Background: an optimization exercise with open tools, aiming at small area, a short achievable clock period and few clock cycles per item. Do not read the settings as production practice. Where RTL was checked, it was by simulation tests only, not by an equivalence proof against the original. Not every run is shown, and edits may drop behaviour that the tests do not exercise. Only the layout flow was run in runs 7 and 8; the RTL was not checked for function there. No activity file was given, so power comes from the tool's default toggle rates.

run_1/closeup.png
Region (185, 185) to (215, 215) microns. Cells in grey, sequential cells in the stronger grey; small squares are vias.
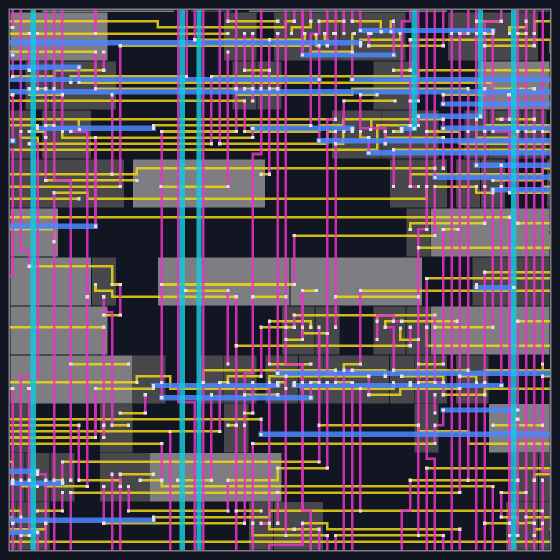
run_1/pinout.png
Drawn at 2 px/micron. Pins as bars across the die edge, other pins in grey.
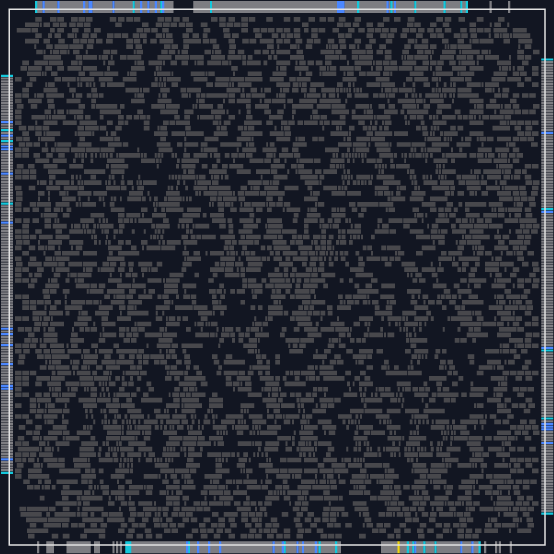
run_1/clock_wires.png
Drawn at 2 px/micron.
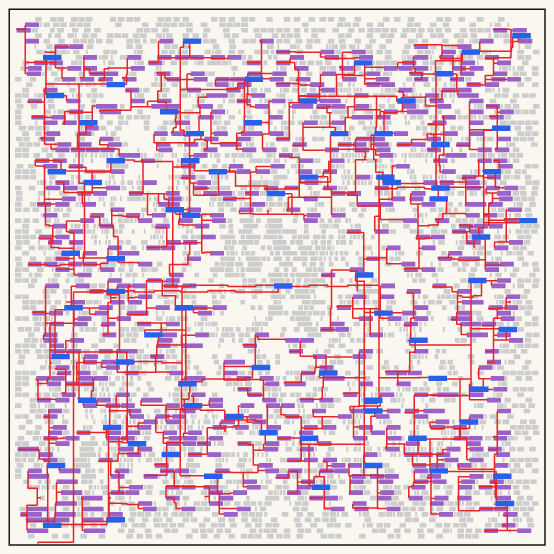
run_1/top_view.png
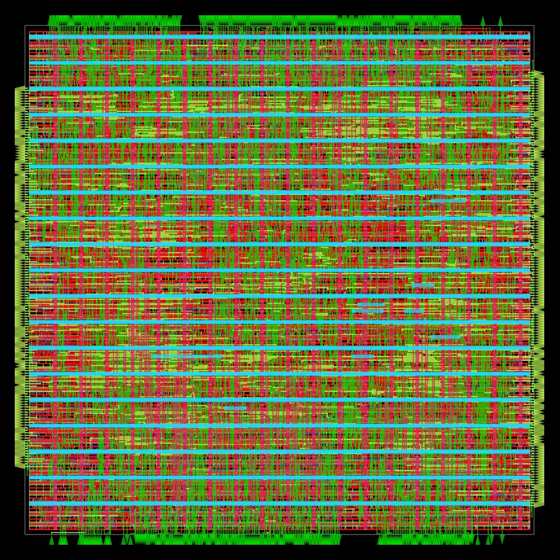
File: flow/run.sh
#!/bin/bash
# synth_recipe.tcl (not shown) runs the flow's synth.tcl, then flattens the netlist and writes it again
# the make line also repeats each setting of config.mk as NAME=value (left out here)
make -C /OpenROAD-flow-scripts/flow DESIGN_CONFIG=/design/flow/config.mk WORK_HOME=/design/flow/orfs CLKGATE_MAP_FILE= SYNTH_SCRIPT=/design/flow/synth_recipe.tcl finish
File: flow/config.mk
export PLATFORM = sky130hd
export DESIGN_NAME = action_config
export DESIGN_NICKNAME = action_config
export VERILOG_FILES = /design/flow/design.v
export SDC_FILE = /design/flow/constraint.sdc
export NUM_CORES = 4
export LEC_CHECK = 0
export CAP_MARGIN = 20
export CORE_MARGIN = 2
export CORE_UTILIZATION = 40
export SLEW_MARGIN = 20
File: flow/constraint.sdc
create_clock -name core_clock -period 4.0 [get_ports {clk}]
set_input_delay 0.8000 -clock core_clock [delete_from_list [all_inputs] [get_ports {clk}]]
set_output_delay 0.8000 -clock core_clock [all_outputs]
set_load 0.01 [all_outputs]
File: flow/design.v
`timescale 1ns/1ps
module action_config
#(parameter
    C_S_AXI_ADDR_WIDTH = 16,
    C_S_AXI_DATA_WIDTH = 32
)(
    (* X_INTERFACE_INFO = "xilinx.com:signal:clock:1.0 clk CLK" *)
    (* X_INTERFACE_PARAMETER = "ASSOCIATED_BUSIF s_axi, ASSOCIATED_RESET resetn" *)
    input                                   clk                   ,
    (* X_INTERFACE_INFO = "xilinx.com:signal:reset:1.0 resetn RST" *)
    (* X_INTERFACE_PARAMETER = "POLARITY ACTIVE_LOW" *)
    input                                   resetn                 ,
    input  wire [C_S_AXI_ADDR_WIDTH-1:0]   s_axi_AWADDR,
    input  wire                            s_axi_AWVALID,
    output wire                            s_axi_AWREADY,
    input  wire [C_S_AXI_DATA_WIDTH-1:0]   s_axi_WDATA,
    input  wire [C_S_AXI_DATA_WIDTH/8-1:0] s_axi_WSTRB,
    input  wire                            s_axi_WVALID,
    output wire                            s_axi_WREADY,
    output wire [1:0]                      s_axi_BRESP,
    output wire                            s_axi_BVALID,
    input  wire                            s_axi_BREADY,
    input  wire [C_S_AXI_ADDR_WIDTH-1:0]   s_axi_ARADDR,
    input  wire                            s_axi_ARVALID,
    output wire                            s_axi_ARREADY,
    output wire [C_S_AXI_DATA_WIDTH-1:0]   s_axi_RDATA,
    output wire [1:0]                      s_axi_RRESP,
    output wire                            s_axi_RVALID,
    input  wire                            s_axi_RREADY,
    output reg [31:0]                      data_collection_mode     ,
    output reg [47:0]                      fpga_mac_addr            ,
    output reg [31:0]                      fpga_ipv4_addr           ,
    output reg [31:0]                      one_over_energy          ,
    output reg [31:0]                      frames_per_trigger       ,
    output reg [7:0]                       nmodules                 ,
    output reg [3:0]                       nstorage_cells           ,
    output reg                             data_collection_start    ,
    output reg                             data_collection_cancel   ,
    input                                  data_collection_idle     ,
    input                                  qsfpdd_modprs            ,
    input [6:0]                            hbm_temperature          ,
    input                                  hbm_temp_trip            ,
    input                                  apb_complete_0           ,
    input                                  pede2gain_data_fifo_empty  ,
    input                                  pede2gain_data_fifo_full   ,
    input                                  pede2gain_addr_fifo_empty  ,
    input                                  pede2gain_addr_fifo_full   ,
    input                                  udp_fifo_empty             ,
    input                                  udp_fifo_full              ,
    input                                  host_mem_data_fifo_empty   ,
    input                                  host_mem_data_fifo_full    ,
    input                                  host_mem_cmd_fifo_empty    ,
    input                                  host_mem_cmd_fifo_full     ,
    input                                  work_req_fifo_empty        ,
    input                                  work_req_fifo_full         ,
    input                                  work_compl_fifo_empty      ,
    input                                  work_compl_fifo_full       ,
    input                                  last_data_fifo_empty       ,
    input                                  last_data_fifo_full        ,
    input                                  last_addr_fifo_empty       ,
    input                                  last_addr_fifo_full        ,
    input                                  mailbox_interrupt_0        ,
    input                                  mailbox_interrupt_1        ,
    input [63:0]                           stalls_hbm                 ,
    input [63:0]                           stalls_host                ,
    input                                  stalls_hbm_valid           ,
    input                                  stalls_host_valid          ,
    input [63:0]                           packets_processed          ,
    input                                  packets_processed_valid    ,
    input [63:0]                           packets_eth                ,
    input                                  packets_eth_valid          ,
    input [63:0]                           packets_icmp               ,
    input                                  packets_icmp_valid         ,
    input [63:0]                           packets_udp                ,
    input                                  packets_udp_valid          ,
    input [3:0]                            host_writer_err       ,
    input                                  host_writer_err_valid ,
    input                                  eth_stat_rx_status         ,
    input                                  eth_stat_rx_aligned        ,
    input                                  eth_busy                   ,
    input                                  eth_stat_rx_packet_bad_fcs ,
    input                                  mm2s_error                 ,
    input                                  s2mm_error                 ,
    output                                 qsfp_led_busy                ,
    output                                 qsfp_led_conn
);
localparam
    WRIDLE                 = 2'd0,
    WRDATA                 = 2'd1,
    WRRESP                 = 2'd2,
    WRRESET                = 2'd3,
    RDIDLE                 = 2'd0,
    RDDATA                 = 2'd1,
    RDRESET                = 2'd2,
    ADDR_BITS              = C_S_AXI_ADDR_WIDTH;
    reg  [1:0]                    wstate;
    reg  [1:0]                    wnext;
    reg  [ADDR_BITS-1:0]          waddr;
    wire [31:0]                   wmask;
    wire                          aw_hs;
    wire                          w_hs;
    reg  [1:0]                    rstate;
    reg  [1:0]                    rnext;
    reg  [31:0]                   rdata;
    wire                          ar_hs;
    wire [ADDR_BITS-1:0]          raddr;
    (* ASYNC_REG = "TRUE" *) reg reg_eth_busy_1;
    (* ASYNC_REG = "TRUE" *) reg reg_eth_busy_2;
    (* ASYNC_REG = "TRUE" *) reg reg_eth_stat_rx_status_1;
    (* ASYNC_REG = "TRUE" *) reg reg_eth_stat_rx_aligned_1;
    (* ASYNC_REG = "TRUE" *) reg reg_eth_stat_rx_status_2;
    (* ASYNC_REG = "TRUE" *) reg reg_eth_stat_rx_aligned_2;
    (* ASYNC_REG = "TRUE" *) reg reg_eth_stat_rx_packet_bad_fcs_1;
    (* ASYNC_REG = "TRUE" *) reg reg_eth_stat_rx_packet_bad_fcs_2;
    reg reg_eth_stat_rx_packet_bad_fcs_ever;
    reg [6:0]  reg_hbm_temperature;
    reg [6:0]  reg_hbm_max_temperature;
    reg        reg_hbm_temp_trip;
    reg        reg_hbm_temp_trip_ever;
    reg [63:0] reg_stalls_hbm;
    reg [63:0] reg_stalls_host;
    reg [63:0] reg_packets_processed;
    reg [63:0] reg_packets_eth;
    reg [63:0] reg_packets_icmp;
    reg [63:0] reg_packets_udp;
    reg [31:0] reg_fifo_status;
    reg [3:0]  reg_host_writer_err;
    reg        reg_qsfpdd_modprs;
    reg        reg_data_collection_idle;
assign s_axi_AWREADY = (wstate == WRIDLE);
assign s_axi_WREADY  = (wstate == WRDATA);
assign s_axi_BRESP   = 2'b00;   
assign s_axi_BVALID  = (wstate == WRRESP);
assign wmask   = { {8{s_axi_WSTRB[3]}}, {8{s_axi_WSTRB[2]}}, {8{s_axi_WSTRB[1]}}, {8{s_axi_WSTRB[0]}} };
assign aw_hs   = s_axi_AWVALID & s_axi_AWREADY;
assign w_hs    = s_axi_WVALID & s_axi_WREADY;
always @(posedge clk) begin
    if (!resetn)
        wstate <= WRRESET;
    else
        wstate <= wnext;
end
always @(*) begin
    case (wstate)
        WRIDLE:
            if (s_axi_AWVALID)
                wnext = WRDATA;
            else
                wnext = WRIDLE;
        WRDATA:
            if (s_axi_WVALID)
                wnext = WRRESP;
            else
                wnext = WRDATA;
        WRRESP:
            if (s_axi_BREADY)
                wnext = WRIDLE;
            else
                wnext = WRRESP;
        default:
            wnext = WRIDLE;
    endcase
end
always @(posedge clk) begin
    if (aw_hs)
        waddr <= s_axi_AWADDR[ADDR_BITS-1:0];
end
assign s_axi_ARREADY = (rstate == RDIDLE);
assign s_axi_RDATA   = rdata;
assign s_axi_RRESP   = 2'b00;   
assign s_axi_RVALID  = (rstate == RDDATA);
assign ar_hs   = s_axi_ARVALID & s_axi_ARREADY;
assign raddr   = s_axi_ARADDR[ADDR_BITS-1:0];
always @(posedge clk) begin
    if (!resetn)
        rstate <= RDRESET;
    else
        rstate <= rnext;
end
always @(*) begin
    case (rstate)
        RDIDLE:
            if (s_axi_ARVALID)
                rnext = RDDATA;
            else
                rnext = RDIDLE;
        RDDATA:
            if (s_axi_RREADY & s_axi_RVALID)
                rnext = RDIDLE;
            else
                rnext = RDDATA;
        default:
            rnext = RDIDLE;
    endcase
end
always @(posedge clk) begin
    if (ar_hs) begin
        rdata <= 1'b0;
        case (raddr)
            16'h0000: begin
                rdata[0] <= data_collection_start;
                rdata[1] <= reg_data_collection_idle;
                rdata[2] <= data_collection_cancel;
                rdata[8] <= reg_eth_stat_rx_status_2;
                rdata[9] <= reg_eth_stat_rx_aligned_2;
                if (mm2s_error)
                    rdata[10] <= 1;
                if (s2mm_error)
                    rdata[11] <= 1;
                rdata[12] <= reg_hbm_temp_trip;
                rdata[13] <= reg_hbm_temp_trip_ever;
                rdata[14] <= apb_complete_0;
                rdata[15] <= reg_eth_stat_rx_packet_bad_fcs_ever;
                rdata[16] <= mailbox_interrupt_0;
                rdata[17] <= mailbox_interrupt_1;
                rdata[18] <= !reg_qsfpdd_modprs;
                rdata[31:24] <= reg_host_writer_err;
            end
            16'h0064: begin
                rdata <= fpga_mac_addr[47:32];
            end
            16'h0060: begin
                rdata <= fpga_mac_addr[31:0];
            end
            16'h0068: begin
                rdata <= fpga_ipv4_addr;
            end
            16'h0070: begin
                rdata <= data_collection_mode;
            end
            16'h0074: begin
                rdata <= one_over_energy;
            end
            16'h0078: begin
                rdata <= frames_per_trigger;
            end
            16'h006C: begin
                rdata <= nmodules;
            end
            16'h007C: begin
                rdata <= nstorage_cells;
            end
            32'h0010: begin
                rdata <= 32'h52324158;
            end
            32'h0014: begin
                rdata <= 32'h00000000;
            end
            16'h000C: begin
                rdata <= 32'h00000000;
            end
            16'h0020: begin
                rdata <= 32'd8;
            end
            16'h0024: begin
                rdata <= 32'd1;
            end
            16'h0018: begin
                rdata <= reg_hbm_temperature;
            end
            16'h001C: begin
                rdata <= reg_hbm_max_temperature;
            end
            16'h0034: begin
                rdata <= reg_stalls_hbm[63:32];
            end
            16'h0030: begin
                rdata <= reg_stalls_hbm[31:0];
            end
            16'h002C: begin
                rdata <= reg_stalls_host[63:32];
            end
            16'h0028: begin
                rdata <= reg_stalls_host[31:0];
            end
            16'h004C: begin
                rdata <= reg_packets_eth[63:32];
            end
            16'h0048: begin
                rdata <= reg_packets_eth[31:0];
            end
            16'h005C: begin
                rdata <= reg_packets_udp[63:32];
            end
            16'h0058: begin
                rdata <= reg_packets_udp[31:0];
            end
            16'h0054: begin
                rdata <= reg_packets_icmp[63:32];
            end
            16'h0050: begin
                rdata <= reg_packets_icmp[31:0];
            end
            16'h0044: begin
                rdata <= reg_packets_processed[63:32];
            end
            16'h0040: begin
                rdata <= reg_packets_processed[31:0];
            end
            16'h0038: begin
                rdata <= reg_fifo_status;
            end
        endcase
    end
end
always @(posedge clk) begin
    if (!resetn)
        data_collection_start <= 1'b0;
    else if (!reg_data_collection_idle)
        data_collection_start <= 1'b0;
    else if (w_hs && waddr == 16'h0000 && s_axi_WSTRB[0] && s_axi_WDATA[0])
        data_collection_start <= 1'b1;
end
always @(posedge clk) begin
    if (!resetn)
        data_collection_cancel <= 1'b0;
    else if (w_hs && waddr == 16'h0000 && s_axi_WSTRB[0])
        data_collection_cancel <= s_axi_WDATA[2];
end
always @(posedge clk) begin
    if (!resetn)
        reg_data_collection_idle <= 1'b1;
    else begin
        reg_data_collection_idle <= data_collection_idle;
    end
end
always @(posedge clk) begin
    if (!resetn)
        data_collection_mode <= 0;
    else if (reg_data_collection_idle) begin
        if (w_hs && waddr == 16'h0070)
            data_collection_mode <= (s_axi_WDATA[31:0] & wmask) | (data_collection_mode & ~wmask);
    end
end
always @(posedge clk) begin
    if (!resetn)
        fpga_mac_addr[47:32] <= 0;
    else if (reg_data_collection_idle) begin
        if (w_hs && waddr == 16'h0064 )
            fpga_mac_addr[47:32] <= (s_axi_WDATA[31:0] & wmask) | (fpga_mac_addr[47:32] & ~wmask);
    end
end
always @(posedge clk) begin
    if (!resetn)
        fpga_mac_addr[31:0] <= 0;
    else if (reg_data_collection_idle) begin
        if (w_hs && waddr == 16'h0060 )
            fpga_mac_addr[31:0] <= (s_axi_WDATA[31:0] & wmask) | (fpga_mac_addr[31:0] & ~wmask);
    end
end
always @(posedge clk) begin
    if (!resetn)
        fpga_ipv4_addr <= 0;
    else if (reg_data_collection_idle) begin
        if (w_hs && waddr == 16'h0068 )
            fpga_ipv4_addr <= (s_axi_WDATA[31:0] & wmask) | (fpga_ipv4_addr & ~wmask);
    end
end
always @(posedge clk) begin
    if (!resetn)
        one_over_energy <= 0;
    else if (reg_data_collection_idle) begin
        if (w_hs && waddr == 16'h0074 )
            one_over_energy <= (s_axi_WDATA[31:0] & wmask) | (one_over_energy & ~wmask);
    end
end
always @(posedge clk) begin
    if (!resetn)
        frames_per_trigger <= 0;
    else if (reg_data_collection_idle) begin
        if (w_hs && waddr == 16'h0078 )
            frames_per_trigger <= (s_axi_WDATA[31:0] & wmask) | (frames_per_trigger & ~wmask);
    end
end
always @(posedge clk) begin
    if (!resetn)
        nmodules <= 0;
    else if (reg_data_collection_idle) begin
        if (w_hs && waddr == 16'h006C )
            nmodules <= (s_axi_WDATA[7:0] & wmask[7:0]) | (nmodules & ~wmask[7:0]);
    end
end
always @(posedge clk) begin
    if (!resetn)
        nstorage_cells <= 0;
    else if (reg_data_collection_idle) begin
        if (w_hs && waddr == 16'h007C)
            nstorage_cells <= (s_axi_WDATA[3:0] & wmask[3:0]) | (nstorage_cells & ~wmask[3:0]);
    end
end
always @ (posedge clk) begin
    reg_eth_stat_rx_status_1  <= eth_stat_rx_status;
    reg_eth_stat_rx_status_2  <= reg_eth_stat_rx_status_1;
    reg_eth_stat_rx_aligned_1 <= eth_stat_rx_aligned;
    reg_eth_stat_rx_aligned_2 <= reg_eth_stat_rx_aligned_1;
    reg_eth_stat_rx_packet_bad_fcs_1 <= eth_stat_rx_packet_bad_fcs;
    reg_eth_stat_rx_packet_bad_fcs_2 <= reg_eth_stat_rx_packet_bad_fcs_1;
    reg_eth_busy_1            <= eth_busy;
    reg_eth_busy_2            <= reg_eth_busy_1;
    reg_hbm_temperature       <= hbm_temperature;
    reg_hbm_temp_trip         <= hbm_temp_trip;
end
always @ (posedge clk) begin
    if (!resetn)
        begin
            reg_stalls_hbm        <= 0;
            reg_stalls_host       <= 0;
            reg_packets_processed <= 0;
            reg_packets_eth       <= 0;
            reg_packets_udp       <= 0;
            reg_packets_icmp      <= 0;
            reg_host_writer_err   <= 0;
        end
    else
        begin
            if (stalls_hbm_valid)
                reg_stalls_hbm <= stalls_hbm;
            if (stalls_host_valid)
                reg_stalls_host <= stalls_host;
            if (packets_processed_valid)
                reg_packets_processed <= packets_processed;
            if (packets_eth_valid)
                reg_packets_eth <= packets_eth;
            if (packets_udp_valid)
                reg_packets_udp <= packets_udp;
            if (packets_icmp_valid)
                reg_packets_icmp <= packets_icmp;
            if (host_writer_err_valid)
                reg_host_writer_err <= host_writer_err;
        end
end
always @ (posedge clk) begin
    if (!resetn)
        reg_hbm_temp_trip_ever <= 0;
    else if (hbm_temp_trip)
        reg_hbm_temp_trip_ever <= 1;
end
always @ (posedge clk) begin
    if (!resetn)
        reg_eth_stat_rx_packet_bad_fcs_ever <= 0;
    else if (reg_eth_stat_rx_packet_bad_fcs_2)
        reg_eth_stat_rx_packet_bad_fcs_ever <= 1;
end
always @ (posedge clk) begin
    if (!resetn)
        reg_qsfpdd_modprs <= 0;
    else
        reg_qsfpdd_modprs <= qsfpdd_modprs;
end
always @ (posedge clk) begin
    if (!resetn)
        reg_hbm_max_temperature <= 0;
    else if (reg_hbm_temperature > reg_hbm_max_temperature)
        reg_hbm_max_temperature <= reg_hbm_temperature;
end
always @(posedge clk) begin
    if (!resetn)
        reg_fifo_status <= 32'h0;
    else
        begin
        reg_fifo_status[0] <= pede2gain_data_fifo_empty;
        reg_fifo_status[1] <= pede2gain_data_fifo_full;
        reg_fifo_status[2] <= pede2gain_addr_fifo_empty;
        reg_fifo_status[3] <= pede2gain_addr_fifo_full;
        reg_fifo_status[6] <= udp_fifo_empty;
        reg_fifo_status[7] <= udp_fifo_full;
        reg_fifo_status[8] <= host_mem_data_fifo_empty;
        reg_fifo_status[9] <= host_mem_data_fifo_full;
        reg_fifo_status[10] <= host_mem_cmd_fifo_empty;
        reg_fifo_status[11] <= host_mem_cmd_fifo_full;
        reg_fifo_status[12] <= work_req_fifo_empty;
        reg_fifo_status[13] <= work_req_fifo_full;
        reg_fifo_status[14] <= work_compl_fifo_empty;
        reg_fifo_status[15] <= work_compl_fifo_full;
        reg_fifo_status[16] <= last_data_fifo_empty;
        reg_fifo_status[17] <= last_data_fifo_full;
        reg_fifo_status[18] <= last_addr_fifo_empty;
        reg_fifo_status[19] <= last_addr_fifo_full;
        end
end
assign qsfp_led_conn = !reg_eth_stat_rx_status_2;
assign qsfp_led_busy = !reg_eth_busy_2;
endmodule
==> Implementation_results.wiki, run 1 <==
{| class="wikitable"
! Metric !! Value
|-
| Result of the run || complete, no violations
|-
| Met2 Track Usage GR || 62.4%
|-
| Via density per instance || around 5.9
|-
| Clk slew on worst S/H paths || 60 ps
|-
| Via count of the routed design || 27100
|-
| Total grt overflow || 0
|-
| Worst Setup Slack post-DPL || 260 ps
|-
| Static Leak || roughly 16 nW
|-
| Async set-or-reset flop fraction in the synthesized netlist || 0%
|-
| Gr busiest metal || met2
|-
| Met1 track demand over resource in global routing || a little under half
|-
| Area of the multi-input gates || approximately 13000 sq um
|-
| Overall Power || 0.0156 W
|-
| Clock sink total || between 600 and 700
|-
| Type of the worst setup path || input pin to flip-flop
|-
| Placed cell area || between 30000 and 40000 sq um
|-
| Initial antenna violation count || 17
|-
| Switching power share of the total || between 20% and 30%
|-
| Number of cells upsized or downsized after cts || 0
|-
| Slew at the pin closest to its max-slew limit || between 1000 and 1500 ps
|-
| Cell depth of the worst min-delay path || 0
|-
| Detailed Routing Iterations Pass 1 || 8
|-
| Post-Synthesis Mean Instance Area || between 9 and 10 sq um
|-
| Portion of total power attributed to sequential cells || 46.8%
|-
| Remaining antenna violation count after routing || 0
|-
| Post-route fraction of the period consumed by the critical path || roughly 80%
|-
| Slew Viols, Final || 0
|-
| Dominant combinational cell family by area after synthesis || simple AND/OR/NAND/NOR gates
|}
Testbench counts for the RTL of run 1, summed over its fixed seeds: cycles 5,971, transactions 4,800.
## Picture notes: closeup.png
layer	colour
M2	magenta
M1	yellow
M4	cyan
M3	blue
sequential cells in the window	11
netlist names of flops here include	reg_packets_eth (1), reg_packets_udp (1)
most frequent	nand2_1 (18), dfxtp_1 (11), a21oi_1 (10)
cells with their middle in the window	59

## Picture notes: pinout.png
port	colour	pins	direction	edge
fpga_mac_addr	blue	48	output	16 north, 13 west, 12 south, 7 east
data_collection_mode	cyan	32	output	12 south, 10 north, 5 west, 5 east
packets_icmp_valid	yellow	1	input	south
all pins by edge	226 north, 199 south, 168 east, 147 west
count of buffers from port buffering: 735
floorplan die height: 267 microns
width of the die: 267 microns

## Picture notes: clock_wires.png
[clock wires] red | length: 8520 microns
[flip-flops] purple | count: 675
[clock-net drivers] blue | count: 75
routed clock nets	76
clk pwr: 0.00682 W
share of total power in the clock network: 43.6%
later-pin clock latency in the skew report: 620 ps
Max Clock Skew: 22.4 ps

## Picture notes: top_view.png
top-level port count: 740
non-filler instance count after layout: 4568
total wire length after detailed routing: 142 mm

run 1: Yosys cell counts (5+ instances only):
cell type / number / share of area (%)
and3_1: 17 / 0.38
a22o_1: 70 / 2.2
a21oi_1: 171 / 3.1
a22oi_1: 79 / 2.1
buf_4: 16 / 0.43
nand4_1: 33 / 0.75
nor4_4: 15 / 1.2
nand2_1: 313 / 4.2
inv_1: 21 / 0.28
a221oi_1: 77 / 2.4
nor2_1: 436 / 5.9
nor4_2: 21 / 0.95
a222oi_1: 47 / 1.7
clkbuf_1: 127 / 1.7
dfxtp_1: 627 / 45
buf_1: 30 / 0.41
nor4_1: 14 / 0.32
nand3_1: 75 / 1.4
buf_2: 34 / 0.61
and2_1: 34 / 0.77
edfxtp_1: 48 / 5.2
buf_6: 10 / 0.41
nor2b_1: 6 / 0.14
and4_1: 5 / 0.16
nor3_1: 5 / 0.090
o21ai_0: 5 / 0.090
mux2i_1: 428 / 15
ha_1: 7 / 0.32
run 1: layout make-up:
type | instances | area share [%]
timing repair buffer | 875 | 22.1
multi-input combinational | 1921 | 32.8
tap | 931 | 2.97
clock buffer | 109 | 5.54
antenna | 10 | 0.0639
clock inverter | 25 | 0.533
inverter | 22 | 0.230
sequential | 675 | 35.7
run_1/clock_nets.png
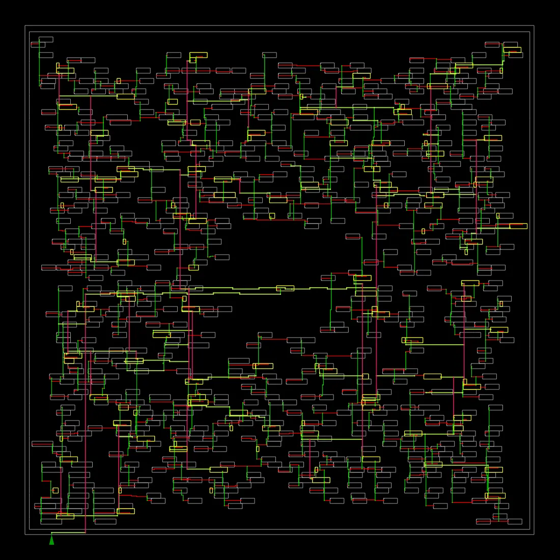

--- run 2 (changed files replaced; the others as in run 1) ---
==> flow/design.v <==
`timescale 1ns/1ps
module action_config
#(parameter
    C_S_AXI_ADDR_WIDTH = 16,
    C_S_AXI_DATA_WIDTH = 32
)(
    input                                   clk                   ,
    input                                   resetn                 ,
    input  wire [C_S_AXI_ADDR_WIDTH-1:0]   s_axi_AWADDR,
    input  wire                            s_axi_AWVALID,
    output wire                            s_axi_AWREADY,
    input  wire [C_S_AXI_DATA_WIDTH-1:0]   s_axi_WDATA,
    input  wire [C_S_AXI_DATA_WIDTH/8-1:0] s_axi_WSTRB,
    input  wire                            s_axi_WVALID,
    output wire                            s_axi_WREADY,
    output wire [1:0]                      s_axi_BRESP,
    output wire                            s_axi_BVALID,
    input  wire                            s_axi_BREADY,
    input  wire [C_S_AXI_ADDR_WIDTH-1:0]   s_axi_ARADDR,
    input  wire                            s_axi_ARVALID,
    output wire                            s_axi_ARREADY,
    output wire [C_S_AXI_DATA_WIDTH-1:0]   s_axi_RDATA,
    output wire [1:0]                      s_axi_RRESP,
    output wire                            s_axi_RVALID,
    input  wire                            s_axi_RREADY,
    output reg [31:0]                      data_collection_mode     ,
    output reg [47:0]                      fpga_mac_addr            ,
    output reg [31:0]                      fpga_ipv4_addr           ,
    output reg [31:0]                      one_over_energy          ,
    output reg [31:0]                      frames_per_trigger       ,
    output reg [7:0]                       nmodules                 ,
    output reg [3:0]                       nstorage_cells           ,
    output reg                             data_collection_start    ,
    output reg                             data_collection_cancel   ,
    input                                  data_collection_idle     ,
    input                                  qsfpdd_modprs            ,
    input [6:0]                            hbm_temperature          ,
    input                                  hbm_temp_trip            ,
    input                                  apb_complete_0           ,
    input                                  pede2gain_data_fifo_empty  ,
    input                                  pede2gain_data_fifo_full   ,
    input                                  pede2gain_addr_fifo_empty  ,
    input                                  pede2gain_addr_fifo_full   ,
    input                                  udp_fifo_empty             ,
    input                                  udp_fifo_full              ,
    input                                  host_mem_data_fifo_empty   ,
    input                                  host_mem_data_fifo_full    ,
    input                                  host_mem_cmd_fifo_empty    ,
    input                                  host_mem_cmd_fifo_full     ,
    input                                  work_req_fifo_empty        ,
    input                                  work_req_fifo_full         ,
    input                                  work_compl_fifo_empty      ,
    input                                  work_compl_fifo_full       ,
    input                                  last_data_fifo_empty       ,
    input                                  last_data_fifo_full        ,
    input                                  last_addr_fifo_empty       ,
    input                                  last_addr_fifo_full        ,
    input                                  mailbox_interrupt_0        ,
    input                                  mailbox_interrupt_1        ,
    input [63:0]                           stalls_hbm                 ,
    input [63:0]                           stalls_host                ,
    input                                  stalls_hbm_valid           ,
    input                                  stalls_host_valid          ,
    input [63:0]                           packets_processed          ,
    input                                  packets_processed_valid    ,
    input [63:0]                           packets_eth                ,
    input                                  packets_eth_valid          ,
    input [63:0]                           packets_icmp               ,
    input                                  packets_icmp_valid         ,
    input [63:0]                           packets_udp                ,
    input                                  packets_udp_valid          ,
    input [3:0]                            host_writer_err       ,
    input                                  host_writer_err_valid ,
    input                                  eth_stat_rx_status         ,
    input                                  eth_stat_rx_aligned        ,
    input                                  eth_busy                   ,
    input                                  eth_stat_rx_packet_bad_fcs ,
    input                                  mm2s_error                 ,
    input                                  s2mm_error                 ,
    output                                 qsfp_led_busy                ,
    output                                 qsfp_led_conn
);
    reg        rvalid;
    reg [31:0] rdata;
    reg [1:0]  bcnt;           
    reg        idle_r;
    reg        rst_d;          
    reg        st1, st2, al1, al2, fcs1, fcs2, fcs_ever, busy1, busy2n;
    reg [6:0]  temp_r, maxtemp;
    reg        trip_r, trip_ever, modprs_r;
    reg [17:0] fifo_r;
    reg [3:0]  hwerr;
    reg [63:0] c_shost, c_shbm, c_pproc, c_peth, c_picmp, c_pudp;
    reg        v_shost, v_shbm, v_pproc, v_peth, v_picmp, v_pudp;
    wire wr_ok = (bcnt != 2'd3);
    assign s_axi_AWREADY = wr_ok & s_axi_WVALID;
    assign s_axi_WREADY  = wr_ok & s_axi_AWVALID;
    assign s_axi_BVALID  = (bcnt != 2'd0);
    assign s_axi_BRESP   = 2'b00;
    wire wr = s_axi_AWVALID & s_axi_WVALID & wr_ok;
    wire b_hs = s_axi_BVALID & s_axi_BREADY;
    always @(posedge clk) begin
        if (!resetn)
            bcnt <= 2'd0;
        else
            bcnt <= bcnt + {1'b0, wr} - {1'b0, b_hs};
    end
    wire aw_hi0 = (s_axi_AWADDR[15:7] == 9'd0) && (s_axi_AWADDR[1:0] == 2'd0);
    wire w_ap   = wr && aw_hi0 && (s_axi_AWADDR[6:2] == 5'd0);
    wire w_cfg  = wr && aw_hi0 && (s_axi_AWADDR[6:5] == 2'b11) && idle_r;
    wire [2:0] w_idx = s_axi_AWADDR[4:2];
    wire [31:0] wd = s_axi_WDATA & {32{resetn}};
    wire [7:0]  w_sel = {8{w_cfg}} & (8'd1 << w_idx);
    wire [3:0] be_maclo  = ({4{w_sel[0]}} & s_axi_WSTRB) | {4{~resetn}};
    wire [3:0] be_machi  = ({4{w_sel[1]}} & s_axi_WSTRB) | {4{~resetn}};
    wire [3:0] be_ipv4   = ({4{w_sel[2]}} & s_axi_WSTRB) | {4{~resetn}};
    wire [3:0] be_nmod   = ({4{w_sel[3]}} & s_axi_WSTRB) | {4{~resetn}};
    wire [3:0] be_mode   = ({4{w_sel[4]}} & s_axi_WSTRB) | {4{~resetn}};
    wire [3:0] be_energy = ({4{w_sel[5]}} & s_axi_WSTRB) | {4{~resetn}};
    wire [3:0] be_frames = ({4{w_sel[6]}} & s_axi_WSTRB) | {4{~resetn}};
    wire [3:0] be_nsc    = ({4{w_sel[7]}} & s_axi_WSTRB) | {4{~resetn}};
    integer i;
    always @(posedge clk) begin
        for (i = 0; i < 4; i = i + 1) begin
            if (be_maclo[i])  fpga_mac_addr[8*i +: 8]    <= wd[8*i +: 8];
            if (be_ipv4[i])   fpga_ipv4_addr[8*i +: 8]   <= wd[8*i +: 8];
            if (be_mode[i])   data_collection_mode[8*i +: 8] <= wd[8*i +: 8];
            if (be_energy[i]) one_over_energy[8*i +: 8]  <= wd[8*i +: 8];
            if (be_frames[i]) frames_per_trigger[8*i +: 8] <= wd[8*i +: 8];
        end
        for (i = 0; i < 2; i = i + 1)
            if (be_machi[i])  fpga_mac_addr[32+8*i +: 8] <= wd[8*i +: 8];
        if (be_nmod[0]) nmodules       <= wd[7:0];
        if (be_nsc[0])  nstorage_cells <= wd[3:0];
    end
    always @(posedge clk) begin
        if (!resetn)
            data_collection_start <= 1'b0;
        else if (!idle_r)
            data_collection_start <= 1'b0;
        else if (w_ap && s_axi_WSTRB[0] && s_axi_WDATA[0])
            data_collection_start <= 1'b1;
    end
    always @(posedge clk) begin
        if (!resetn)
            data_collection_cancel <= 1'b0;
        else if (w_ap && s_axi_WSTRB[0])
            data_collection_cancel <= s_axi_WDATA[2];
    end
    assign s_axi_ARREADY = ~rvalid | s_axi_RREADY;
    assign s_axi_RVALID  = rvalid;
    assign s_axi_RDATA   = rdata;
    assign s_axi_RRESP   = 2'b00;
    always @(posedge clk) begin
        if (!resetn)
            rvalid <= 1'b0;
        else if (s_axi_ARREADY)
            rvalid <= s_axi_ARVALID;
    end
    wire [31:0] ap_ctrl = {4'd0, hwerr, 5'd0,
                           ~(modprs_r & rst_d), mailbox_interrupt_1, mailbox_interrupt_0,
                           fcs_ever, apb_complete_0, trip_ever, trip_r,
                           s2mm_error, mm2s_error, al2, st2,
                           5'd0, data_collection_cancel, idle_r, data_collection_start};
    reg [31:0] rmux;
    always @(*) begin
        rmux = 32'd0;
        case (s_axi_ARADDR[6:2])
            5'd0:  rmux = ap_ctrl;
            5'd4:  rmux = 32'h52324158;
            5'd6:  rmux = {25'd0, temp_r};
            5'd7:  rmux = {25'd0, maxtemp};
            5'd8:  rmux = 32'd8;
            5'd9:  rmux = 32'd1;
            5'd10: rmux = c_shost[31:0]  & {32{v_shost}};
            5'd11: rmux = c_shost[63:32] & {32{v_shost}};
            5'd12: rmux = c_shbm[31:0]   & {32{v_shbm}};
            5'd13: rmux = c_shbm[63:32]  & {32{v_shbm}};
            5'd14: rmux = {12'd0, fifo_r[17:4], 2'd0, fifo_r[3:0]} & {32{rst_d}};
            5'd16: rmux = c_pproc[31:0]  & {32{v_pproc}};
            5'd17: rmux = c_pproc[63:32] & {32{v_pproc}};
            5'd18: rmux = c_peth[31:0]   & {32{v_peth}};
            5'd19: rmux = c_peth[63:32]  & {32{v_peth}};
            5'd20: rmux = c_picmp[31:0]  & {32{v_picmp}};
            5'd21: rmux = c_picmp[63:32] & {32{v_picmp}};
            5'd22: rmux = c_pudp[31:0]   & {32{v_pudp}};
            5'd23: rmux = c_pudp[63:32]  & {32{v_pudp}};
            5'd24: rmux = fpga_mac_addr[31:0];
            5'd25: rmux = {16'd0, fpga_mac_addr[47:32]};
            5'd26: rmux = fpga_ipv4_addr;
            5'd27: rmux = {24'd0, nmodules};
            5'd28: rmux = data_collection_mode;
            5'd29: rmux = one_over_energy;
            5'd30: rmux = frames_per_trigger;
            5'd31: rmux = {28'd0, nstorage_cells};
            default: rmux = 32'd0;
        endcase
        if (s_axi_ARADDR[15:7] != 9'd0 || s_axi_ARADDR[1:0] != 2'd0)
            rmux = 32'd0;
    end
    always @(posedge clk) begin
        if (s_axi_ARREADY)
            rdata <= rmux;
    end
    always @(posedge clk) begin
        st1    <= eth_stat_rx_status;
        st2    <= st1;
        al1    <= eth_stat_rx_aligned;
        al2    <= al1;
        fcs1   <= eth_stat_rx_packet_bad_fcs;
        fcs2   <= fcs1;
        busy1  <= eth_busy;
        busy2n <= ~busy1;
        temp_r <= hbm_temperature;
        trip_r <= hbm_temp_trip;
        rst_d  <= resetn;
        modprs_r <= qsfpdd_modprs;
        fifo_r <= {last_addr_fifo_full, last_addr_fifo_empty,
                   last_data_fifo_full, last_data_fifo_empty,
                   work_compl_fifo_full, work_compl_fifo_empty,
                   work_req_fifo_full, work_req_fifo_empty,
                   host_mem_cmd_fifo_full, host_mem_cmd_fifo_empty,
                   host_mem_data_fifo_full, host_mem_data_fifo_empty,
                   udp_fifo_full, udp_fifo_empty,
                   pede2gain_addr_fifo_full, pede2gain_addr_fifo_empty,
                   pede2gain_data_fifo_full, pede2gain_data_fifo_empty};
    end
    assign qsfp_led_conn = ~st2;
    assign qsfp_led_busy = busy2n;
    always @(posedge clk) begin
        if (!resetn) begin
            idle_r    <= 1'b1;
            trip_ever <= 1'b0;
            fcs_ever  <= 1'b0;
            maxtemp   <= 7'd0;
            hwerr     <= 4'd0;
        end else begin
            idle_r <= data_collection_idle;
            if (hbm_temp_trip) trip_ever <= 1'b1;
            if (fcs2) fcs_ever <= 1'b1;
            if (temp_r > maxtemp) maxtemp <= temp_r;
            if (host_writer_err_valid) hwerr <= host_writer_err;
        end
    end
    always @(posedge clk) begin
        if (stalls_host_valid)       c_shost <= stalls_host;
        if (stalls_hbm_valid)        c_shbm  <= stalls_hbm;
        if (packets_processed_valid) c_pproc <= packets_processed;
        if (packets_eth_valid)       c_peth  <= packets_eth;
        if (packets_icmp_valid)      c_picmp <= packets_icmp;
        if (packets_udp_valid)       c_pudp  <= packets_udp;
    end
    always @(posedge clk) begin
        if (!resetn) begin
            v_shost <= 1'b0; v_shbm <= 1'b0; v_pproc <= 1'b0;
            v_peth  <= 1'b0; v_picmp <= 1'b0; v_pudp <= 1'b0;
        end else begin
            if (stalls_host_valid)       v_shost <= 1'b1;
            if (stalls_hbm_valid)        v_shbm  <= 1'b1;
            if (packets_processed_valid) v_pproc <= 1'b1;
            if (packets_eth_valid)       v_peth  <= 1'b1;
            if (packets_icmp_valid)      v_picmp <= 1'b1;
            if (packets_udp_valid)       v_pudp  <= 1'b1;
        end
    end
endmodule
run_2/clock_nets.png
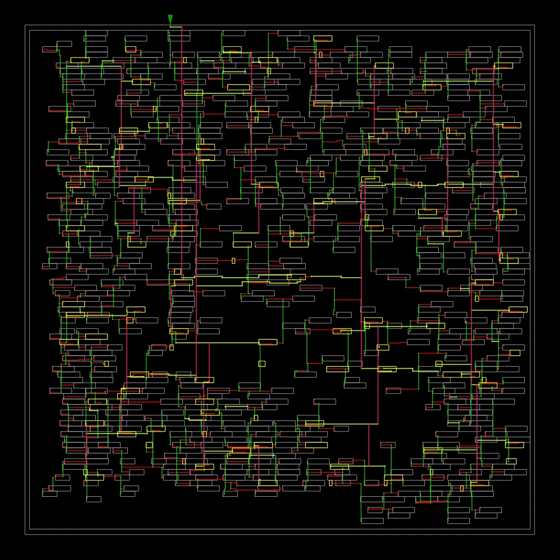
later-pin clock latency in the skew report: 610 ps
number of buffers created by CTS: 73
# clk buffers: 91
Max Clock Skew: 22.6 ps

run_2/pinout.png
Drawn at 2 px/micron. Pins as bars across the die edge, other pins in grey.
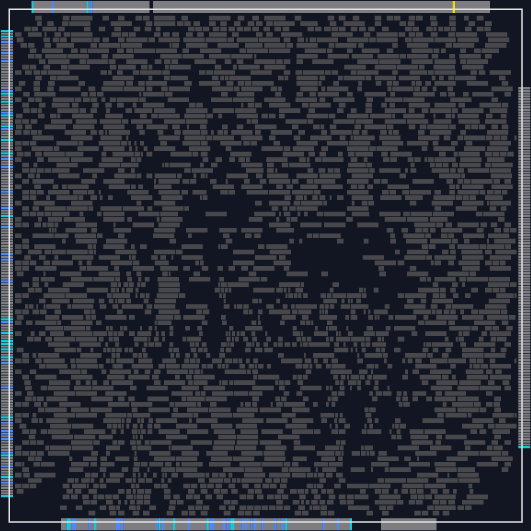
port	colour	pins	direction	edge
packets_icmp_valid	yellow	1	input	north
fpga_mac_addr	blue	48	output	24 west, 22 south, 2 north
data_collection_mode	cyan	32	output	19 west, 10 south, 2 north, 1 east
all pins by edge	247 north, 188 south, 172 west, 133 east
width of the die: 256 microns
floorplan die height: 256 microns

run_2/closeup.png
Region (177, 177) to (207, 207) microns. Cells in grey, sequential cells in the stronger grey; small squares are vias.
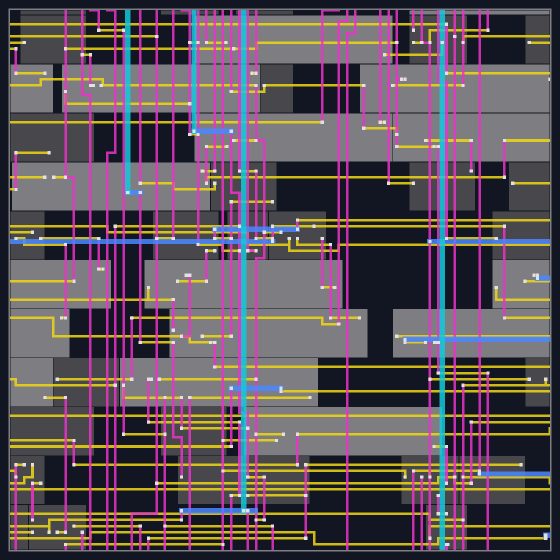
layer	colour
M3	blue
M2	magenta
M1	yellow
M4	cyan
netlist names of flops here include	c_picmp (6), c_shost (4), c_pproc (2)
sequential cells in the window	12
most frequent	edfxtp_1 (12), clkdlybuf4s50_1 (11), o221ai_1 (5)
cells with their middle in the window	34

==> Implementation_results.wiki, run 2 <==
{| class="wikitable"
! Metric !! Value
|-
| Result of the run || complete, no violations
|-
| Share of total power in the clock network || between 30% and 40%
|-
| Top cell type's share of synthesized area || 71.6%
|-
| Async set-or-reset flop fraction in the synthesized netlist || 0%
|-
| Clock sink total || between 600 and 700
|-
| Number of DRC markers in iteration 0 || roughly 2700
|-
| Portion of total power attributed to sequential cells || between 40% and 50%
|-
| Placed cell area || 34000 sq um
|-
| Total wire length after detailed routing || 115 mm
|-
| Clk slew on worst S/H paths || approximately 60 ps
|-
| Switching power share of the total || a little under a quarter
|-
| Number of cells upsized or downsized after cts || 0
|-
| Overall Power || between 0.015 and 0.02 W
|-
| Via count of the routed design || 19300
|-
| Total grt overflow || 0
|-
| Via density per instance || slightly below 6
|-
| Initial antenna violation count || 25
|-
| Detailed Routing Iterations Pass 1 || 8
|-
| Area contributors post-synth || edfxtp_1 72%, dfxtp_1 4.8%, o221ai_1 4.0%
|-
| Static Leak || about 13 nW
|-
| Clk pwr || slightly below 0.007 W
|-
| Most numerous cell in the Yosys netlist || edfxtp_1
|-
| Slew Viols, Final || 0
|-
| Starting Density || slightly above 40%
|-
| Non-filler instance count after layout || 3239
|-
| Library cell occupying the most area in the post-synthesis netlist || edfxtp_1
|-
| Clock tree from TritonCTS || done
|-
| Top-level port count || 740
|-
| Cell types with the highest counts after synthesis || 604 x edfxtp_1, 117 x o221ai_1, 61 x dfxtp_1, 59 x clkbuf_1, 51 x a22oi_1
|-
| Type of the worst setup path || input pin to flip-flop
|-
| Area of the multi-input gates || around 5500 sq um
|-
| Time the final worst path needs with I/O delays and setup || ~3500 ps
|-
| Count of buffers from port buffering || about 740
|-
| Post-route fraction of the period consumed by the critical path || 87.2%
|-
| Cell depth of the worst min-delay path || 0
|-
| Post-Synthesis Mean Instance Area || around 17 sq um
|-
| Fin. Hold Viols || 0
|}
Testbench counts for the RTL of run 2, summed over its fixed seeds: cycles 2,995, transactions 4,800.
[run 2: changes by cell type after synthesis, moves of 70 or more]
cell and delta:
a221oi_1 -70, dfxtp_1 -566, nor2_1 -399, edfxtp_1 +556, a21oi_1 -163, o221ai_1 +117
mux2i_1 -380, nand2_1 -275
[run 2: cells by family after synthesis]
logic type / synth area share, %
compound gates: 12.0
xor+xnor: 0.104
fa+ha+maj: 0.444
buf+inv: 2.19
flops: 76.4
mux: 2.30
other cells: 0.0148
simple gates: 6.52
[run 2: how the worst max path moves through the flow]
stage                               endpoint  slack (ps)  cells after the start
final                              rdata[22]         510                      9
after floorplan           fpga_ipv4_addr[16]        1020                      5
after CTS                          rdata[12]         690                      7
after global routing               rdata[12]         490                      7
after detailed placement           rdata[22]          40                      9
after global placement             rdata[12]          70                      7
[run 2: area by class of cell]
class                   instances  area share [%]
diodes                         17           0.117
clock inverters                38            1.08
flip-flops and latches        665            53.1
clock buffers                  91            5.46
inverters                      18           0.185
multi-input cells             739            15.0
well taps                     846            2.90
repair buffers                825            22.1
[run 2: per-layer routing]
metal	vias up	GRT usage (%)
met2	1315	56.2
met5	-	0
met3	204	8.70
met4	18	11.1
li1	7962	-
met1	9771	44.9
==> run 3, diff against run 2 <==
--- a/flow/design.v
+++ b/flow/design.v
@@ -85,7 +85,7 @@
     reg [1:0]  bcnt;           
     reg        idle_r;
     reg        rst_d;          
-    reg        st1, st2, al1, al2, fcs1, fcs2, fcs_ever, busy1, busy2n;
+    reg        st1, st2n, al1, al2, fcs1, fcs2, fcs_ever, busy1, busy2n;
     reg [6:0]  temp_r, maxtemp;
     reg        trip_r, trip_ever, modprs_r;
     reg [17:0] fifo_r;
@@ -160,7 +160,7 @@
     wire [31:0] ap_ctrl = {4'd0, hwerr, 5'd0,
                            ~(modprs_r & rst_d), mailbox_interrupt_1, mailbox_interrupt_0,
                            fcs_ever, apb_complete_0, trip_ever, trip_r,
-                           s2mm_error, mm2s_error, al2, st2,
+                           s2mm_error, mm2s_error, al2, ~st2n,
                            5'd0, data_collection_cancel, idle_r, data_collection_start};
     reg [31:0] rmux;
     always @(*) begin
@@ -204,7 +204,7 @@
     end
     always @(posedge clk) begin
         st1    <= eth_stat_rx_status;
-        st2    <= st1;
+        st2n   <= ~st1;
         al1    <= eth_stat_rx_aligned;
         al2    <= al1;
         fcs1   <= eth_stat_rx_packet_bad_fcs;
@@ -225,7 +225,7 @@
                    pede2gain_addr_fifo_full, pede2gain_addr_fifo_empty,
                    pede2gain_data_fifo_full, pede2gain_data_fifo_empty};
     end
-    assign qsfp_led_conn = ~st2;
+    assign qsfp_led_conn = st2n;
     assign qsfp_led_busy = busy2n;
     always @(posedge clk) begin
         if (!resetn) begin
==> flow/flow/run.sh (new file) <==
#!/bin/bash
# Standard ORFS flow, with small port buffers, large clock sink clusters and no CTS dummy loads.
set -e
export BUFFER_PORTS_ARGS="-buffer_cell sky130_fd_sc_hd__buf_1"
export CTS_ARGS="-sink_clustering_enable -repair_clock_nets -dont_use_dummy_load -sink_clustering_size 25 -sink_clustering_max_diameter 80"
bash standard.sh > standard.log 2>&1
==> flow/standard.sh (new file) <==
#!/bin/bash
# synth_recipe.tcl (not shown) runs the flow's synth.tcl, then flattens the netlist and writes it again
# the make line also repeats each setting of config.mk as NAME=value (left out here)
make -C /OpenROAD-flow-scripts/flow DESIGN_CONFIG=/design/flow/config.mk WORK_HOME=/design/flow/orfs CLKGATE_MAP_FILE= SYNTH_SCRIPT=/design/flow/synth_recipe.tcl "${@:-finish}"
--- a/flow/config.mk
+++ b/flow/config.mk
@@ -7,5 +7,6 @@
 export LEC_CHECK = 0
 export CAP_MARGIN = 20
 export CORE_MARGIN = 2
-export CORE_UTILIZATION = 40
-export SLEW_MARGIN = 20
+export CORE_UTILIZATION = 65
+export SETUP_SLACK_MARGIN = 1.75
+export SLEW_MARGIN = 60
removed: flow/run.sh
==> Implementation_results.wiki, run 3 <==
{| class="wikitable"
! Metric !! Value
|-
| Share of synthesized area occupied by flip-flops and latches || ~76%
|-
| Async set-or-reset flop fraction in the synthesized netlist || 0%
|-
| Post-Synthesis Cells || around 1500
|-
| Result of the run || aborted with a tool error
|-
| Starting Density || 66.1%
|-
| Cell types with the highest counts after synthesis || 604 x edfxtp_1, 119 x o221ai_1, 62 x mux2i_1, 61 x dfxtp_1, 54 x nand3_1
|-
| Number of flops mapped to enable cells by yosys || roughly 600
|-
| Top cell type's share of synthesized area || between 70% and 80%
|-
| Site Rows || 72
|-
| Width of the die || 203 microns
|-
| Main synth FF type || edfxtp_1
|-
| First error || [ERROR PPL-0024] Number of IO pins (740) exceeds maximum number of available positions (726). Increase the die perimeter from 810.16um to 1006.40um.
|-
| Mapped cell area || approximately 26000 sq um
|-
| Post-Synthesis Mean Instance Area || around 17 sq um
|-
| Most numerous cell in the Yosys netlist || edfxtp_1
|-
| Library cell occupying the most area in the post-synthesis netlist || edfxtp_1
|-
| Area contributors post-synth || edfxtp_1 71%, dfxtp_1 4.8%, o221ai_1 4.1%
|-
| Last stage || I/O pin placement
|-
| Number of library cell types mapped by synthesis || a little under 80
|-
| Yosys warning count || 1
|-
| Floorplan die height || 203 microns
|-
| Yosys reg bits || between 600 and 700
|}
Testbench counts for the RTL of run 3, summed over its fixed seeds: cycles 2,995, transactions 4,800.
==> run 3: kinds of logic after synthesis <==
| family | count (synthesis) | share of synthesized area, % |
|---|---|---|
| DFF | 665 | 75.6 |
| AOI/OAI and AO/OA | 372 | 11.7 |
| and+or+nand+nor | 295 | 6.78 |
| buffers and inverters | 130 | 2.60 |
| muxes | 72 | 2.88 |
| adders and majority gates | 9 | 0.440 |
| xor gates and xnor gates | 2 | 0.0684 |
| other | 1 | 0.0146 |
==> run 4, diff against run 3 <==
--- a/flow/config.mk
+++ b/flow/config.mk
@@ -7,6 +7,6 @@
 export LEC_CHECK = 0
 export CAP_MARGIN = 20
 export CORE_MARGIN = 2
-export CORE_UTILIZATION = 65
+export CORE_UTILIZATION = 55
 export SETUP_SLACK_MARGIN = 1.75
 export SLEW_MARGIN = 60
run_4/top_view.png
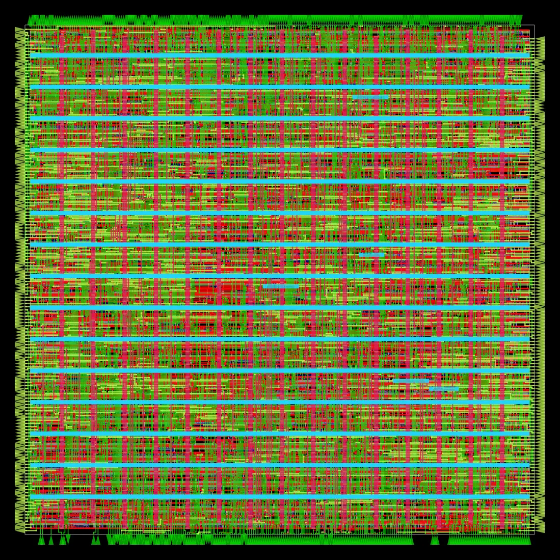
floorplan die height: 220 microns
non-filler instance count after layout: 2948
total wire length after detailed routing: 106 mm
share of the core filled with cells: 68.4%
Site Rows: 79

run_4/pinout.png
Drawn at 2 px/micron. Pins as bars across the die edge, other pins in grey.
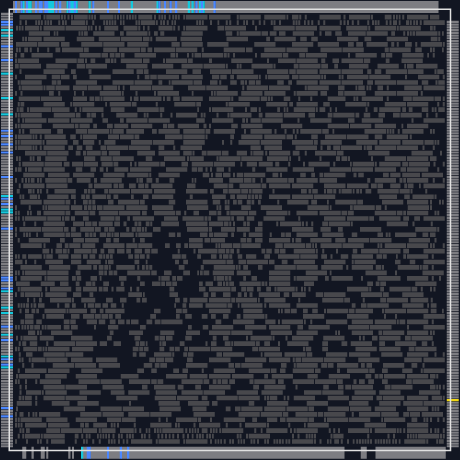
port	colour	pins	direction	edge
fpga_mac_addr	blue	48	output	22 north, 21 west, 5 south
packets_icmp_valid	yellow	1	input	east
data_collection_mode	cyan	32	output	17 north, 14 west, 1 south
all pins by edge	231 north, 192 south, 160 west, 157 east
width of the die: 220 microns

run_4/util_map.png
Drawn at 1.5 px/micron. The die is cut into 22 by 22 equal tiles; dark purple is low, yellow is high, 0 to 100% covered.
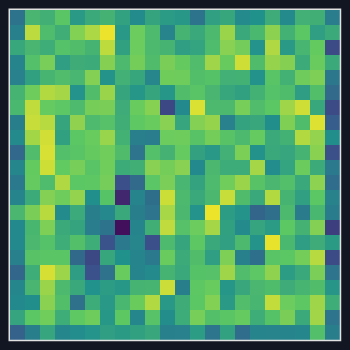
mean over tiles	64%
fullest tile	97%
tiles over 75% full	26%
Starting Density: 55.4%
Std-Cell Core Area: 46300 sq um

==> Implementation_results.wiki, run 4 <==
{| class="wikitable"
! Metric !! Value
|-
| Top-level port count || 740
|-
| Simple logic cell fraction of the synthesized area || 6.78%
|-
| Most numerous cell in the Yosys netlist || edfxtp_1
|-
| Yosys reg bits || roughly 670
|-
| Fraction of area in registers || 61.2%
|-
| FF+latch count || 665
|-
| Via count of the routed design || slightly below 20000
|-
| Comb_multi_in || 761
|-
| Synth Area in Compound Gates || approximately an eighth
|-
| Diode insertion count for antenna repair || 27
|-
| Post-route fraction of the period consumed by the critical path || between 50 and 60%
|-
| Main synth FF type || edfxtp_1
|-
| Slew Viols, Final || 0
|-
| Share of synthesized area occupied by flip-flops and latches || approximately 76%
|-
| Slew at the pin closest to its max-slew limit || around 690 ps
|-
| Total grt overflow || 0
|-
| Cell depth of the worst min-delay path || 1
|-
| Clk slew on worst S/H paths || 100 ps
|-
| # clk buffers || 35
|-
| Type of the worst setup path || input pin to flip-flop
|-
| Synthesized-area fraction occupied by xor and xnor cells || less than 1%
|-
| Number of DRC markers in iteration 0 || 2904
|-
| Number of library cell types mapped by synthesis || slightly below 80
|-
| Max Clock Skew || slightly above 60 ps
|-
| Initial antenna violation count || 22
|-
| Dominant combinational cell family by area after synthesis || compound AO/OA/AOI/OAI gates
|-
| Cell chosen for the clock root || clkbuf_16
|-
| Number of flops mapped to enable cells by yosys || 604
|-
| Leading cell kind || flip-flops and latches
|-
| Worst Setup Slack post-DPL || 574 ps
|-
| Cell types with the highest counts after synthesis || 604 x edfxtp_1, 119 x o221ai_1, 62 x mux2i_1, 61 x dfxtp_1, 54 x nand3_1
|-
| Area contributors post-synth || edfxtp_1 71%, dfxtp_1 4.8%, o221ai_1 4.1%
|-
| Yosys warning count || 1
|-
| Share of the final layout cell area in multi-input gates || 20.4%
|-
| Remaining antenna violation count after routing || 0
|-
| Area fraction of clock buffers and clock inverters || under 10%
|-
| Placed cell area || 29400 sq um
|-
| Detailed Routing Iterations Pass 1 || 7
|-
| Time the final worst path needs with I/O delays and setup || ~2300 ps
|-
| Later-pin clock latency in the skew report || around 600 ps
|-
| Tapcell Cnt || 607
|-
| Mapped cell area || approximately 26000 sq um
|-
| Result of the run || complete, no violations
|-
| Area of the multi-input gates || between 6000 and 7000 sq um
|-
| Post-Synthesis Mean Instance Area || about 17 sq um
|-
| Via density per instance || 6.72
|-
| Non-clock buffer contribution to total cell area || between 10 and 15%
|-
| Clock sink total || ~670
|-
| Overall Power || around 0.014 W
|-
| Count of buffers from port buffering || between 700 and 800
|-
| Mux cell area share after synthesis || roughly 2.9%
|-
| Fin. Hold Viols || 0
|-
| Non-clock inverter instance count of the final layout || 19
|-
| Critical path capture point || rdata[5]
|}
## run 4: cell counts after synthesis
Identical to the previous run, type by type.
## run 4: layer usage
layer	wire [microns]	track usage [%]	vias to the layer above
li1	-	-	7939
met1	36000	54.2	9927
met2	50800	68.7	1669
met3	13500	11.2	272
met4	5640	18.4	10
met5	61	0	-
## run 4: cells by family after synthesis
kind of cell | after synthesis
AOI/OAI and AO/OA | 372
xor gates and xnor gates | 2
adders and majority gates | 9
buffers and inverters | 130
DFF | 665
muxes | 72
other | 1
and+or+nand+nor | 295
## run 4: timing repair
action                                  4_1_cts  5_1_grt
resized for setup                            64       45
gates cloned                                  9        3
pin swaps                                    26       25
hold buffers                                  0        0
setup buffers                                26       19
endpoints found under the setup margin      176      116
## run 4: power by group
| part | total [W] | internal [W] | switching [W] | leakage [nW] |
|---|---|---|---|---|
| logic | 0.00149 | 0.000526 | 0.000968 | 3.66 |
| registers | 0.00851 | 0.00817 | 0.000340 | 6.45 |
| clock network | 0.00368 | 0.00157 | 0.00210 | 0.431 |
## run 4: worst max-delay path, delay by kind of cell
kind,cells,cell delay [ps]
compound gates,2,840
buf+inv,2,260
mux,1,330
simple gates,2,370
run_4/clock_wires.png
Drawn at 2 px/micron.
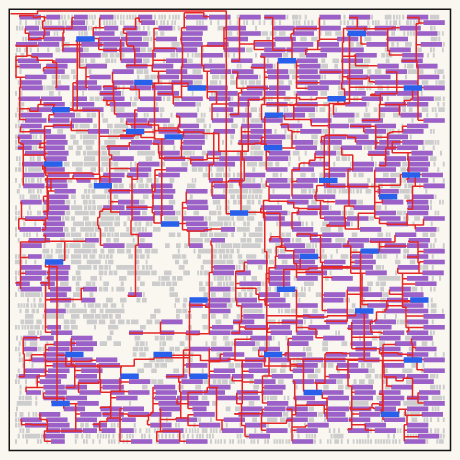

==> run 5, diff against run 4 <==
--- a/flow/config.mk
+++ b/flow/config.mk
@@ -8,5 +8,6 @@
 export CAP_MARGIN = 20
 export CORE_MARGIN = 2
 export CORE_UTILIZATION = 55
-export SETUP_SLACK_MARGIN = 1.75
+export SETUP_SLACK_MARGIN = 2.2
 export SLEW_MARGIN = 60
+export TNS_END_PERCENT = 0
run_5/clock_wires.png
Drawn at 2 px/micron.
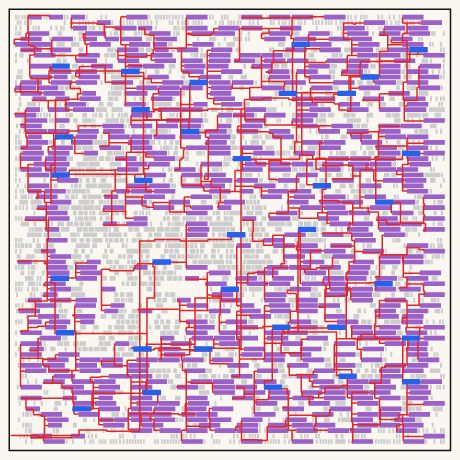
[clock-net drivers] blue | count: 34
[flip-flops] purple | count: 665
[clock wires] red | length: 6700 microns
routed clock nets	35
flops lie	widely spread

run_5/clock_nets.png
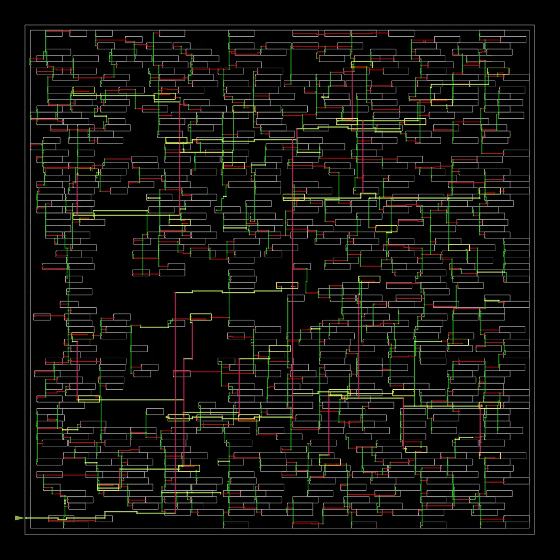
FF+latch count: 665
clock sink total: 665

run_5/closeup.png
Region (150, 150) to (180, 180) microns. Cells in grey, sequential cells in the stronger grey; small squares are vias.
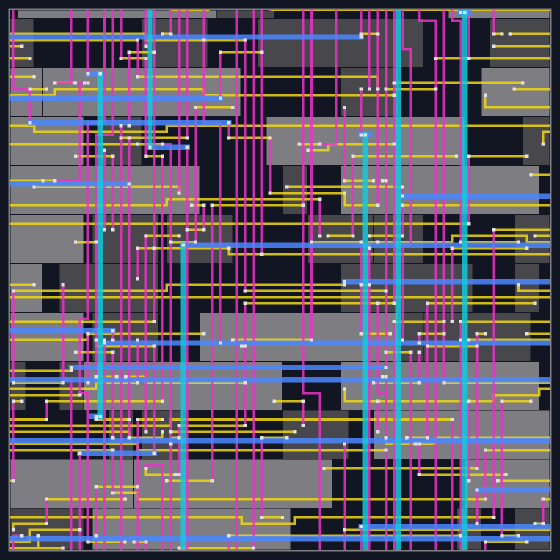
layer	colour
M2	magenta
M3	blue
M4	cyan
M1	yellow
sequential cells in the window	11
most frequent	edfxtp_1 (11), mux2i_1 (9), buf_1 (7)
cells with their middle in the window	37
netlist names of flops here include	c_peth (7), c_shbm (3)

==> Implementation_results.wiki, run 5 <==
{| class="wikitable"
! Metric !! Value
|-
| Result of the run || complete, no violations
|-
| Met2 routed WL || between 50 and 60 mm
|-
| Number of buffers and inverters on the critical path || 3
|-
| Share of synthesized area occupied by flip-flops and latches || between 70 and 80%
|-
| Clk slew on worst S/H paths || approximately 100 ps
|-
| Detailed Routing Iterations Pass 1 || 6
|-
| Met2 Track Usage GR || between 60% and 70%
|-
| Via density per instance || around 6.7
|-
| Critical path depth in cells || 8
|-
| Cell types with the highest counts after synthesis || 604 x edfxtp_1, 119 x o221ai_1, 62 x mux2i_1, 61 x dfxtp_1, 54 x nand3_1
|-
| Mapped cell area || around 26000 sq um
|-
| Power of the combinational group || around 0.0015 W
|-
| Simple logic cell fraction of the synthesized area || under 10%
|-
| Gr busiest metal || met2
|-
| Combinational share of power || between 10% and 20%
|-
| Area share of fa/ha/maj cells after synthesis || 0.439%
|-
| Critical path capture point || rdata[12]
|-
| Dominant combinational cell family by area after synthesis || compound AO/OA/AOI/OAI gates
|-
| Overall Power || 0.0137 W
|-
| Library cell occupying the most area in the post-synthesis netlist || edfxtp_1
|-
| Clock tree from TritonCTS || done
|-
| Share of the core filled with cells || between 60% and 70%
|-
| Share of total power in the clock network || a little over a quarter
|-
| Fin. Hold Viols || 0
|-
| Post-Synthesis Cells || about 1500
|-
| Async set-or-reset flop fraction in the synthesized netlist || 0%
|-
| Post-route fraction of the period consumed by the critical path || a little under three fifths
|-
| Mux cell area share after synthesis || between 2 and 3%
|-
| Post-Synthesis Mean Instance Area || around 17 sq um
|-
| Top-level port count || 740
|-
| Static Leak || 10.6 nW
|-
| Main synth FF type || edfxtp_1
|-
| Count of buffers from port buffering || between 700 and 800
|-
| Via count of the routed design || 19800
|-
| Later-pin clock latency in the skew report || between 500 and 600 ps
|-
| Top layer used by detailed routing || met5
|-
| GR Util met3 || 11.8%
|-
| Slew Viols, Final || 0
|-
| Total wire length after detailed routing || about 110 mm
|-
| Number of library cell types mapped by synthesis || 77
|-
| Yosys reg bits || 665
|}
[run 5: cell count changes in the layout (fill, tap and decap cells not counted), moves of 5 or more]
cell / delta
diode_2: +12
a22oi_1: +8
a22oi_2: -8
buf_12: +7
buf_4: +6
mux2i_1: -6
buf_6: +5
mux2_2: +5
mux2_4: -5
nand3_1: -5
nand3_2: +5
[run 5: final cells by class]
class                   instances  area [sq um]  share of cell area [%]
multi-input cells             756          6350                    20.0
repair buffers                852          4270                    13.4
inverters                      19          71.3                   0.225
well taps                     607           759                    2.39
diodes                         39          97.6                   0.307
flip-flops and latches        665         19400                    61.0
clock buffers                  34           851                    2.68
[run 5: cells by family after synthesis]
group,Yosys count
simple gates,295
buf+inv,130
fa+ha+maj,9
mux,72
compound gates,372
other cells,1
flops,665
xor+xnor,2
[run 5: what timing repair did]
item | CTS | global route
hold endpoints to repair | 0 | 0
setup buffers | 42 | 9
gates cloned | 6 | 4
pin swaps | 38 | 21
gates resized for setup | 149 | 36
endpoints found under the setup margin | 458 | 458
==> run 6, diff against run 5 <==
--- a/flow/config.mk
+++ b/flow/config.mk
@@ -8,6 +8,6 @@
 export CAP_MARGIN = 20
 export CORE_MARGIN = 2
 export CORE_UTILIZATION = 55
-export SETUP_SLACK_MARGIN = 2.2
+export SETUP_SLACK_MARGIN = 2.0
 export SLEW_MARGIN = 60
 export TNS_END_PERCENT = 0
run_6/pinout.png
Drawn at 2 px/micron. Pins as bars across the die edge, other pins in grey.
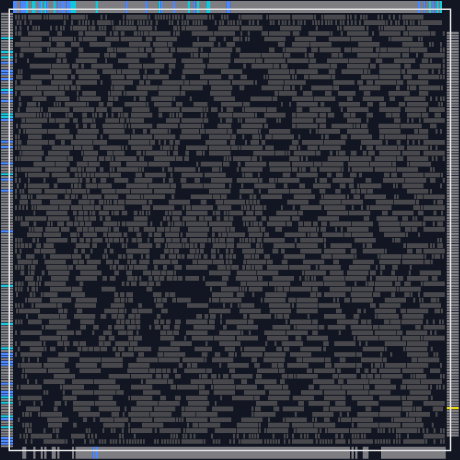
port	colour	pins	direction	edge
data_collection_mode	cyan	32	output	18 north, 14 west
fpga_mac_addr	blue	48	output	24 west, 22 north, 2 south
packets_icmp_valid	yellow	1	input	east
all pins by edge	233 north, 198 south, 160 west, 149 east

run_6/top_view.png
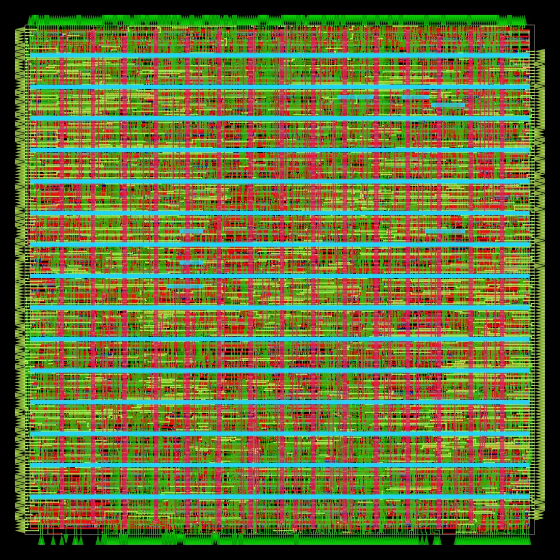
floorplan die area: 48300 sq um
total wire length after detailed routing: 105 mm
share of the core filled with cells: 68.7%
non-filler instance count after layout: 2972

run_6/util_map.png
Drawn at 1.5 px/micron. The die is cut into 22 by 22 equal tiles; dark purple is low, yellow is high, 0 to 100% covered.
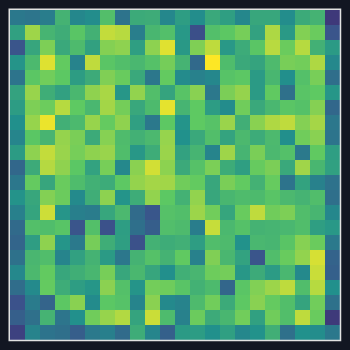
mean over tiles	64%
emptiest ninth of the die	south-west
fullest tile	100%
tiles over 75% full	30%

==> Implementation_results.wiki, run 6 <==
{| class="wikitable"
! Metric !! Value
|-
| Area share of fa/ha/maj cells after synthesis || 0.439%
|-
| Post-route fraction of the period consumed by the critical path || around 57%
|-
| Async set-or-reset flop fraction in the synthesized netlist || 0%
|-
| Site Rows || just under 80
|-
| Area contributors post-synth || edfxtp_1 71%, dfxtp_1 4.8%, o221ai_1 4.1%
|-
| Type of the worst setup path || input pin to flip-flop
|-
| Count of buffers from port buffering || between 700 and 800
|-
| Pint || around 0.010 W
|-
| Result of the run || complete, no violations
|-
| Yosys warning count || 1
|-
| Number of library cell types mapped by synthesis || 77
|-
| Overall Power || roughly 0.014 W
|-
| Met2 Track Usage GR || a little over two thirds
|-
| Library cell occupying the most area in the post-synthesis netlist || edfxtp_1
|-
| Routed length on met1 || around 36 mm
|-
| Initial antenna violation count || 28
|-
| Synthesized-area fraction occupied by xor and xnor cells || less than 1%
|-
| Number of flops mapped to enable cells by yosys || just over 600
|-
| Switching power share of the total || 25.0%
|-
| Static Leak || around 11 nW
|-
| Clock sink total || 665
|-
| Placed cell area || between 20000 and 30000 sq um
|-
| Later-pin clock latency in the skew report || 590 ps
|-
| Number of buffers created by CTS || 34
|-
| Number of cells upsized or downsized after cts || ~150
|-
| Clk pwr || approximately 0.0036 W
|-
| Total grt overflow || 0
|-
| Cell chosen for the clock root || clkbuf_16
|-
| Most numerous cell in the Yosys netlist || edfxtp_1
|-
| Gate family responsible for the most delay along the worst path || simple AND/OR/NAND/NOR gates
|-
| Share of synthesized area occupied by flip-flops and latches || between 70% and 80%
|-
| Top layer used by detailed routing || met5
|-
| GR Util met3 || 11.8%
|-
| Simple logic cell fraction of the synthesized area || 6.78%
|-
| Main synth FF type || edfxtp_1
|-
| Width of the die || 220 microns
|-
| Synth Area in Compound Gates || approximately an eighth
|-
| Slew Viols, Final || 0
|-
| Top cell type's share of synthesized area || a little over two thirds
|}
run 6: layout make-up:
type / count / area (sq um) / share of cell area, %
inverter: 19 / 71.3 / 0.225
tap: 607 / 759 / 2.39
timing repair buffer: 852 / 4270 / 13.4
antenna: 39 / 97.6 / 0.307
clock buffer: 34 / 851 / 2.68
sequential: 665 / 19400 / 61.0
multi-input combinational: 756 / 6350 / 20.0
run 6: stage by stage:
stage / setup WS (ps) / util [%]
final: 1710 / 68.7
after global routing: 1770 / 68.5
after CTS: 1800 / 67.7
after detailed placement: 333 / 63.2
after global placement: 169 / 62.9
after floorplan: 1500 / -
run 6: logic make-up after synthesis:
group                      count (synthesis)
DFF                                      665
and+or+nand+nor                          295
buffers and inverters                    130
adders and majority gates                  9
other                                      1
AOI/OAI and AO/OA                        372
muxes                                     72
xor gates and xnor gates                   2
run 6: path summary, 6_finish.rpt:
kind                      startpoint    endpoint  depth (start not counted)
setup / recovery     s_axi_ARADDR[6]   rdata[12]                          8
setup reg to reg           temp_r[1]  maxtemp[4]                          6
hold reg to reg                 fcs1        fcs2                          0
hold / removal    eth_stat_rx_status         st1                          1
==> run 7, diff against run 6 <==
--- a/flow/design.v
+++ b/flow/design.v
@@ -162,42 +162,36 @@
                            fcs_ever, apb_complete_0, trip_ever, trip_r,
                            s2mm_error, mm2s_error, al2, ~st2n,
                            5'd0, data_collection_cancel, idle_r, data_collection_start};
-    reg [31:0] rmux;
-    always @(*) begin
-        rmux = 32'd0;
-        case (s_axi_ARADDR[6:2])
-            5'd0:  rmux = ap_ctrl;
-            5'd4:  rmux = 32'h52324158;
-            5'd6:  rmux = {25'd0, temp_r};
-            5'd7:  rmux = {25'd0, maxtemp};
-            5'd8:  rmux = 32'd8;
-            5'd9:  rmux = 32'd1;
-            5'd10: rmux = c_shost[31:0]  & {32{v_shost}};
-            5'd11: rmux = c_shost[63:32] & {32{v_shost}};
-            5'd12: rmux = c_shbm[31:0]   & {32{v_shbm}};
-            5'd13: rmux = c_shbm[63:32]  & {32{v_shbm}};
-            5'd14: rmux = {12'd0, fifo_r[17:4], 2'd0, fifo_r[3:0]} & {32{rst_d}};
-            5'd16: rmux = c_pproc[31:0]  & {32{v_pproc}};
-            5'd17: rmux = c_pproc[63:32] & {32{v_pproc}};
-            5'd18: rmux = c_peth[31:0]   & {32{v_peth}};
-            5'd19: rmux = c_peth[63:32]  & {32{v_peth}};
-            5'd20: rmux = c_picmp[31:0]  & {32{v_picmp}};
-            5'd21: rmux = c_picmp[63:32] & {32{v_picmp}};
-            5'd22: rmux = c_pudp[31:0]   & {32{v_pudp}};
-            5'd23: rmux = c_pudp[63:32]  & {32{v_pudp}};
-            5'd24: rmux = fpga_mac_addr[31:0];
-            5'd25: rmux = {16'd0, fpga_mac_addr[47:32]};
-            5'd26: rmux = fpga_ipv4_addr;
-            5'd27: rmux = {24'd0, nmodules};
-            5'd28: rmux = data_collection_mode;
-            5'd29: rmux = one_over_energy;
-            5'd30: rmux = frames_per_trigger;
-            5'd31: rmux = {28'd0, nstorage_cells};
-            default: rmux = 32'd0;
-        endcase
-        if (s_axi_ARADDR[15:7] != 9'd0 || s_axi_ARADDR[1:0] != 2'd0)
-            rmux = 32'd0;
-    end
+    wire ar_in = (s_axi_ARADDR[15:7] == 9'd0) && (s_axi_ARADDR[1:0] == 2'd0);
+    wire [31:0] rsel = {31'd0, ar_in} << s_axi_ARADDR[6:2];
+    wire [31:0] rmux =
+          ({32{rsel[0]}}  & ap_ctrl)
+        | ({32{rsel[4]}}  & 32'h52324158)
+        | ({32{rsel[6]}}  & {25'd0, temp_r})
+        | ({32{rsel[7]}}  & {25'd0, maxtemp})
+        | ({32{rsel[8]}}  & 32'd8)
+        | ({32{rsel[9]}}  & 32'd1)
+        | ({32{rsel[10] & v_shost}} & c_shost[31:0])
+        | ({32{rsel[11] & v_shost}} & c_shost[63:32])
+        | ({32{rsel[12] & v_shbm}}  & c_shbm[31:0])
+        | ({32{rsel[13] & v_shbm}}  & c_shbm[63:32])
+        | ({32{rsel[14] & rst_d}}   & {12'd0, fifo_r[17:4], 2'd0, fifo_r[3:0]})
+        | ({32{rsel[16] & v_pproc}} & c_pproc[31:0])
+        | ({32{rsel[17] & v_pproc}} & c_pproc[63:32])
+        | ({32{rsel[18] & v_peth}}  & c_peth[31:0])
+        | ({32{rsel[19] & v_peth}}  & c_peth[63:32])
+        | ({32{rsel[20] & v_picmp}} & c_picmp[31:0])
+        | ({32{rsel[21] & v_picmp}} & c_picmp[63:32])
+        | ({32{rsel[22] & v_pudp}}  & c_pudp[31:0])
+        | ({32{rsel[23] & v_pudp}}  & c_pudp[63:32])
+        | ({32{rsel[24]}} & fpga_mac_addr[31:0])
+        | ({32{rsel[25]}} & {16'd0, fpga_mac_addr[47:32]})
+        | ({32{rsel[26]}} & fpga_ipv4_addr)
+        | ({32{rsel[27]}} & {24'd0, nmodules})
+        | ({32{rsel[28]}} & data_collection_mode)
+        | ({32{rsel[29]}} & one_over_energy)
+        | ({32{rsel[30]}} & frames_per_trigger)
+        | ({32{rsel[31]}} & {28'd0, nstorage_cells});
     always @(posedge clk) begin
         if (s_axi_ARREADY)
             rdata <= rmux;
==> flow/flow/run.sh (replaced) <==
#!/bin/bash
# Standard ORFS flow, with small port buffers and no CTS dummy loads.
set -e
export BUFFER_PORTS_ARGS="-buffer_cell sky130_fd_sc_hd__buf_1"
export CTS_ARGS="-sink_clustering_enable -repair_clock_nets -dont_use_dummy_load"
bash standard.sh > standard.log 2>&1
--- a/flow/config.mk
+++ b/flow/config.mk
@@ -8,6 +8,5 @@
 export CAP_MARGIN = 20
 export CORE_MARGIN = 2
 export CORE_UTILIZATION = 55
-export SETUP_SLACK_MARGIN = 2.0
-export SLEW_MARGIN = 60
-export TNS_END_PERCENT = 0
+export SETUP_SLACK_MARGIN = 1.8
+export SLEW_MARGIN = 20
run_7/clock_nets.png
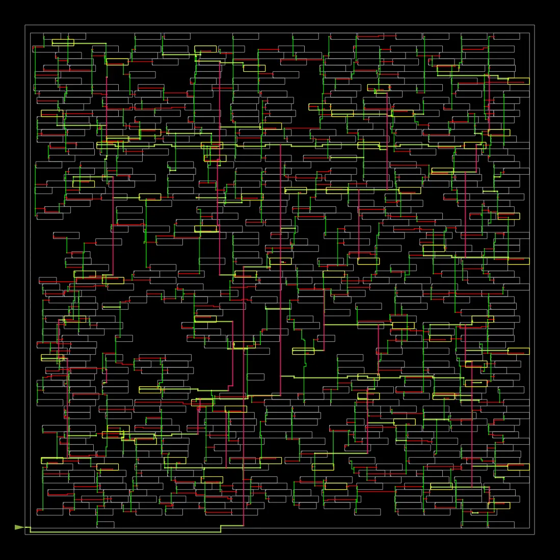
later-pin clock latency in the skew report: 600 ps
number of buffers created by CTS: 68
clk pwr: 0.00543 W

run_7/pinout.png
Drawn at 2 px/micron. Pins as bars across the die edge, other pins in grey.
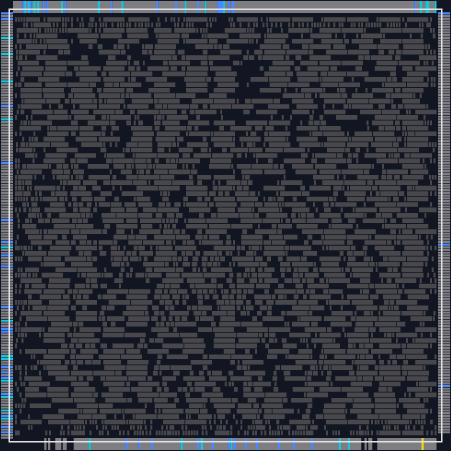
port	colour	pins	direction	edge
fpga_mac_addr	blue	48	output	18 west, 15 north, 12 south, 3 east
packets_icmp_valid	yellow	1	input	south
data_collection_mode	cyan	32	output	14 north, 12 west, 6 south

==> Implementation_results.wiki, run 7 <==
{| class="wikitable"
! Metric !! Value
|-
| Post-route fraction of the period consumed by the critical path || between 70% and 80%
|-
| Cells on worst reg2reg path || 3
|-
| Fraction of area in registers || 60.1%
|-
| Synth Area in Compound Gates || roughly 10%
|-
| Startpoint of the worst hold path || eth_busy
|-
| Worst setup path start || s_axi_ARADDR[4]
|-
| Post-Synthesis Mean Instance Area || approximately 18 sq um
|-
| Top cell type's share of synthesized area || between 70% and 80%
|-
| Clk slew on worst S/H paths || 60 ps
|-
| Main synth FF type || edfxtp_1
|-
| Mapped cell area || between 20000 and 25000 sq um
|-
| Number of library cell types mapped by synthesis || 59
|-
| Cell depth of the worst min-delay path || 1
|-
| Diode insertion count for antenna repair || 31
|-
| Met2 routed WL || 48.2 mm
|-
| Beginning of the worst register-to-register path || one_over_energy[18]
|-
| Count of buffers from port buffering || about 740
|-
| Non-clock buffer contribution to total cell area || 14.8%
|-
| Share of the core filled with cells || 72.8%
|-
| Area fraction of clock buffers and clock inverters || around 5.3%
|-
| Fin. Hold Viols || 0
|-
| Detailed Routing Iterations Pass 1 || 6
|-
| Final setup slack of the worst path || roughly 1000 ps
|-
| Share of the final layout cell area in multi-input gates || between 10% and 20%
|-
| Time the final worst path needs with I/O delays and setup || about 3000 ps
|-
| Worst Setup Slack post-DPL || 197 ps
|-
| Yosys reg bits || about 670
|-
| Floorplan die height || approximately 220 microns
|-
| Via count of the routed design || 19100
|-
| Number of buffers added to fix hold violations after cts || 0
|-
| GR Util met3 || between 10% and 20%
|-
| Remaining antenna violation count after routing || 0
|-
| Cell chosen for the clock root || clkbuf_16
|-
| Async set-or-reset flop fraction in the synthesized netlist || 0%
|-
| Number of DRC markers in iteration 0 || about 3400
|-
| Top-level port count || 740
|-
| Std-Cell Core Area || between 40000 and 50000 sq um
|-
| Post-Synthesis Cells || roughly 1400
|-
| Mux cell area share after synthesis || less than 1%
|-
| Met2 Track Usage GR || between 60% and 70%
|-
| Slew Viols, Final || 0
|-
| Starting Density || a little under three fifths
|-
| FF+latch count || between 600 and 700
|-
| Metal3 WL || about 15 mm
|-
| Area share of fa/ha/maj cells after synthesis || 0.458%
|-
| Slew at the pin closest to its max-slew limit || 1180 ps
|-
| Gr busiest metal || met2
|-
| Reg area || ~19000 sq um
|-
| Top layer used by detailed routing || met5
|-
| Endpoint, Worst Hold || busy1
|-
| Comb_multi_in || roughly 640
|-
| Critical path capture point || rdata[18]
|-
| Simple logic cell fraction of the synthesized area || 7.31%
|-
| Share of synthesized area occupied by flip-flops and latches || 78.6%
|-
| Result of the run || complete, no violations
|-
| Leading cell kind || flip-flops and latches
|-
| Static Leak || around 11 nW
|-
| Worst flop-to-flop path endpoint || rdata[18]
|}
run_7/top_view.png
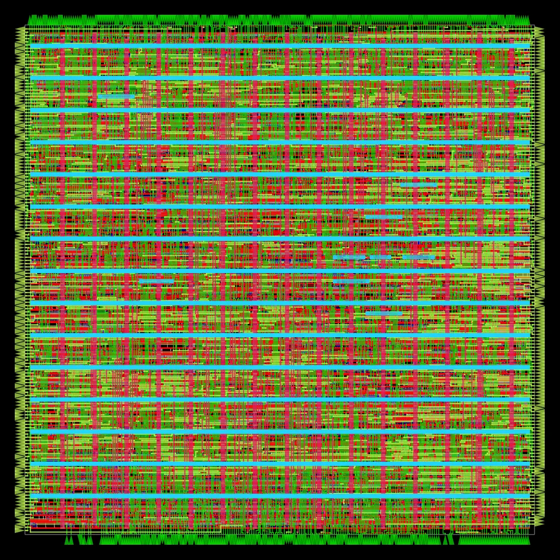
Site Rows: 77
floorplan die area: 46500 sq um
total wire length after detailed routing: 104 mm
finished layout cell area: 32200 sq um

[run 7: cell count changes after synthesis, sizes merged, moves of 30 or more]
cell / change
a221oi: +30
o221ai: -119
mux2i: -46
a22oi: +97
nor2: -30
nand3: -33
[run 7: power breakdown]
part           internal [W]  switching [W]  total (W)
clock network       0.00299        0.00245    0.00543
registers           0.00818       0.000314    0.00849
logic              0.000339       0.000646   0.000985
total                0.0115        0.00341     0.0149
[run 7: repair_timing]
item                       CTS  global route
setup endpoints to repair  182           201
gates cloned                12             1
setup buffers               90            19
pin swaps                   57            63
resized for setup          132            63
[run 7: critical path, stage by stage]
cell and delay [ps]:
buf_6 100, or4b_4 230, nor4_4 60, and2_4 150
buf_12 150, a222oi_1 990, inv_1 290, or4_1 550
[run 7: stage by stage]
stage,area [sq um],std cells,hold slack (ps),total power (W)
after floorplan,25000,1401,310,0.00877
after global placement,28300,2686,316,0.00949
after detailed placement,28300,2686,313,0.00949
after CTS,31700,2856,270,0.0148
after global routing,32200,2893,275,0.0152
final,32200,2907,288,0.0149
run_7/util_map.png
Drawn at 1.5 px/micron. The die is cut into 22 by 22 equal tiles; dark purple is low, yellow is high, 0 to 100% covered.
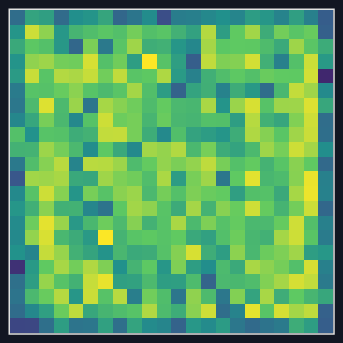

==> run 8, diff against run 7 <==
==> flow/flow/run.sh (replaced) <==
#!/bin/bash
# Standard ORFS flow, with small port buffers, larger clock sink clusters and no CTS dummy loads.
set -e
export BUFFER_PORTS_ARGS="-buffer_cell sky130_fd_sc_hd__buf_1"
export CTS_ARGS="-sink_clustering_enable -repair_clock_nets -dont_use_dummy_load -sink_clustering_size 24 -sink_clustering_max_diameter 120"
bash standard.sh > standard.log 2>&1
run_8/util_map.png
Drawn at 1.5 px/micron. The die is cut into 22 by 22 equal tiles; dark purple is low, yellow is high, 0 to 100% covered.
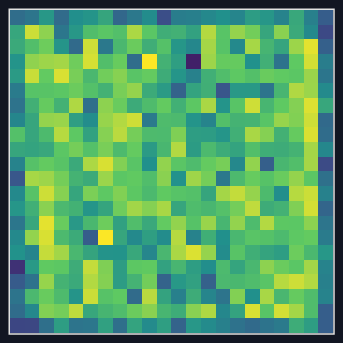
mean over tiles	65%
fullest tile	100%
tiles over 75% full	34%

run_8/pinout.png
Drawn at 2 px/micron. Pins as bars across the die edge, other pins in grey.
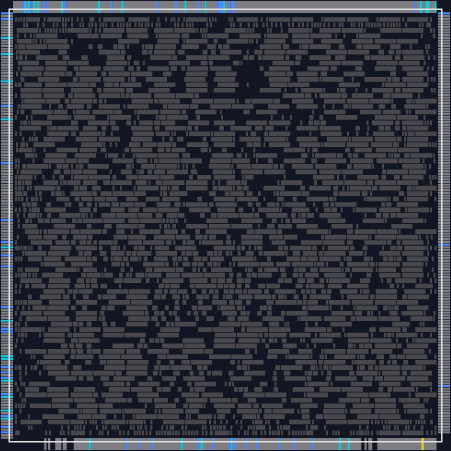
port	colour	pins	direction	edge
data_collection_mode	cyan	32	output	14 north, 12 west, 6 south
fpga_mac_addr	blue	48	output	18 west, 15 north, 12 south, 3 east
packets_icmp_valid	yellow	1	input	south
all pins by edge	230 north, 198 south, 157 west, 155 east

==> Implementation_results.wiki, run 8 <==
{| class="wikitable"
! Metric !! Value
|-
| Share of the core filled with cells || a little over 70%
|-
| Area contributors post-synth || edfxtp_1 74%, dfxtp_1 5.0%, a22oi_1 4.4%
|-
| Type of the worst setup path || input pin to flip-flop
|-
| Starting Density || between 50% and 60%
|-
| Routed length on met1 || 34.9 mm
|-
| Total grt overflow || 0
|-
| Count of buffers from port buffering || roughly 740
|-
| Met1 track demand over resource in global routing || a little over half
|-
| Worst setup path start || s_axi_ARADDR[4]
|-
| Cell chosen for the clock root || clkbuf_16
|-
| Non-filler instance count after layout || 2851
|-
| Finished layout cell area || 31100 sq um
|-
| Pint || just under 0.01 W
|-
| Post-Synthesis Mean Instance Area || 17.6 sq um
|-
| Clock sink total || around 670
|-
| DP Cell Count || around 2700
|-
| Worst Setup Slack post-DPL || 197 ps
|-
| Met2 routed WL || roughly 48 mm
|-
| Metal3 WL || between 10 and 15 mm
|-
| Sequential power || 0.00848 W
|-
| Placed cell area || 28300 sq um
|-
| Slew Viols, Final || 0
|-
| Std-Cell Core Area || approximately 44000 sq um
|-
| Combinational share of power || around 7.7%
|-
| Result of the run || complete, no violations
|-
| Site Rows || 77
|-
| Width of the die || about 220 microns
|-
| Top-level port count || 740
|-
| Cell types with the highest counts after synthesis || 604 x edfxtp_1, 145 x a22oi_1, 61 x dfxtp_1, 54 x and2_1, 54 x and3_1
|-
| Floorplan die height || ~220 microns
|-
| Most numerous cell in the Yosys netlist || edfxtp_1
|}
run_8/closeup.png
Region (147, 147) to (177, 177) microns. Cells in grey, sequential cells in the stronger grey; small squares are vias.
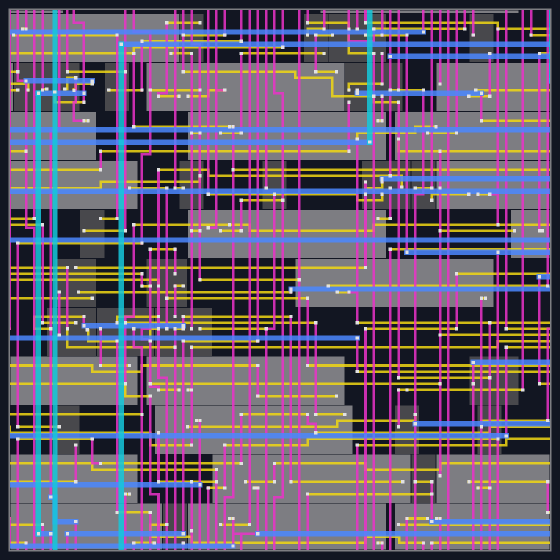
layer	colour
M3	blue
M4	cyan
M2	magenta
M1	yellow
sequential cells in the window	18
netlist names of flops here include	c_shbm (6), c_pudp (5), c_picmp (3)
most frequent	edfxtp_1 (18), buf_1 (13)
cells with their middle in the window	41

==> run 8: layout make-up <==
cell class	instances	area, sq um	area share [%]
diodes	28	70.1	0.225
clock buffers	31	776	2.49
inverters	19	71.3	0.229
multi-input cells	634	5390	17.3
flip-flops and latches	665	19400	62.2
well taps	592	741	2.38
repair buffers	882	4710	15.1
==> run 8: critical path, stage by stage <==
cell	delay, ps
buf_6	100
or4b_4	240
nor4_4	60
and2_4	150
buf_6	130
a222oi_1	970
inv_1	300
or4_1	540
==> run 8: timing repair <==
item                       CTS  global route
hold buffers                 0             0
gates cloned                 7             3
setup buffers               54            41
setup endpoints to repair  143           169
resized for setup           94           102
pin swaps                   40            68
==> run 8: path summary, 6_finish.rpt <==
kind | end | slack (ps) | cells past startpoint
setup reg to reg | rdata[18] | 1380 | 3
setup / recovery | rdata[18] | 1080 | 8
hold / removal | temp_r[2] | 250 | 1
hold reg to reg | fcs2 | 330 | 0
==> run 8: cells by family after synthesis <==
| group | synth area share, % |
|---|---|
| other cells | 0.0152 |
| buf+inv | 2.51 |
| flops | 78.6 |
| simple gates | 7.31 |
| compound gates | 10.3 |
| xor+xnor | 0.0712 |
| fa+ha+maj | 0.458 |
| mux | 0.696 |
run_8/top_view.png
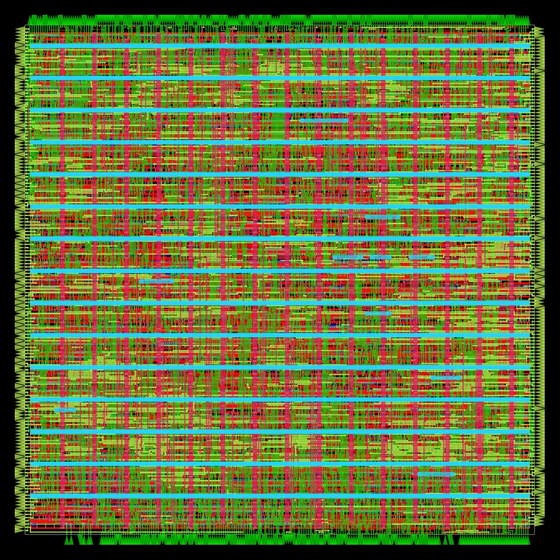

==> run 9, diff against run 8 <==
--- a/flow/design.v
+++ b/flow/design.v
@@ -162,36 +162,49 @@
                            fcs_ever, apb_complete_0, trip_ever, trip_r,
                            s2mm_error, mm2s_error, al2, ~st2n,
                            5'd0, data_collection_cancel, idle_r, data_collection_start};
-    wire ar_in = (s_axi_ARADDR[15:7] == 9'd0) && (s_axi_ARADDR[1:0] == 2'd0);
-    wire [31:0] rsel = {31'd0, ar_in} << s_axi_ARADDR[6:2];
-    wire [31:0] rmux =
-          ({32{rsel[0]}}  & ap_ctrl)
-        | ({32{rsel[4]}}  & 32'h52324158)
-        | ({32{rsel[6]}}  & {25'd0, temp_r})
-        | ({32{rsel[7]}}  & {25'd0, maxtemp})
-        | ({32{rsel[8]}}  & 32'd8)
-        | ({32{rsel[9]}}  & 32'd1)
-        | ({32{rsel[10] & v_shost}} & c_shost[31:0])
-        | ({32{rsel[11] & v_shost}} & c_shost[63:32])
-        | ({32{rsel[12] & v_shbm}}  & c_shbm[31:0])
-        | ({32{rsel[13] & v_shbm}}  & c_shbm[63:32])
-        | ({32{rsel[14] & rst_d}}   & {12'd0, fifo_r[17:4], 2'd0, fifo_r[3:0]})
-        | ({32{rsel[16] & v_pproc}} & c_pproc[31:0])
-        | ({32{rsel[17] & v_pproc}} & c_pproc[63:32])
-        | ({32{rsel[18] & v_peth}}  & c_peth[31:0])
-        | ({32{rsel[19] & v_peth}}  & c_peth[63:32])
-        | ({32{rsel[20] & v_picmp}} & c_picmp[31:0])
-        | ({32{rsel[21] & v_picmp}} & c_picmp[63:32])
-        | ({32{rsel[22] & v_pudp}}  & c_pudp[31:0])
-        | ({32{rsel[23] & v_pudp}}  & c_pudp[63:32])
-        | ({32{rsel[24]}} & fpga_mac_addr[31:0])
-        | ({32{rsel[25]}} & {16'd0, fpga_mac_addr[47:32]})
-        | ({32{rsel[26]}} & fpga_ipv4_addr)
-        | ({32{rsel[27]}} & {24'd0, nmodules})
-        | ({32{rsel[28]}} & data_collection_mode)
-        | ({32{rsel[29]}} & one_over_energy)
-        | ({32{rsel[30]}} & frames_per_trigger)
-        | ({32{rsel[31]}} & {28'd0, nstorage_cells});
+    wire [31:0] w [0:31];
+    assign w[0]  = ap_ctrl;
+    assign w[1]  = 32'd0;
+    assign w[2]  = 32'd0;
+    assign w[3]  = 32'd0;
+    assign w[4]  = 32'h52324158;
+    assign w[5]  = 32'd0;
+    assign w[6]  = {25'd0, temp_r};
+    assign w[7]  = {25'd0, maxtemp};
+    assign w[8]  = 32'd8;
+    assign w[9]  = 32'd1;
+    assign w[10] = c_shost[31:0]  & {32{v_shost}};
+    assign w[11] = c_shost[63:32] & {32{v_shost}};
+    assign w[12] = c_shbm[31:0]   & {32{v_shbm}};
+    assign w[13] = c_shbm[63:32]  & {32{v_shbm}};
+    assign w[14] = {12'd0, fifo_r[17:4], 2'd0, fifo_r[3:0]} & {32{rst_d}};
+    assign w[15] = 32'd0;
+    assign w[16] = c_pproc[31:0]  & {32{v_pproc}};
+    assign w[17] = c_pproc[63:32] & {32{v_pproc}};
+    assign w[18] = c_peth[31:0]   & {32{v_peth}};
+    assign w[19] = c_peth[63:32]  & {32{v_peth}};
+    assign w[20] = c_picmp[31:0]  & {32{v_picmp}};
+    assign w[21] = c_picmp[63:32] & {32{v_picmp}};
+    assign w[22] = c_pudp[31:0]   & {32{v_pudp}};
+    assign w[23] = c_pudp[63:32]  & {32{v_pudp}};
+    assign w[24] = fpga_mac_addr[31:0];
+    assign w[25] = {16'd0, fpga_mac_addr[47:32]};
+    assign w[26] = fpga_ipv4_addr;
+    assign w[27] = {24'd0, nmodules};
+    assign w[28] = data_collection_mode;
+    assign w[29] = one_over_energy;
+    assign w[30] = frames_per_trigger;
+    assign w[31] = {28'd0, nstorage_cells};
+    wire [1:0] alo = s_axi_ARADDR[3:2];
+    wire [2:0] ahi = s_axi_ARADDR[6:4];
+    wire [31:0] g [0:7];
+    genvar gi;
+    generate
+        for (gi = 0; gi < 8; gi = gi + 1) begin : grp
+            assign g[gi] = w[4*gi + alo];
+        end
+    endgenerate
+    wire [31:0] rmux = ((s_axi_ARADDR[15:7] == 9'd0) && (s_axi_ARADDR[1:0] == 2'd0)) ? g[ahi] : 32'd0;
     always @(posedge clk) begin
         if (s_axi_ARREADY)
             rdata <= rmux;
==> flow/flow/run.sh (replaced) <==
#!/bin/bash
# Standard ORFS flow, with small port buffers, large clock sink clusters and no CTS dummy loads.
set -e
export BUFFER_PORTS_ARGS="-buffer_cell sky130_fd_sc_hd__buf_1"
export CTS_ARGS="-sink_clustering_enable -repair_clock_nets -dont_use_dummy_load -sink_clustering_size 25 -sink_clustering_max_diameter 80"
bash standard.sh > standard.log 2>&1
--- a/flow/config.mk
+++ b/flow/config.mk
@@ -7,6 +7,6 @@
 export LEC_CHECK = 0
 export CAP_MARGIN = 20
 export CORE_MARGIN = 2
-export CORE_UTILIZATION = 55
-export SETUP_SLACK_MARGIN = 1.8
-export SLEW_MARGIN = 20
+export CORE_UTILIZATION = 50
+export SETUP_SLACK_MARGIN = 1.75
+export SLEW_MARGIN = 60
run_9/top_view.png
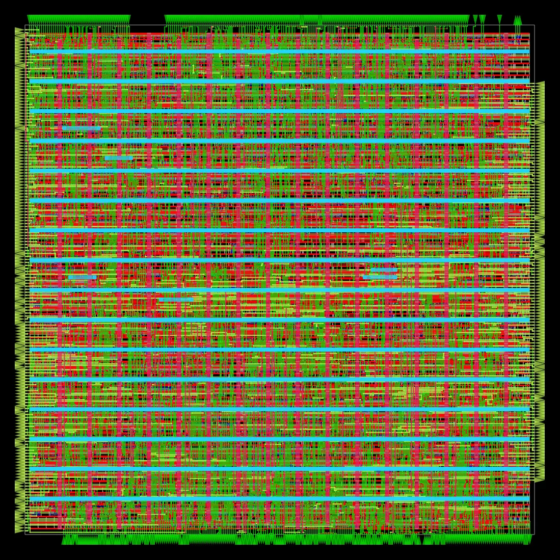
floorplan die area: 54000 sq um
non-filler instance count after layout: 3087
width of the die: 232 microns
finished layout cell area: 31500 sq um
total wire length after detailed routing: 95.6 mm

run_9/clock_wires.png
Drawn at 2 px/micron.
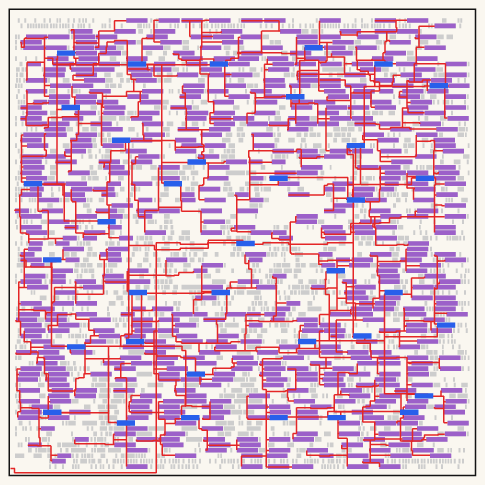
[flip-flops] purple | count: 665
[clock wires] red | length: 7030 microns
[clock-net drivers] blue | count: 36
flops lie	widely spread
share of total power in the clock network: 27.3%
clk pwr: 0.00375 W
Max Clock Skew: 32.3 ps
later-pin clock latency in the skew report: 590 ps

run_9/clock_nets.png
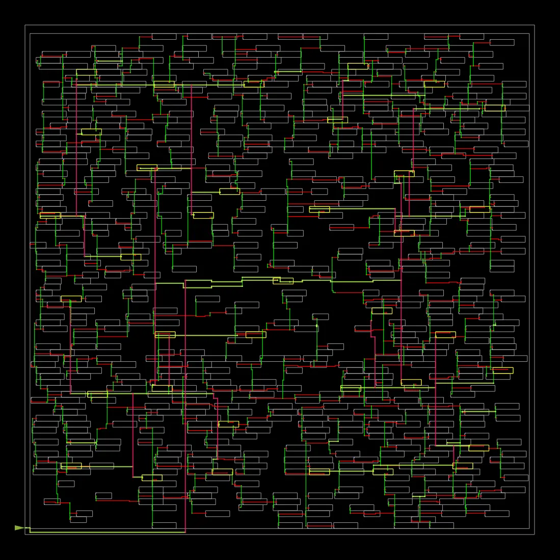
# clk buffers: 36
number of buffers created by CTS: 36

==> Implementation_results.wiki, run 9 <==
{| class="wikitable"
! Metric !! Value
|-
| Metal3 WL || about 9 mm
|-
| Post-route fraction of the period consumed by the critical path || around 56%
|-
| Via density per instance || slightly below 6
|-
| Combinational share of power || between 10% and 20%
|-
| Top layer used by detailed routing || met5
|-
| Cell Chain, Critical Path || clkbuf_8 -> and2_4 -> buf_4 -> mux2i_1 -> o22ai_1 -> a21oi_1 -> a31oi_1 -> a21o_1
|-
| Number of library cell types mapped by synthesis || 57
|-
| Top-level port count || 740
|-
| Cell types with the highest counts after synthesis || 604 x edfxtp_1, 233 x mux2i_1, 101 x nand2_1, 83 x o22ai_1, 67 x o21ai_0
|-
| Library cell occupying the most area in the post-synthesis netlist || edfxtp_1
|-
| Number of buffers added to fix hold violations after cts || 0
|-
| Count of buffers from port buffering || about 740
|-
| Std-Cell Core Area || between 50000 and 60000 sq um
|-
| Longest individual stage delay on the worst path || between 300 and 400 ps
|-
| Simple logic cell fraction of the synthesized area || 4.97%
|-
| Startpoint of the worst hold path || host_mem_data_fifo_full
|-
| Dominant combinational cell family by area after synthesis || multiplexers
|-
| GR Util met3 || approximately 8.6%
|-
| Cell depth of the worst min-delay path || 1
|-
| Gate family responsible for the most delay along the worst path || compound AO/OA/AOI/OAI gates
|-
| Power of the combinational group || approximately 0.0016 W
|-
| Slack of the worst reg-to-reg path || ~1800 ps
|-
| Cells on worst reg2reg path || 7
|-
| Met2 routed WL || approximately 48 mm
|-
| Clock tree from TritonCTS || done
|-
| Site Rows || 83
|-
| Area share of fa/ha/maj cells after synthesis || 0.432%
|-
| Async set-or-reset flop fraction in the synthesized netlist || 0%
|-
| Number of cells upsized or downsized after cts || 28
|-
| Worst flop-to-flop path endpoint || rdata[14]
|-
| Detailed Routing Iterations Pass 1 || 7
|-
| Top cell type's share of synthesized area || a little over two thirds
|-
| Area contributors post-synth || edfxtp_1 70%, mux2i_1 8.9%, dfxtp_1 4.7%
|-
| Synthesized-area fraction occupied by xor and xnor cells || 0.0672%
|-
| Met2 Track Usage GR || between 50 and 60%
|-
| Sequential power || 0.00842 W
|-
| Switching power share of the total || approximately a quarter
|-
| Remaining antenna violation count after routing || 0
|-
| Number of DRC markers in iteration 0 || between 1500 and 2000
|-
| Cell with the largest stage delay on the worst path || a21oi_1
|-
| Static Leak || 11.0 nW
|-
| P_sw || roughly 0.0034 W
|-
| Yosys warning count || 1
|-
| Fin. Hold Viols || 0
|-
| Via count of the routed design || around 18000
|-
| Slew at the pin closest to its max-slew limit || 604 ps
|-
| Critical path depth in cells || 8
|-
| Result of the run || complete, no violations
|}
Testbench counts for the RTL of run 9, summed over its fixed seeds: cycles 2,995, transactions 4,800.
-- run 9: cell count changes in the layout (fill, tap and decap cells not counted), sizes merged, moves of 52 or more --
cell,before,now
o21ai,20,79
nand2,37,101
o22ai,2,83
a21oi,3,57
mux2i,16,233
and3,57,5
buf,863,802
a22oi,146,35
-- run 9: logic make-up after synthesis --
group | Yosys count
flops | 665
compound gates | 325
simple gates | 269
mux | 245
buf+inv | 124
fa+ha+maj | 9
xor+xnor | 2
other cells | 1
-- run 9: final cells by class --
cell class | count | area, sq um | area share (%)
timing repair buffer | 809 | 3700 | 11.8
multi-input combinational | 855 | 6500 | 20.7
tap | 680 | 851 | 2.71
sequential | 665 | 19400 | 61.6
inverter | 22 | 82.6 | 0.263
antenna | 20 | 50.0 | 0.159
clock buffer | 36 | 901 | 2.86
-- run 9: stage by stage --
stage	setup WS, ps	area (sq um)	instances	total power, W	hold slack [ps]
finish	1770	31500	3087	0.0137	297
global route	1730	31400	3080	0.0141	284
CTS	1740	31100	3058	0.0137	274
detailed placement	737	29800	3000	0.0101	316
global placement	608	29700	3000	0.0100	317
floorplan	1600	26300	1643	0.00920	310
run_9/pinout.png
Drawn at 2 px/micron. Pins as bars across the die edge, other pins in grey.
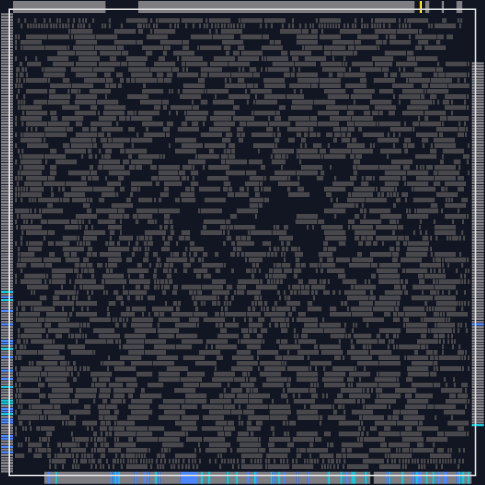

==> run 10, diff against run 9 <==
--- a/flow/config.mk
+++ b/flow/config.mk
@@ -8,5 +8,7 @@
 export CAP_MARGIN = 20
 export CORE_MARGIN = 2
 export CORE_UTILIZATION = 50
-export SETUP_SLACK_MARGIN = 1.75
+export PLACE_DENSITY = 0.75
+export SETUP_SLACK_MARGIN = 2.0
 export SLEW_MARGIN = 60
+export TNS_END_PERCENT = 0
run_10/pinout.png
Drawn at 2 px/micron. Pins as bars across the die edge, other pins in grey.
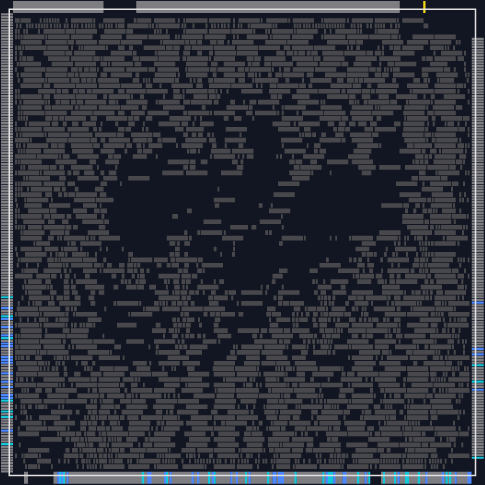
port	colour	pins	direction	edge
packets_icmp_valid	yellow	1	input	north
data_collection_mode	cyan	32	output	22 south, 7 west, 3 east
fpga_mac_addr	blue	48	output	29 south, 15 west, 4 east
all pins by edge	223 south, 193 north, 169 west, 155 east
floorplan die height: 232 microns

run_10/top_view.png
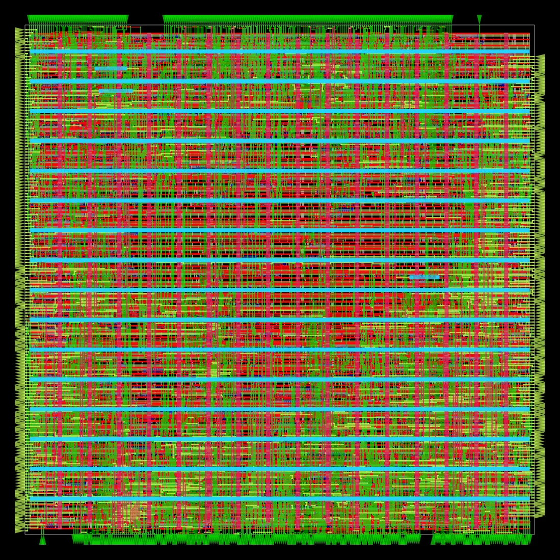
total wire length after detailed routing: 95.4 mm
Site Rows: 83
share of the core filled with cells: 62.6%

==> Implementation_results.wiki, run 10 <==
{| class="wikitable"
! Metric !! Value
|-
| Clock tree from TritonCTS || done
|-
| Remaining antenna violation count after routing || 0
|-
| Cell types with the highest counts after synthesis || 604 x edfxtp_1, 233 x mux2i_1, 101 x nand2_1, 83 x o22ai_1, 67 x o21ai_0
|-
| Detailed Routing Iterations Pass 1 || 6
|-
| Endpoint, Worst Hold || st1
|-
| Worst flop-to-flop path endpoint || fpga_mac_addr[0]
|-
| Library cell occupying the most area in the post-synthesis netlist || edfxtp_1
|-
| Top cell type's share of synthesized area || between 60% and 70%
|-
| Width of the die || between 200 and 250 microns
|-
| Non-filler instance count after layout || about 3100
|-
| Routed length on met1 || 34.8 mm
|-
| Switching power share of the total || about a quarter
|-
| Async set-or-reset flop fraction in the synthesized netlist || 0%
|-
| Startpoint of the worst hold path || eth_stat_rx_status
|-
| Gr busiest metal || met2
|-
| Count of buffers from port buffering || between 700 and 800
|-
| Worst Hold Margin || slightly below 300 ps
|-
| Yosys warning count || 1
|-
| Time the final worst path needs with I/O delays and setup || between 2000 and 2500 ps
|-
| Cell depth of the worst min-delay path || 1
|-
| Met1 track demand over resource in global routing || about 43%
|-
| Later-pin clock latency in the skew report || approximately 590 ps
|-
| Clk slew on worst S/H paths || roughly 90 ps
|-
| Clock sink total || around 670
|-
| Final setup slack of the worst path || 1850 ps
|-
| Portion of total power attributed to sequential cells || 60.3%
|-
| Placed cell area || just under 30000 sq um
|-
| Pint || 0.0105 W
|-
| Share of total power in the clock network || 27.5%
|-
| Cells on worst reg2reg path || 8
|-
| Gate family responsible for the most delay along the worst path || simple AND/OR/NAND/NOR gates
|-
| Cell with the largest stage delay on the worst path || nor4_4
|-
| Critical path capture point || fpga_mac_addr[0]
|-
| P_sw || approximately 0.0034 W
|-
| Starting Density || roughly half
|-
| Cell chosen for the clock root || clkbuf_16
|-
| Metal3 WL || about 9.0 mm
|-
| Via count of the routed design || ~19000
|-
| Beginning of the worst register-to-register path || bcnt[1]
|-
| Floorplan die area || about 54000 sq um
|-
| Number of buffers and inverters on the critical path || 3
|-
| Share of synthesized area occupied by flip-flops and latches || ~74%
|-
| Cell Chain, Critical Path || nand2_1 -> and3_4 -> inv_1 -> nor4_4 -> buf_4 -> nand2_4 -> o21ai_4 -> buf_12
|-
| Main synth FF type || edfxtp_1
|-
| Overall Power || 0.0139 W
|-
| Critical path depth in cells || 8
|-
| Initial antenna violation count || 19
|-
| Result of the run || complete, no violations
|-
| Post-route fraction of the period consumed by the critical path || 53.7%
|}
run_10/clock_nets.png
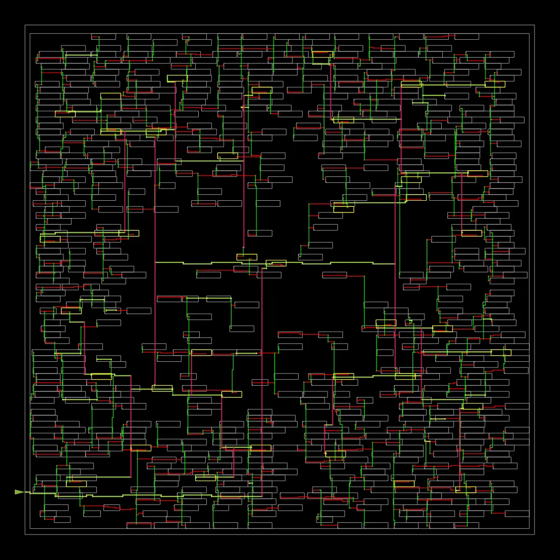
Max Clock Skew: 59.4 ps
# clk buffers: 38

==> run 10: power groups by stage <==
stage                     Combinational [W]  Clock, W  Sequential [W]
after CTS                           0.00160   0.00387         0.00840
after detailed placement            0.00149         0         0.00855
final                               0.00169   0.00384         0.00841
after floorplan                    0.000641         0         0.00855
after global placement              0.00145         0         0.00854
after global routing                0.00178   0.00409         0.00845
==> run 10: repair_timing <==
action                                  CTS  global route
pin swaps                                10            17
resized for setup                        86            48
setup buffers                            17            34
endpoints found under the setup margin  253           289
hold buffers                              0             0
gates cloned                              6             4
==> run 10: logic make-up (layout without fill, tap and decap cells) <==
kind of cell               after synthesis  after routing  share of synthesized area [%]
DFF                                    665            665                           74.2
buffers and inverters                  124            903                           2.51
xor gates and xnor gates                 2              2                         0.0672
other                                    1             25                         0.0144
and+or+nand+nor                        269            270                           4.97
adders and majority gates                9              9                          0.432
AOI/OAI and AO/OA                      325            325                           7.84
muxes                                  245            245                           9.94
==> run 10: final cells by class <==
class	instances	area (sq um)
flip-flops and latches	665	19400
fillers	3860	19200
multi-input cells	855	6620
repair buffers	843	4240
clock buffers	38	951
well taps	680	851
inverters	22	82.6
diodes	21	52.6
run_10/clock_wires.png
Drawn at 2 px/micron.
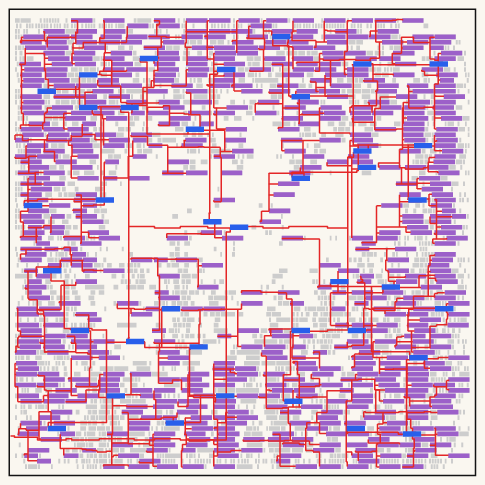

==> run 11, diff against run 10 <==
--- a/flow/config.mk
+++ b/flow/config.mk
@@ -8,7 +8,6 @@
 export CAP_MARGIN = 20
 export CORE_MARGIN = 2
 export CORE_UTILIZATION = 50
-export PLACE_DENSITY = 0.75
 export SETUP_SLACK_MARGIN = 2.0
 export SLEW_MARGIN = 60
 export TNS_END_PERCENT = 0
run_11/clock_wires.png
Drawn at 2 px/micron.
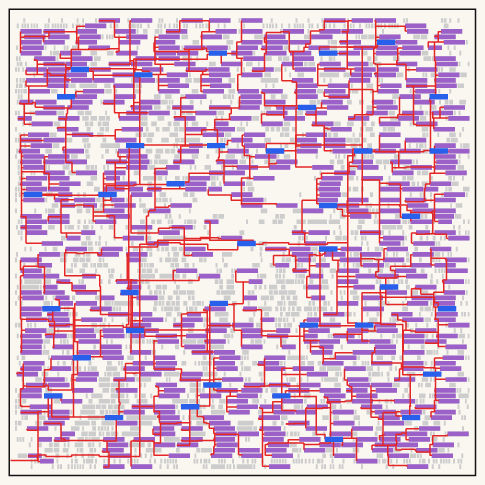
[clock wires] red | length: 6970 microns
[flip-flops] purple | count: 665
[clock-net drivers] blue | count: 37
flops lie	widely spread
routed clock nets	38

run_11/top_view.png
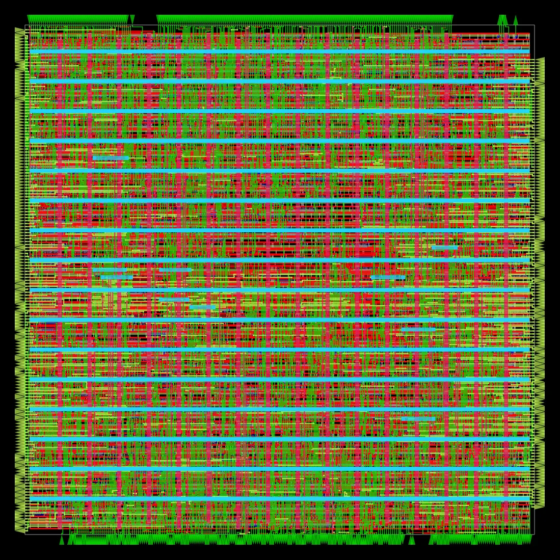
total wire length after detailed routing: 96.7 mm
non-filler instance count after layout: 3100
share of the core filled with cells: 61.8%
finished layout cell area: 31800 sq um

==> Implementation_results.wiki, run 11 <==
{| class="wikitable"
! Metric !! Value
|-
| Comb_multi_in || about 860
|-
| Clock sink total || ~670
|-
| Non-clock buffer contribution to total cell area || roughly an eighth
|-
| Later-pin clock latency in the skew report || 580 ps
|-
| Gr busiest metal || met2
|-
| Met2 routed WL || 48.9 mm
|-
| Via count of the routed design || about 18000
|-
| Overall Power || ~0.014 W
|-
| Floorplan die area || between 50000 and 60000 sq um
|-
| Share of synthesized area occupied by flip-flops and latches || approximately 74%
|-
| Number of buffers added to fix hold violations after cts || 0
|-
| Cell types with the highest counts after synthesis || 604 x edfxtp_1, 233 x mux2i_1, 101 x nand2_1, 83 x o22ai_1, 67 x o21ai_0
|-
| Cell Chain, Critical Path || clkbuf_16 -> and2_4 -> buf_4 -> mux2i_1 -> o22ai_2 -> nor3_1 -> nor2_1
|-
| Placed cell area || around 30000 sq um
|-
| Total grt overflow || 0
|-
| Slew Viols, Final || 0
|-
| Result of the run || complete, no violations
|-
| Number of buffers and inverters on the critical path || 2
|-
| Top cell type's share of synthesized area || a little over two thirds
|-
| # clk buffers || 37
|-
| Async set-or-reset flop fraction in the synthesized netlist || 0%
|-
| Cell with the largest stage delay on the worst path || mux2i_1
|-
| Width of the die || 232 microns
|-
| Fin. Hold Viols || 0
|-
| Worst Setup Slack post-DPL || between 600 and 700 ps
|-
| Number of buffers created by CTS || 37
|-
| Post-Synthesis Mean Instance Area || around 16 sq um
|-
| Tapcell Cnt || between 600 and 700
|-
| Area contributors post-synth || edfxtp_1 70%, mux2i_1 8.9%, dfxtp_1 4.7%
|-
| Longest individual stage delay on the worst path || 380 ps
|-
| Clk slew on worst S/H paths || around 90 ps
|-
| Top layer used by detailed routing || met5
|-
| Fill cell instance count of the final layout || around 4000
|-
| Leading cell kind || flip-flops and latches
|-
| Time the final worst path needs with I/O delays and setup || between 2000 and 2500 ps
|-
| Non-clock inverter instance count of the final layout || 22
|-
| Max Clock Skew || between 40 and 50 ps
|-
| Fraction of area in registers || around three fifths
|-
| DP Cell Count || ~3000
|}
run_11/util_map.png
Drawn at 1.5 px/micron. The die is cut into 23 by 23 equal tiles; dark purple is low, yellow is high, 0 to 100% covered.
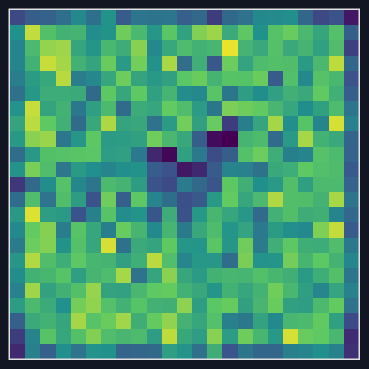
mean over tiles	57%
nearly empty tiles	0.40%
tiles over 75% full	16%
Starting Density: 50.7%
Std-Cell Core Area: 51400 sq um

==> run 11: cell families after synthesis <==
| group | count (synthesis) | share of synthesized area [%] |
|---|---|---|
| fa+ha+maj | 9 | 0.432 |
| compound gates | 325 | 7.84 |
| xor+xnor | 2 | 0.0672 |
| buf+inv | 124 | 2.51 |
| simple gates | 269 | 4.97 |
| mux | 245 | 9.94 |
| other cells | 1 | 0.0144 |
| flops | 665 | 74.2 |
==> run 11: timing repair <==
item,in CTS,in global routing
cloned,5,3
gates resized for setup,85,24
setup buffers,21,7
pin swaps,12,18
setup endpoints to repair,238,277
==> run 11: path summary, 6_finish.rpt <==
check | slack (ps) | cells past startpoint | start | endpoint
worst min-delay path | 310 | 1 | eth_stat_rx_status | st1
worst min register to register | 340 | 0 | al1 | al2
worst max register to register | 1830 | 6 | idle_r | fpga_ipv4_addr[15]
worst max-delay path | 1810 | 7 | s_axi_ARADDR[2] | rdata[31]
==> run 11: report_power, final <==
part           leakage (nW)  switching (W)  internal (W)
combinational          4.19        0.00102      0.000620
clock                 0.456        0.00212       0.00166
sequential             6.45       0.000241       0.00816
total                  11.1        0.00339        0.0104
run_11/pinout.png
Drawn at 2 px/micron. Pins as bars across the die edge, other pins in grey.
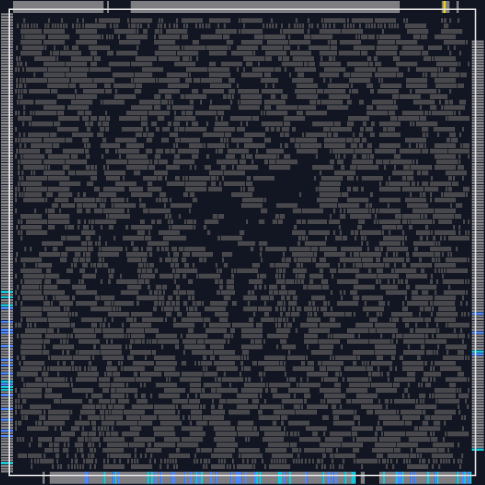

==> run 12, diff against run 11 <==
==> flow/flow/run.sh (replaced) <==
#!/bin/bash
# Standard ORFS flow, with small port buffers, large clock sink clusters and no CTS dummy loads.
set -e
export BUFFER_PORTS_ARGS="-buffer_cell sky130_fd_sc_hd__buf_1"
export CTS_ARGS="-sink_clustering_enable -repair_clock_nets -dont_use_dummy_load -sink_clustering_size 16 -sink_clustering_max_diameter 60 -root_buf sky130_fd_sc_hd__clkbuf_16 -buf_list sky130_fd_sc_hd__clkbuf_8"
bash standard.sh > standard.log 2>&1
--- a/flow/config.mk
+++ b/flow/config.mk
@@ -8,6 +8,7 @@
 export CAP_MARGIN = 20
 export CORE_MARGIN = 2
 export CORE_UTILIZATION = 50
+export PLACE_DENSITY = 0.75
 export SETUP_SLACK_MARGIN = 2.0
 export SLEW_MARGIN = 60
 export TNS_END_PERCENT = 0
run_12/pinout.png
Drawn at 2 px/micron. Pins as bars across the die edge, other pins in grey.
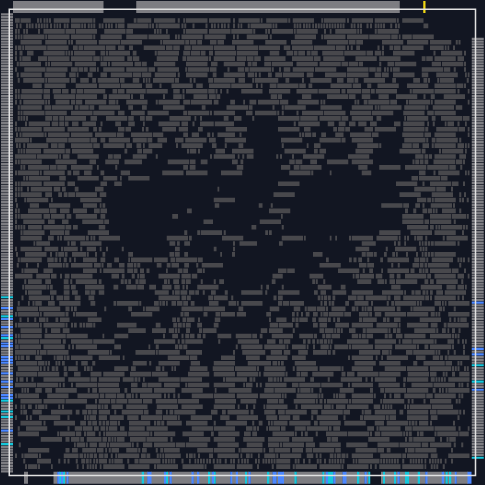
port	colour	pins	direction	edge
data_collection_mode	cyan	32	output	22 south, 7 west, 3 east
fpga_mac_addr	blue	48	output	29 south, 15 west, 4 east
packets_icmp_valid	yellow	1	input	north

run_12/top_view.png
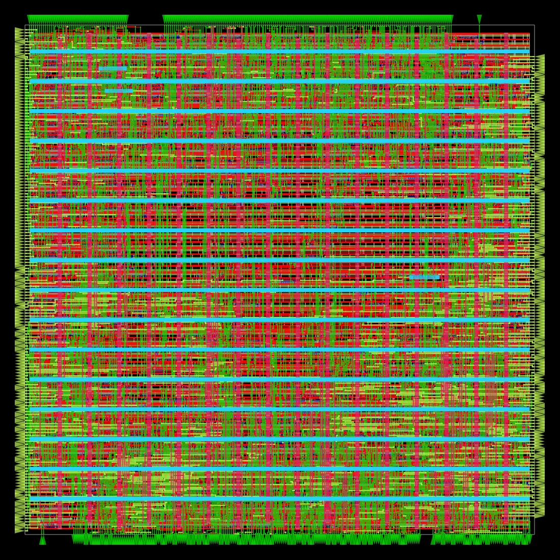
total wire length after detailed routing: 96.3 mm
share of the core filled with cells: 62.7%

==> Implementation_results.wiki, run 12 <==
{| class="wikitable"
! Metric !! Value
|-
| Worst Setup Slack post-DPL || 602 ps
|-
| Result of the run || complete, no violations
|-
| Later-pin clock latency in the skew report || ~600 ps
|-
| Met1 track demand over resource in global routing || between 40% and 50%
|-
| Post-Synthesis Cells || about 1600
|-
| Number of flops mapped to enable cells by yosys || about 600
|-
| Main synth FF type || edfxtp_1
|-
| Area of the multi-input gates || between 6000 and 7000 sq um
|-
| Async set-or-reset flop fraction in the synthesized netlist || 0%
|-
| Total grt overflow || 0
|-
| Starting Density || a little over 50%
|-
| Fin. Hold Viols || 0
|-
| Number of DRC markers in iteration 0 || 1871
|-
| Via density per instance || between 6 and 7
|-
| Time the final worst path needs with I/O delays and setup || 2160 ps
|-
| GR Util met3 || approximately 7.1%
|-
| Synthesized-area fraction occupied by xor and xnor cells || 0.0672%
|-
| Post-Synthesis Mean Instance Area || 15.9 sq um
|-
| Library cell occupying the most area in the post-synthesis netlist || edfxtp_1
|-
| Cell chosen for the clock root || clkbuf_16
|-
| Share of synthesized area occupied by flip-flops and latches || approximately 74%
|-
| Yosys reg bits || roughly 670
|-
| Slew at the pin closest to its max-slew limit || between 500 and 600 ps
|-
| Number of buffers added to fix hold violations after cts || 0
|-
| Number of buffers added for setup after CTS || 15
|-
| Clk slew on worst S/H paths || 110 ps
|-
| Non-filler instance count after layout || about 3200
|-
| Top cell type's share of synthesized area || a little over two thirds
|-
| Slew Viols, Final || 0
|-
| Post-route fraction of the period consumed by the critical path || a little over half
|-
| Detailed Routing Iterations Pass 1 || 6
|-
| Gr busiest metal || met2
|-
| Startpoint of the worst hold path || work_compl_fifo_empty
|-
| Synth Area in Compound Gates || a little under 8%
|-
| Yosys warning count || 1
|-
| Width of the die || approximately 230 microns
|-
| Clock tree from TritonCTS || done
|-
| Floorplan die height || approximately 230 microns
|-
| Finished layout cell area || roughly 32000 sq um
|-
| Clock sink total || 665
|-
| Fill cell instance count of the final layout || around 3800
|-
| Met2 Track Usage GR || 55.7%
|-
| Cell types with the highest counts after synthesis || 604 x edfxtp_1, 233 x mux2i_1, 101 x nand2_1, 83 x o22ai_1, 67 x o21ai_0
|}
run_12/closeup.png
Region (159, 159) to (189, 189) microns. Cells in grey, sequential cells in the stronger grey; small squares are vias.
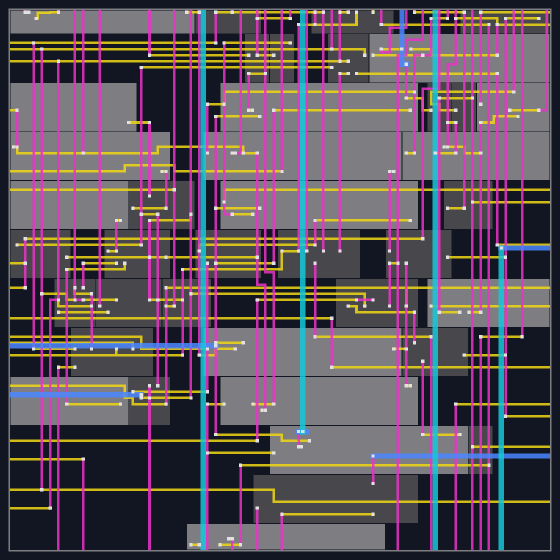
layer	colour
M1	yellow
M3	blue
M4	cyan
M2	magenta
sequential cells in the window	14
cells with their middle in the window	35
netlist names of flops here include	c_picmp (4), c_pudp (4), c_peth (3)
most frequent	edfxtp_1 (14), mux2i_1 (7), buf_1 (5)

## run 12: cell counts after synthesis
No cell type changed its count.
## run 12: report_power, final
group          total [W]  internal [W]  leakage, nW  switching, W
Combinational    0.00172      0.000674         4.47       0.00105
Clock            0.00348       0.00133        0.414       0.00215
Sequential       0.00841       0.00816         6.45      0.000249
Total             0.0136        0.0102         11.3       0.00345
## run 12: layer usage
metal	share of wire (%)	wire length (microns)
met4	5.3	5070
met5	0.035	34
met2	49	46800
met3	9.9	9530
met1	36	34800
## run 12: final timing paths
kind	end	slack [ps]	cells past startpoint
setup / recovery	fpga_mac_addr[43]	1840	7
setup reg to reg	fpga_mac_addr[43]	1840	7
hold reg to reg	fcs2	340	0
hold / removal	fifo_r[12]	290	1
## run 12: cell type report
| cell class | instances | area share, % |
|---|---|---|
| sequential | 665 | 60.1 |
| antenna | 18 | 0.140 |
| timing repair buffer | 860 | 13.6 |
| multi-input combinational | 856 | 20.8 |
| tap | 680 | 2.64 |
| inverter | 22 | 0.264 |
| clock buffer | 54 | 2.48 |
## run 12: worst max-delay path, cell delays in order, from the launching register on
cell	delay, ps
dfxtp_1	490
nand3_1	250
nor4_4	370
buf_4	170
nand3b_1	100
buf_4	190
o21ai_4	170
buf_12	150
run_12/util_map.png
Drawn at 1.5 px/micron. The die is cut into 23 by 23 equal tiles; dark purple is low, yellow is high, 0 to 100% covered.
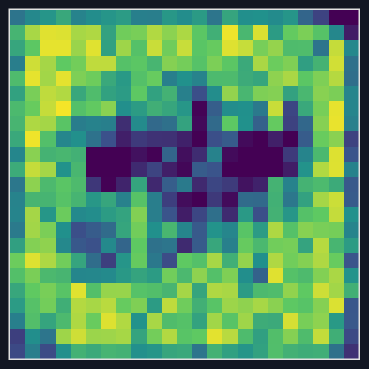

==> run 13, diff against run 12 <==
--- a/flow/design.v
+++ b/flow/design.v
@@ -92,22 +92,29 @@
     reg [3:0]  hwerr;
     reg [63:0] c_shost, c_shbm, c_pproc, c_peth, c_picmp, c_pudp;
     reg        v_shost, v_shbm, v_pproc, v_peth, v_picmp, v_pudp;
-    wire wr_ok = (bcnt != 2'd3);
+    reg  wok_r, cok_r;
+    wire wr_ok = wok_r;
     assign s_axi_AWREADY = wr_ok & s_axi_WVALID;
     assign s_axi_WREADY  = wr_ok & s_axi_AWVALID;
     assign s_axi_BVALID  = (bcnt != 2'd0);
     assign s_axi_BRESP   = 2'b00;
     wire wr = s_axi_AWVALID & s_axi_WVALID & wr_ok;
     wire b_hs = s_axi_BVALID & s_axi_BREADY;
-    always @(posedge clk) begin
-        if (!resetn)
-            bcnt <= 2'd0;
-        else
-            bcnt <= bcnt + {1'b0, wr} - {1'b0, b_hs};
+    wire [1:0] n_bcnt = bcnt + {1'b0, wr} - {1'b0, b_hs};
+    always @(posedge clk) begin
+        if (!resetn) begin
+            bcnt  <= 2'd0;
+            wok_r <= 1'b1;
+            cok_r <= 1'b1;
+        end else begin
+            bcnt  <= n_bcnt;
+            wok_r <= (n_bcnt != 2'd3);
+            cok_r <= (n_bcnt != 2'd3) & data_collection_idle;
+        end
     end
     wire aw_hi0 = (s_axi_AWADDR[15:7] == 9'd0) && (s_axi_AWADDR[1:0] == 2'd0);
     wire w_ap   = wr && aw_hi0 && (s_axi_AWADDR[6:2] == 5'd0);
-    wire w_cfg  = wr && aw_hi0 && (s_axi_AWADDR[6:5] == 2'b11) && idle_r;
+    wire w_cfg  = s_axi_AWVALID && s_axi_WVALID && cok_r && aw_hi0 && (s_axi_AWADDR[6:5] == 2'b11);
     wire [2:0] w_idx = s_axi_AWADDR[4:2];
     wire [31:0] wd = s_axi_WDATA & {32{resetn}};
     wire [7:0]  w_sel = {8{w_cfg}} & (8'd1 << w_idx);
run_13/util_map.png
Drawn at 1.5 px/micron. The die is cut into 23 by 23 equal tiles; dark purple is low, yellow is high, 0 to 100% covered.
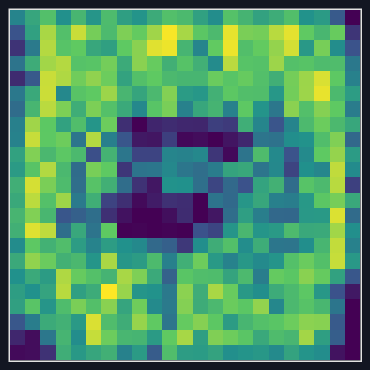
tiles over 75% full	23%
fullest tile	100%
emptiest ninth of the die	centre
mean over tiles	56%
nearly empty tiles	3.0%

run_13/top_view.png
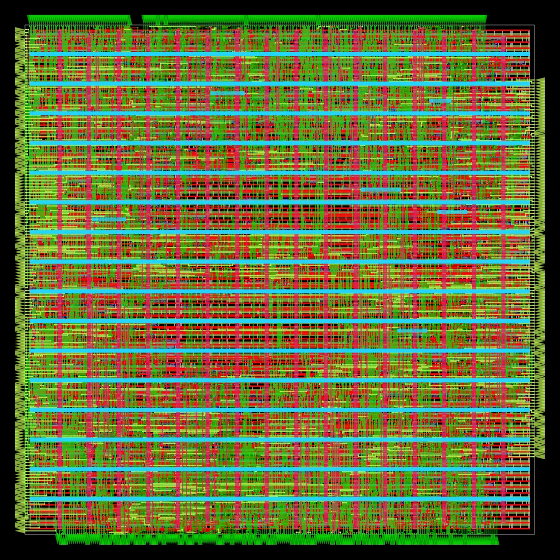
width of the die: 234 microns
non-filler instance count after layout: 3089
floorplan die height: 234 microns

==> Implementation_results.wiki, run 13 <==
{| class="wikitable"
! Metric !! Value
|-
| Std-Cell Core Area || 52300 sq um
|-
| Number of DRC markers in iteration 0 || between 2000 and 2500
|-
| Fin. Hold Viols || 0
|-
| Finished layout cell area || 31600 sq um
|-
| Count of buffers from port buffering || between 700 and 800
|-
| Area fraction of clock buffers and clock inverters || between 2 and 2.5%
|-
| Later-pin clock latency in the skew report || around 590 ps
|-
| Clock sink total || 667
|-
| Overall Power || between 0.01 and 0.015 W
|-
| Non-clock inverter instance count of the final layout || 15
|-
| Worst setup path start || fpga_ipv4_addr[2]
|-
| Area contributors post-synth || edfxtp_1 69%, mux2i_1 8.7%, dfxtp_1 4.8%
|-
| Slack of the worst reg-to-reg path || about 2000 ps
|-
| Share of synthesized area occupied by flip-flops and latches || about three quarters
|-
| Cell chosen for the clock root || clkbuf_16
|-
| Number of buffers and inverters on the critical path || 1
|-
| # clk buffers || between 50 and 60
|-
| Post-route fraction of the period consumed by the critical path || ~52%
|-
| Cell types with the highest counts after synthesis || 604 x edfxtp_1, 230 x mux2i_1, 143 x nand2_1, 77 x o22ai_1, 63 x dfxtp_1
|-
| Starting Density || between 50% and 60%
|-
| Via density per instance || 6.13
|-
| Slew Viols, Final || 0
|-
| Fraction of area in registers || between 60% and 70%
|-
| Max Clock Skew || about 55 ps
|-
| Critical path depth in cells || 1
|-
| Number of flops mapped to enable cells by yosys || ~600
|-
| Simple logic cell fraction of the synthesized area || around 5.5%
|-
| Longest individual stage delay on the worst path || between 400 and 500 ps
|-
| Top cell type's share of synthesized area || between 60 and 70%
|-
| Worst flop-to-flop path endpoint || maxtemp[6]
|-
| Share of total power in the clock network || about a quarter
|-
| Comb_multi_in || approximately 840
|-
| Main synth FF type || edfxtp_1
|-
| Fill cell instance count of the final layout || slightly above 4000
|-
| Critical path capture point || fpga_ipv4_addr[2]
|-
| Beginning of the worst register-to-register path || maxtemp[1]
|-
| Total grt overflow || 0
|-
| Top-level port count || 740
|-
| Mux cell area share after synthesis || roughly a tenth
|-
| Gate family responsible for the most delay along the worst path || flip-flops
|-
| Floorplan die area || 54600 sq um
|-
| Post-Synthesis Cells || roughly 1600
|-
| Site Rows || 84
|-
| Cell Chain, Critical Path || buf_1
|-
| Clk slew on worst S/H paths || ~100 ps
|-
| Slew at the pin closest to its max-slew limit || 605 ps
|-
| Number of library cell types mapped by synthesis || 75
|-
| Share of the final layout cell area in multi-input gates || a little over a fifth
|-
| Synth Area in Compound Gates || under 10%
|-
| Time the final worst path needs with I/O delays and setup || roughly 2100 ps
|-
| Worst Hold Margin || 303 ps
|-
| Reg area || 19400 sq um
|-
| Share of the core filled with cells || 60.5%
|-
| Number of buffers added to fix hold violations after cts || 0
|-
| Tapcell Cnt || between 600 and 700
|-
| Post-Synthesis Mean Instance Area || ~16 sq um
|-
| Startpoint of the worst hold path || eth_busy
|-
| Via count of the routed design || ~19000
|-
| Result of the run || complete, no violations
|-
| Async set-or-reset flop fraction in the synthesized netlist || 0%
|}
Testbench counts for the RTL of run 13, summed over its fixed seeds: cycles 2,995, transactions 4,800.
run_13/clock_wires.png
Drawn at 2 px/micron.
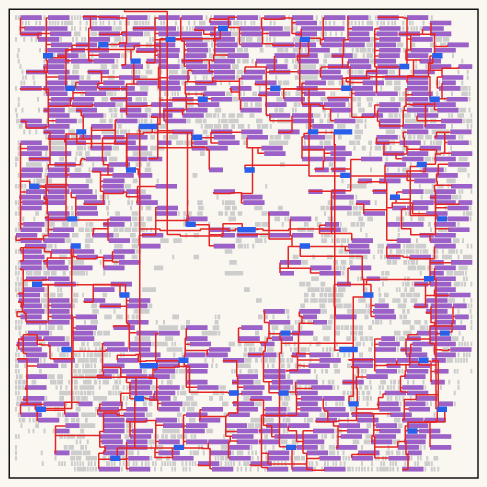
[clock-net drivers] blue | count: 51
[flip-flops] purple | count: 667
[clock wires] red | length: 7150 microns
routed clock nets	52
flops lie	widely spread

==> run 13: layer usage <==
layer	share of wire, %	vias to the layer above	global-route usage, %
met1	37	9553	47.2
met2	49	1309	60.5
met5	0.074	-	0
met4	3.9	12	13.4
li1	-	7848	-
met3	11	219	8.39
==> run 13: kinds of logic after synthesis <==
kind of cell,after synthesis
buf+inv,113
other cells,1
xor+xnor,2
fa+ha+maj,9
flops,667
compound gates,292
simple gates,288
mux,246
==> run 13: metrics by stage <==
step,worst slack (ps),instances
2_1_floorplan,1750,1621
3_3_place_gp,570,2983
3_5_place_dp,701,2985
4_1_cts,1870,3059
5_1_grt,1860,3080
6_report,1910,3089
==> run 13: power groups by stage <==
stage | Combinational (W) | Clock, W | Sequential, W
2_1_floorplan | 0.000676 | 0 | 0.00858
3_3_place_gp | 0.00154 | 0 | 0.00861
3_5_place_dp | 0.00158 | 0 | 0.00861
4_1_cts | 0.00166 | 0.00341 | 0.00846
5_1_grt | 0.00181 | 0.00362 | 0.00851
6_report | 0.00173 | 0.00340 | 0.00847
==> run 13: timing repair <==
action | CTS | global route
buffers inserted | 17 | 9
cloned | 6 | 4
resized for setup | 55 | 43
pin swaps | 5 | 3
setup endpoints to repair | 304 | 324

[re-timing with driven ports]
How much do the figures lean on ideal ports? The routed layouts below were timed once more, with nothing changed but the port constraints.
Step 1: set_driving_cell puts a clkbuf_16 on clk and a buf_2 on each other input, an assumption about the parent block.
Step 2 also shifts input and output timing later by t, the mid clock arrival at the registers, as if the neighbouring blocks saw the same clock.
Three values: ideal, step 1, step 2; two values: the first two.
run | shift t [ns] | setup slack, ns
run 1 | 0.680 | 0.802 / 0.796 / 0.116
run 2 | 0.654 | 0.511 / 0.532 / -0.122
run 4 | 0.625 | 1.688 / 1.665 / 1.040
run 5 | 0.633 | 1.708 / 1.584 / 0.951
run 6 | 0.633 | 1.708 / 1.584 / 0.951
run 7 | 0.647 | 1.000 / 1.020 / 0.374
run 8 | 0.680 | 1.076 / 1.097 / 0.417
run 9 | 0.639 | 1.767 / 1.759 / 1.120
run 10 | 0.625 | 1.851 / 1.785 / 1.160
run 11 | 0.625 | 1.810 / 1.786 / 1.161
run 12 | 0.619 | 1.841 / 1.752 / 1.132
run 13 | 0.623 | 1.908 / 1.788 / 1.165
With both steps, setup timing fails in run 2, where it was met with ideal ports.
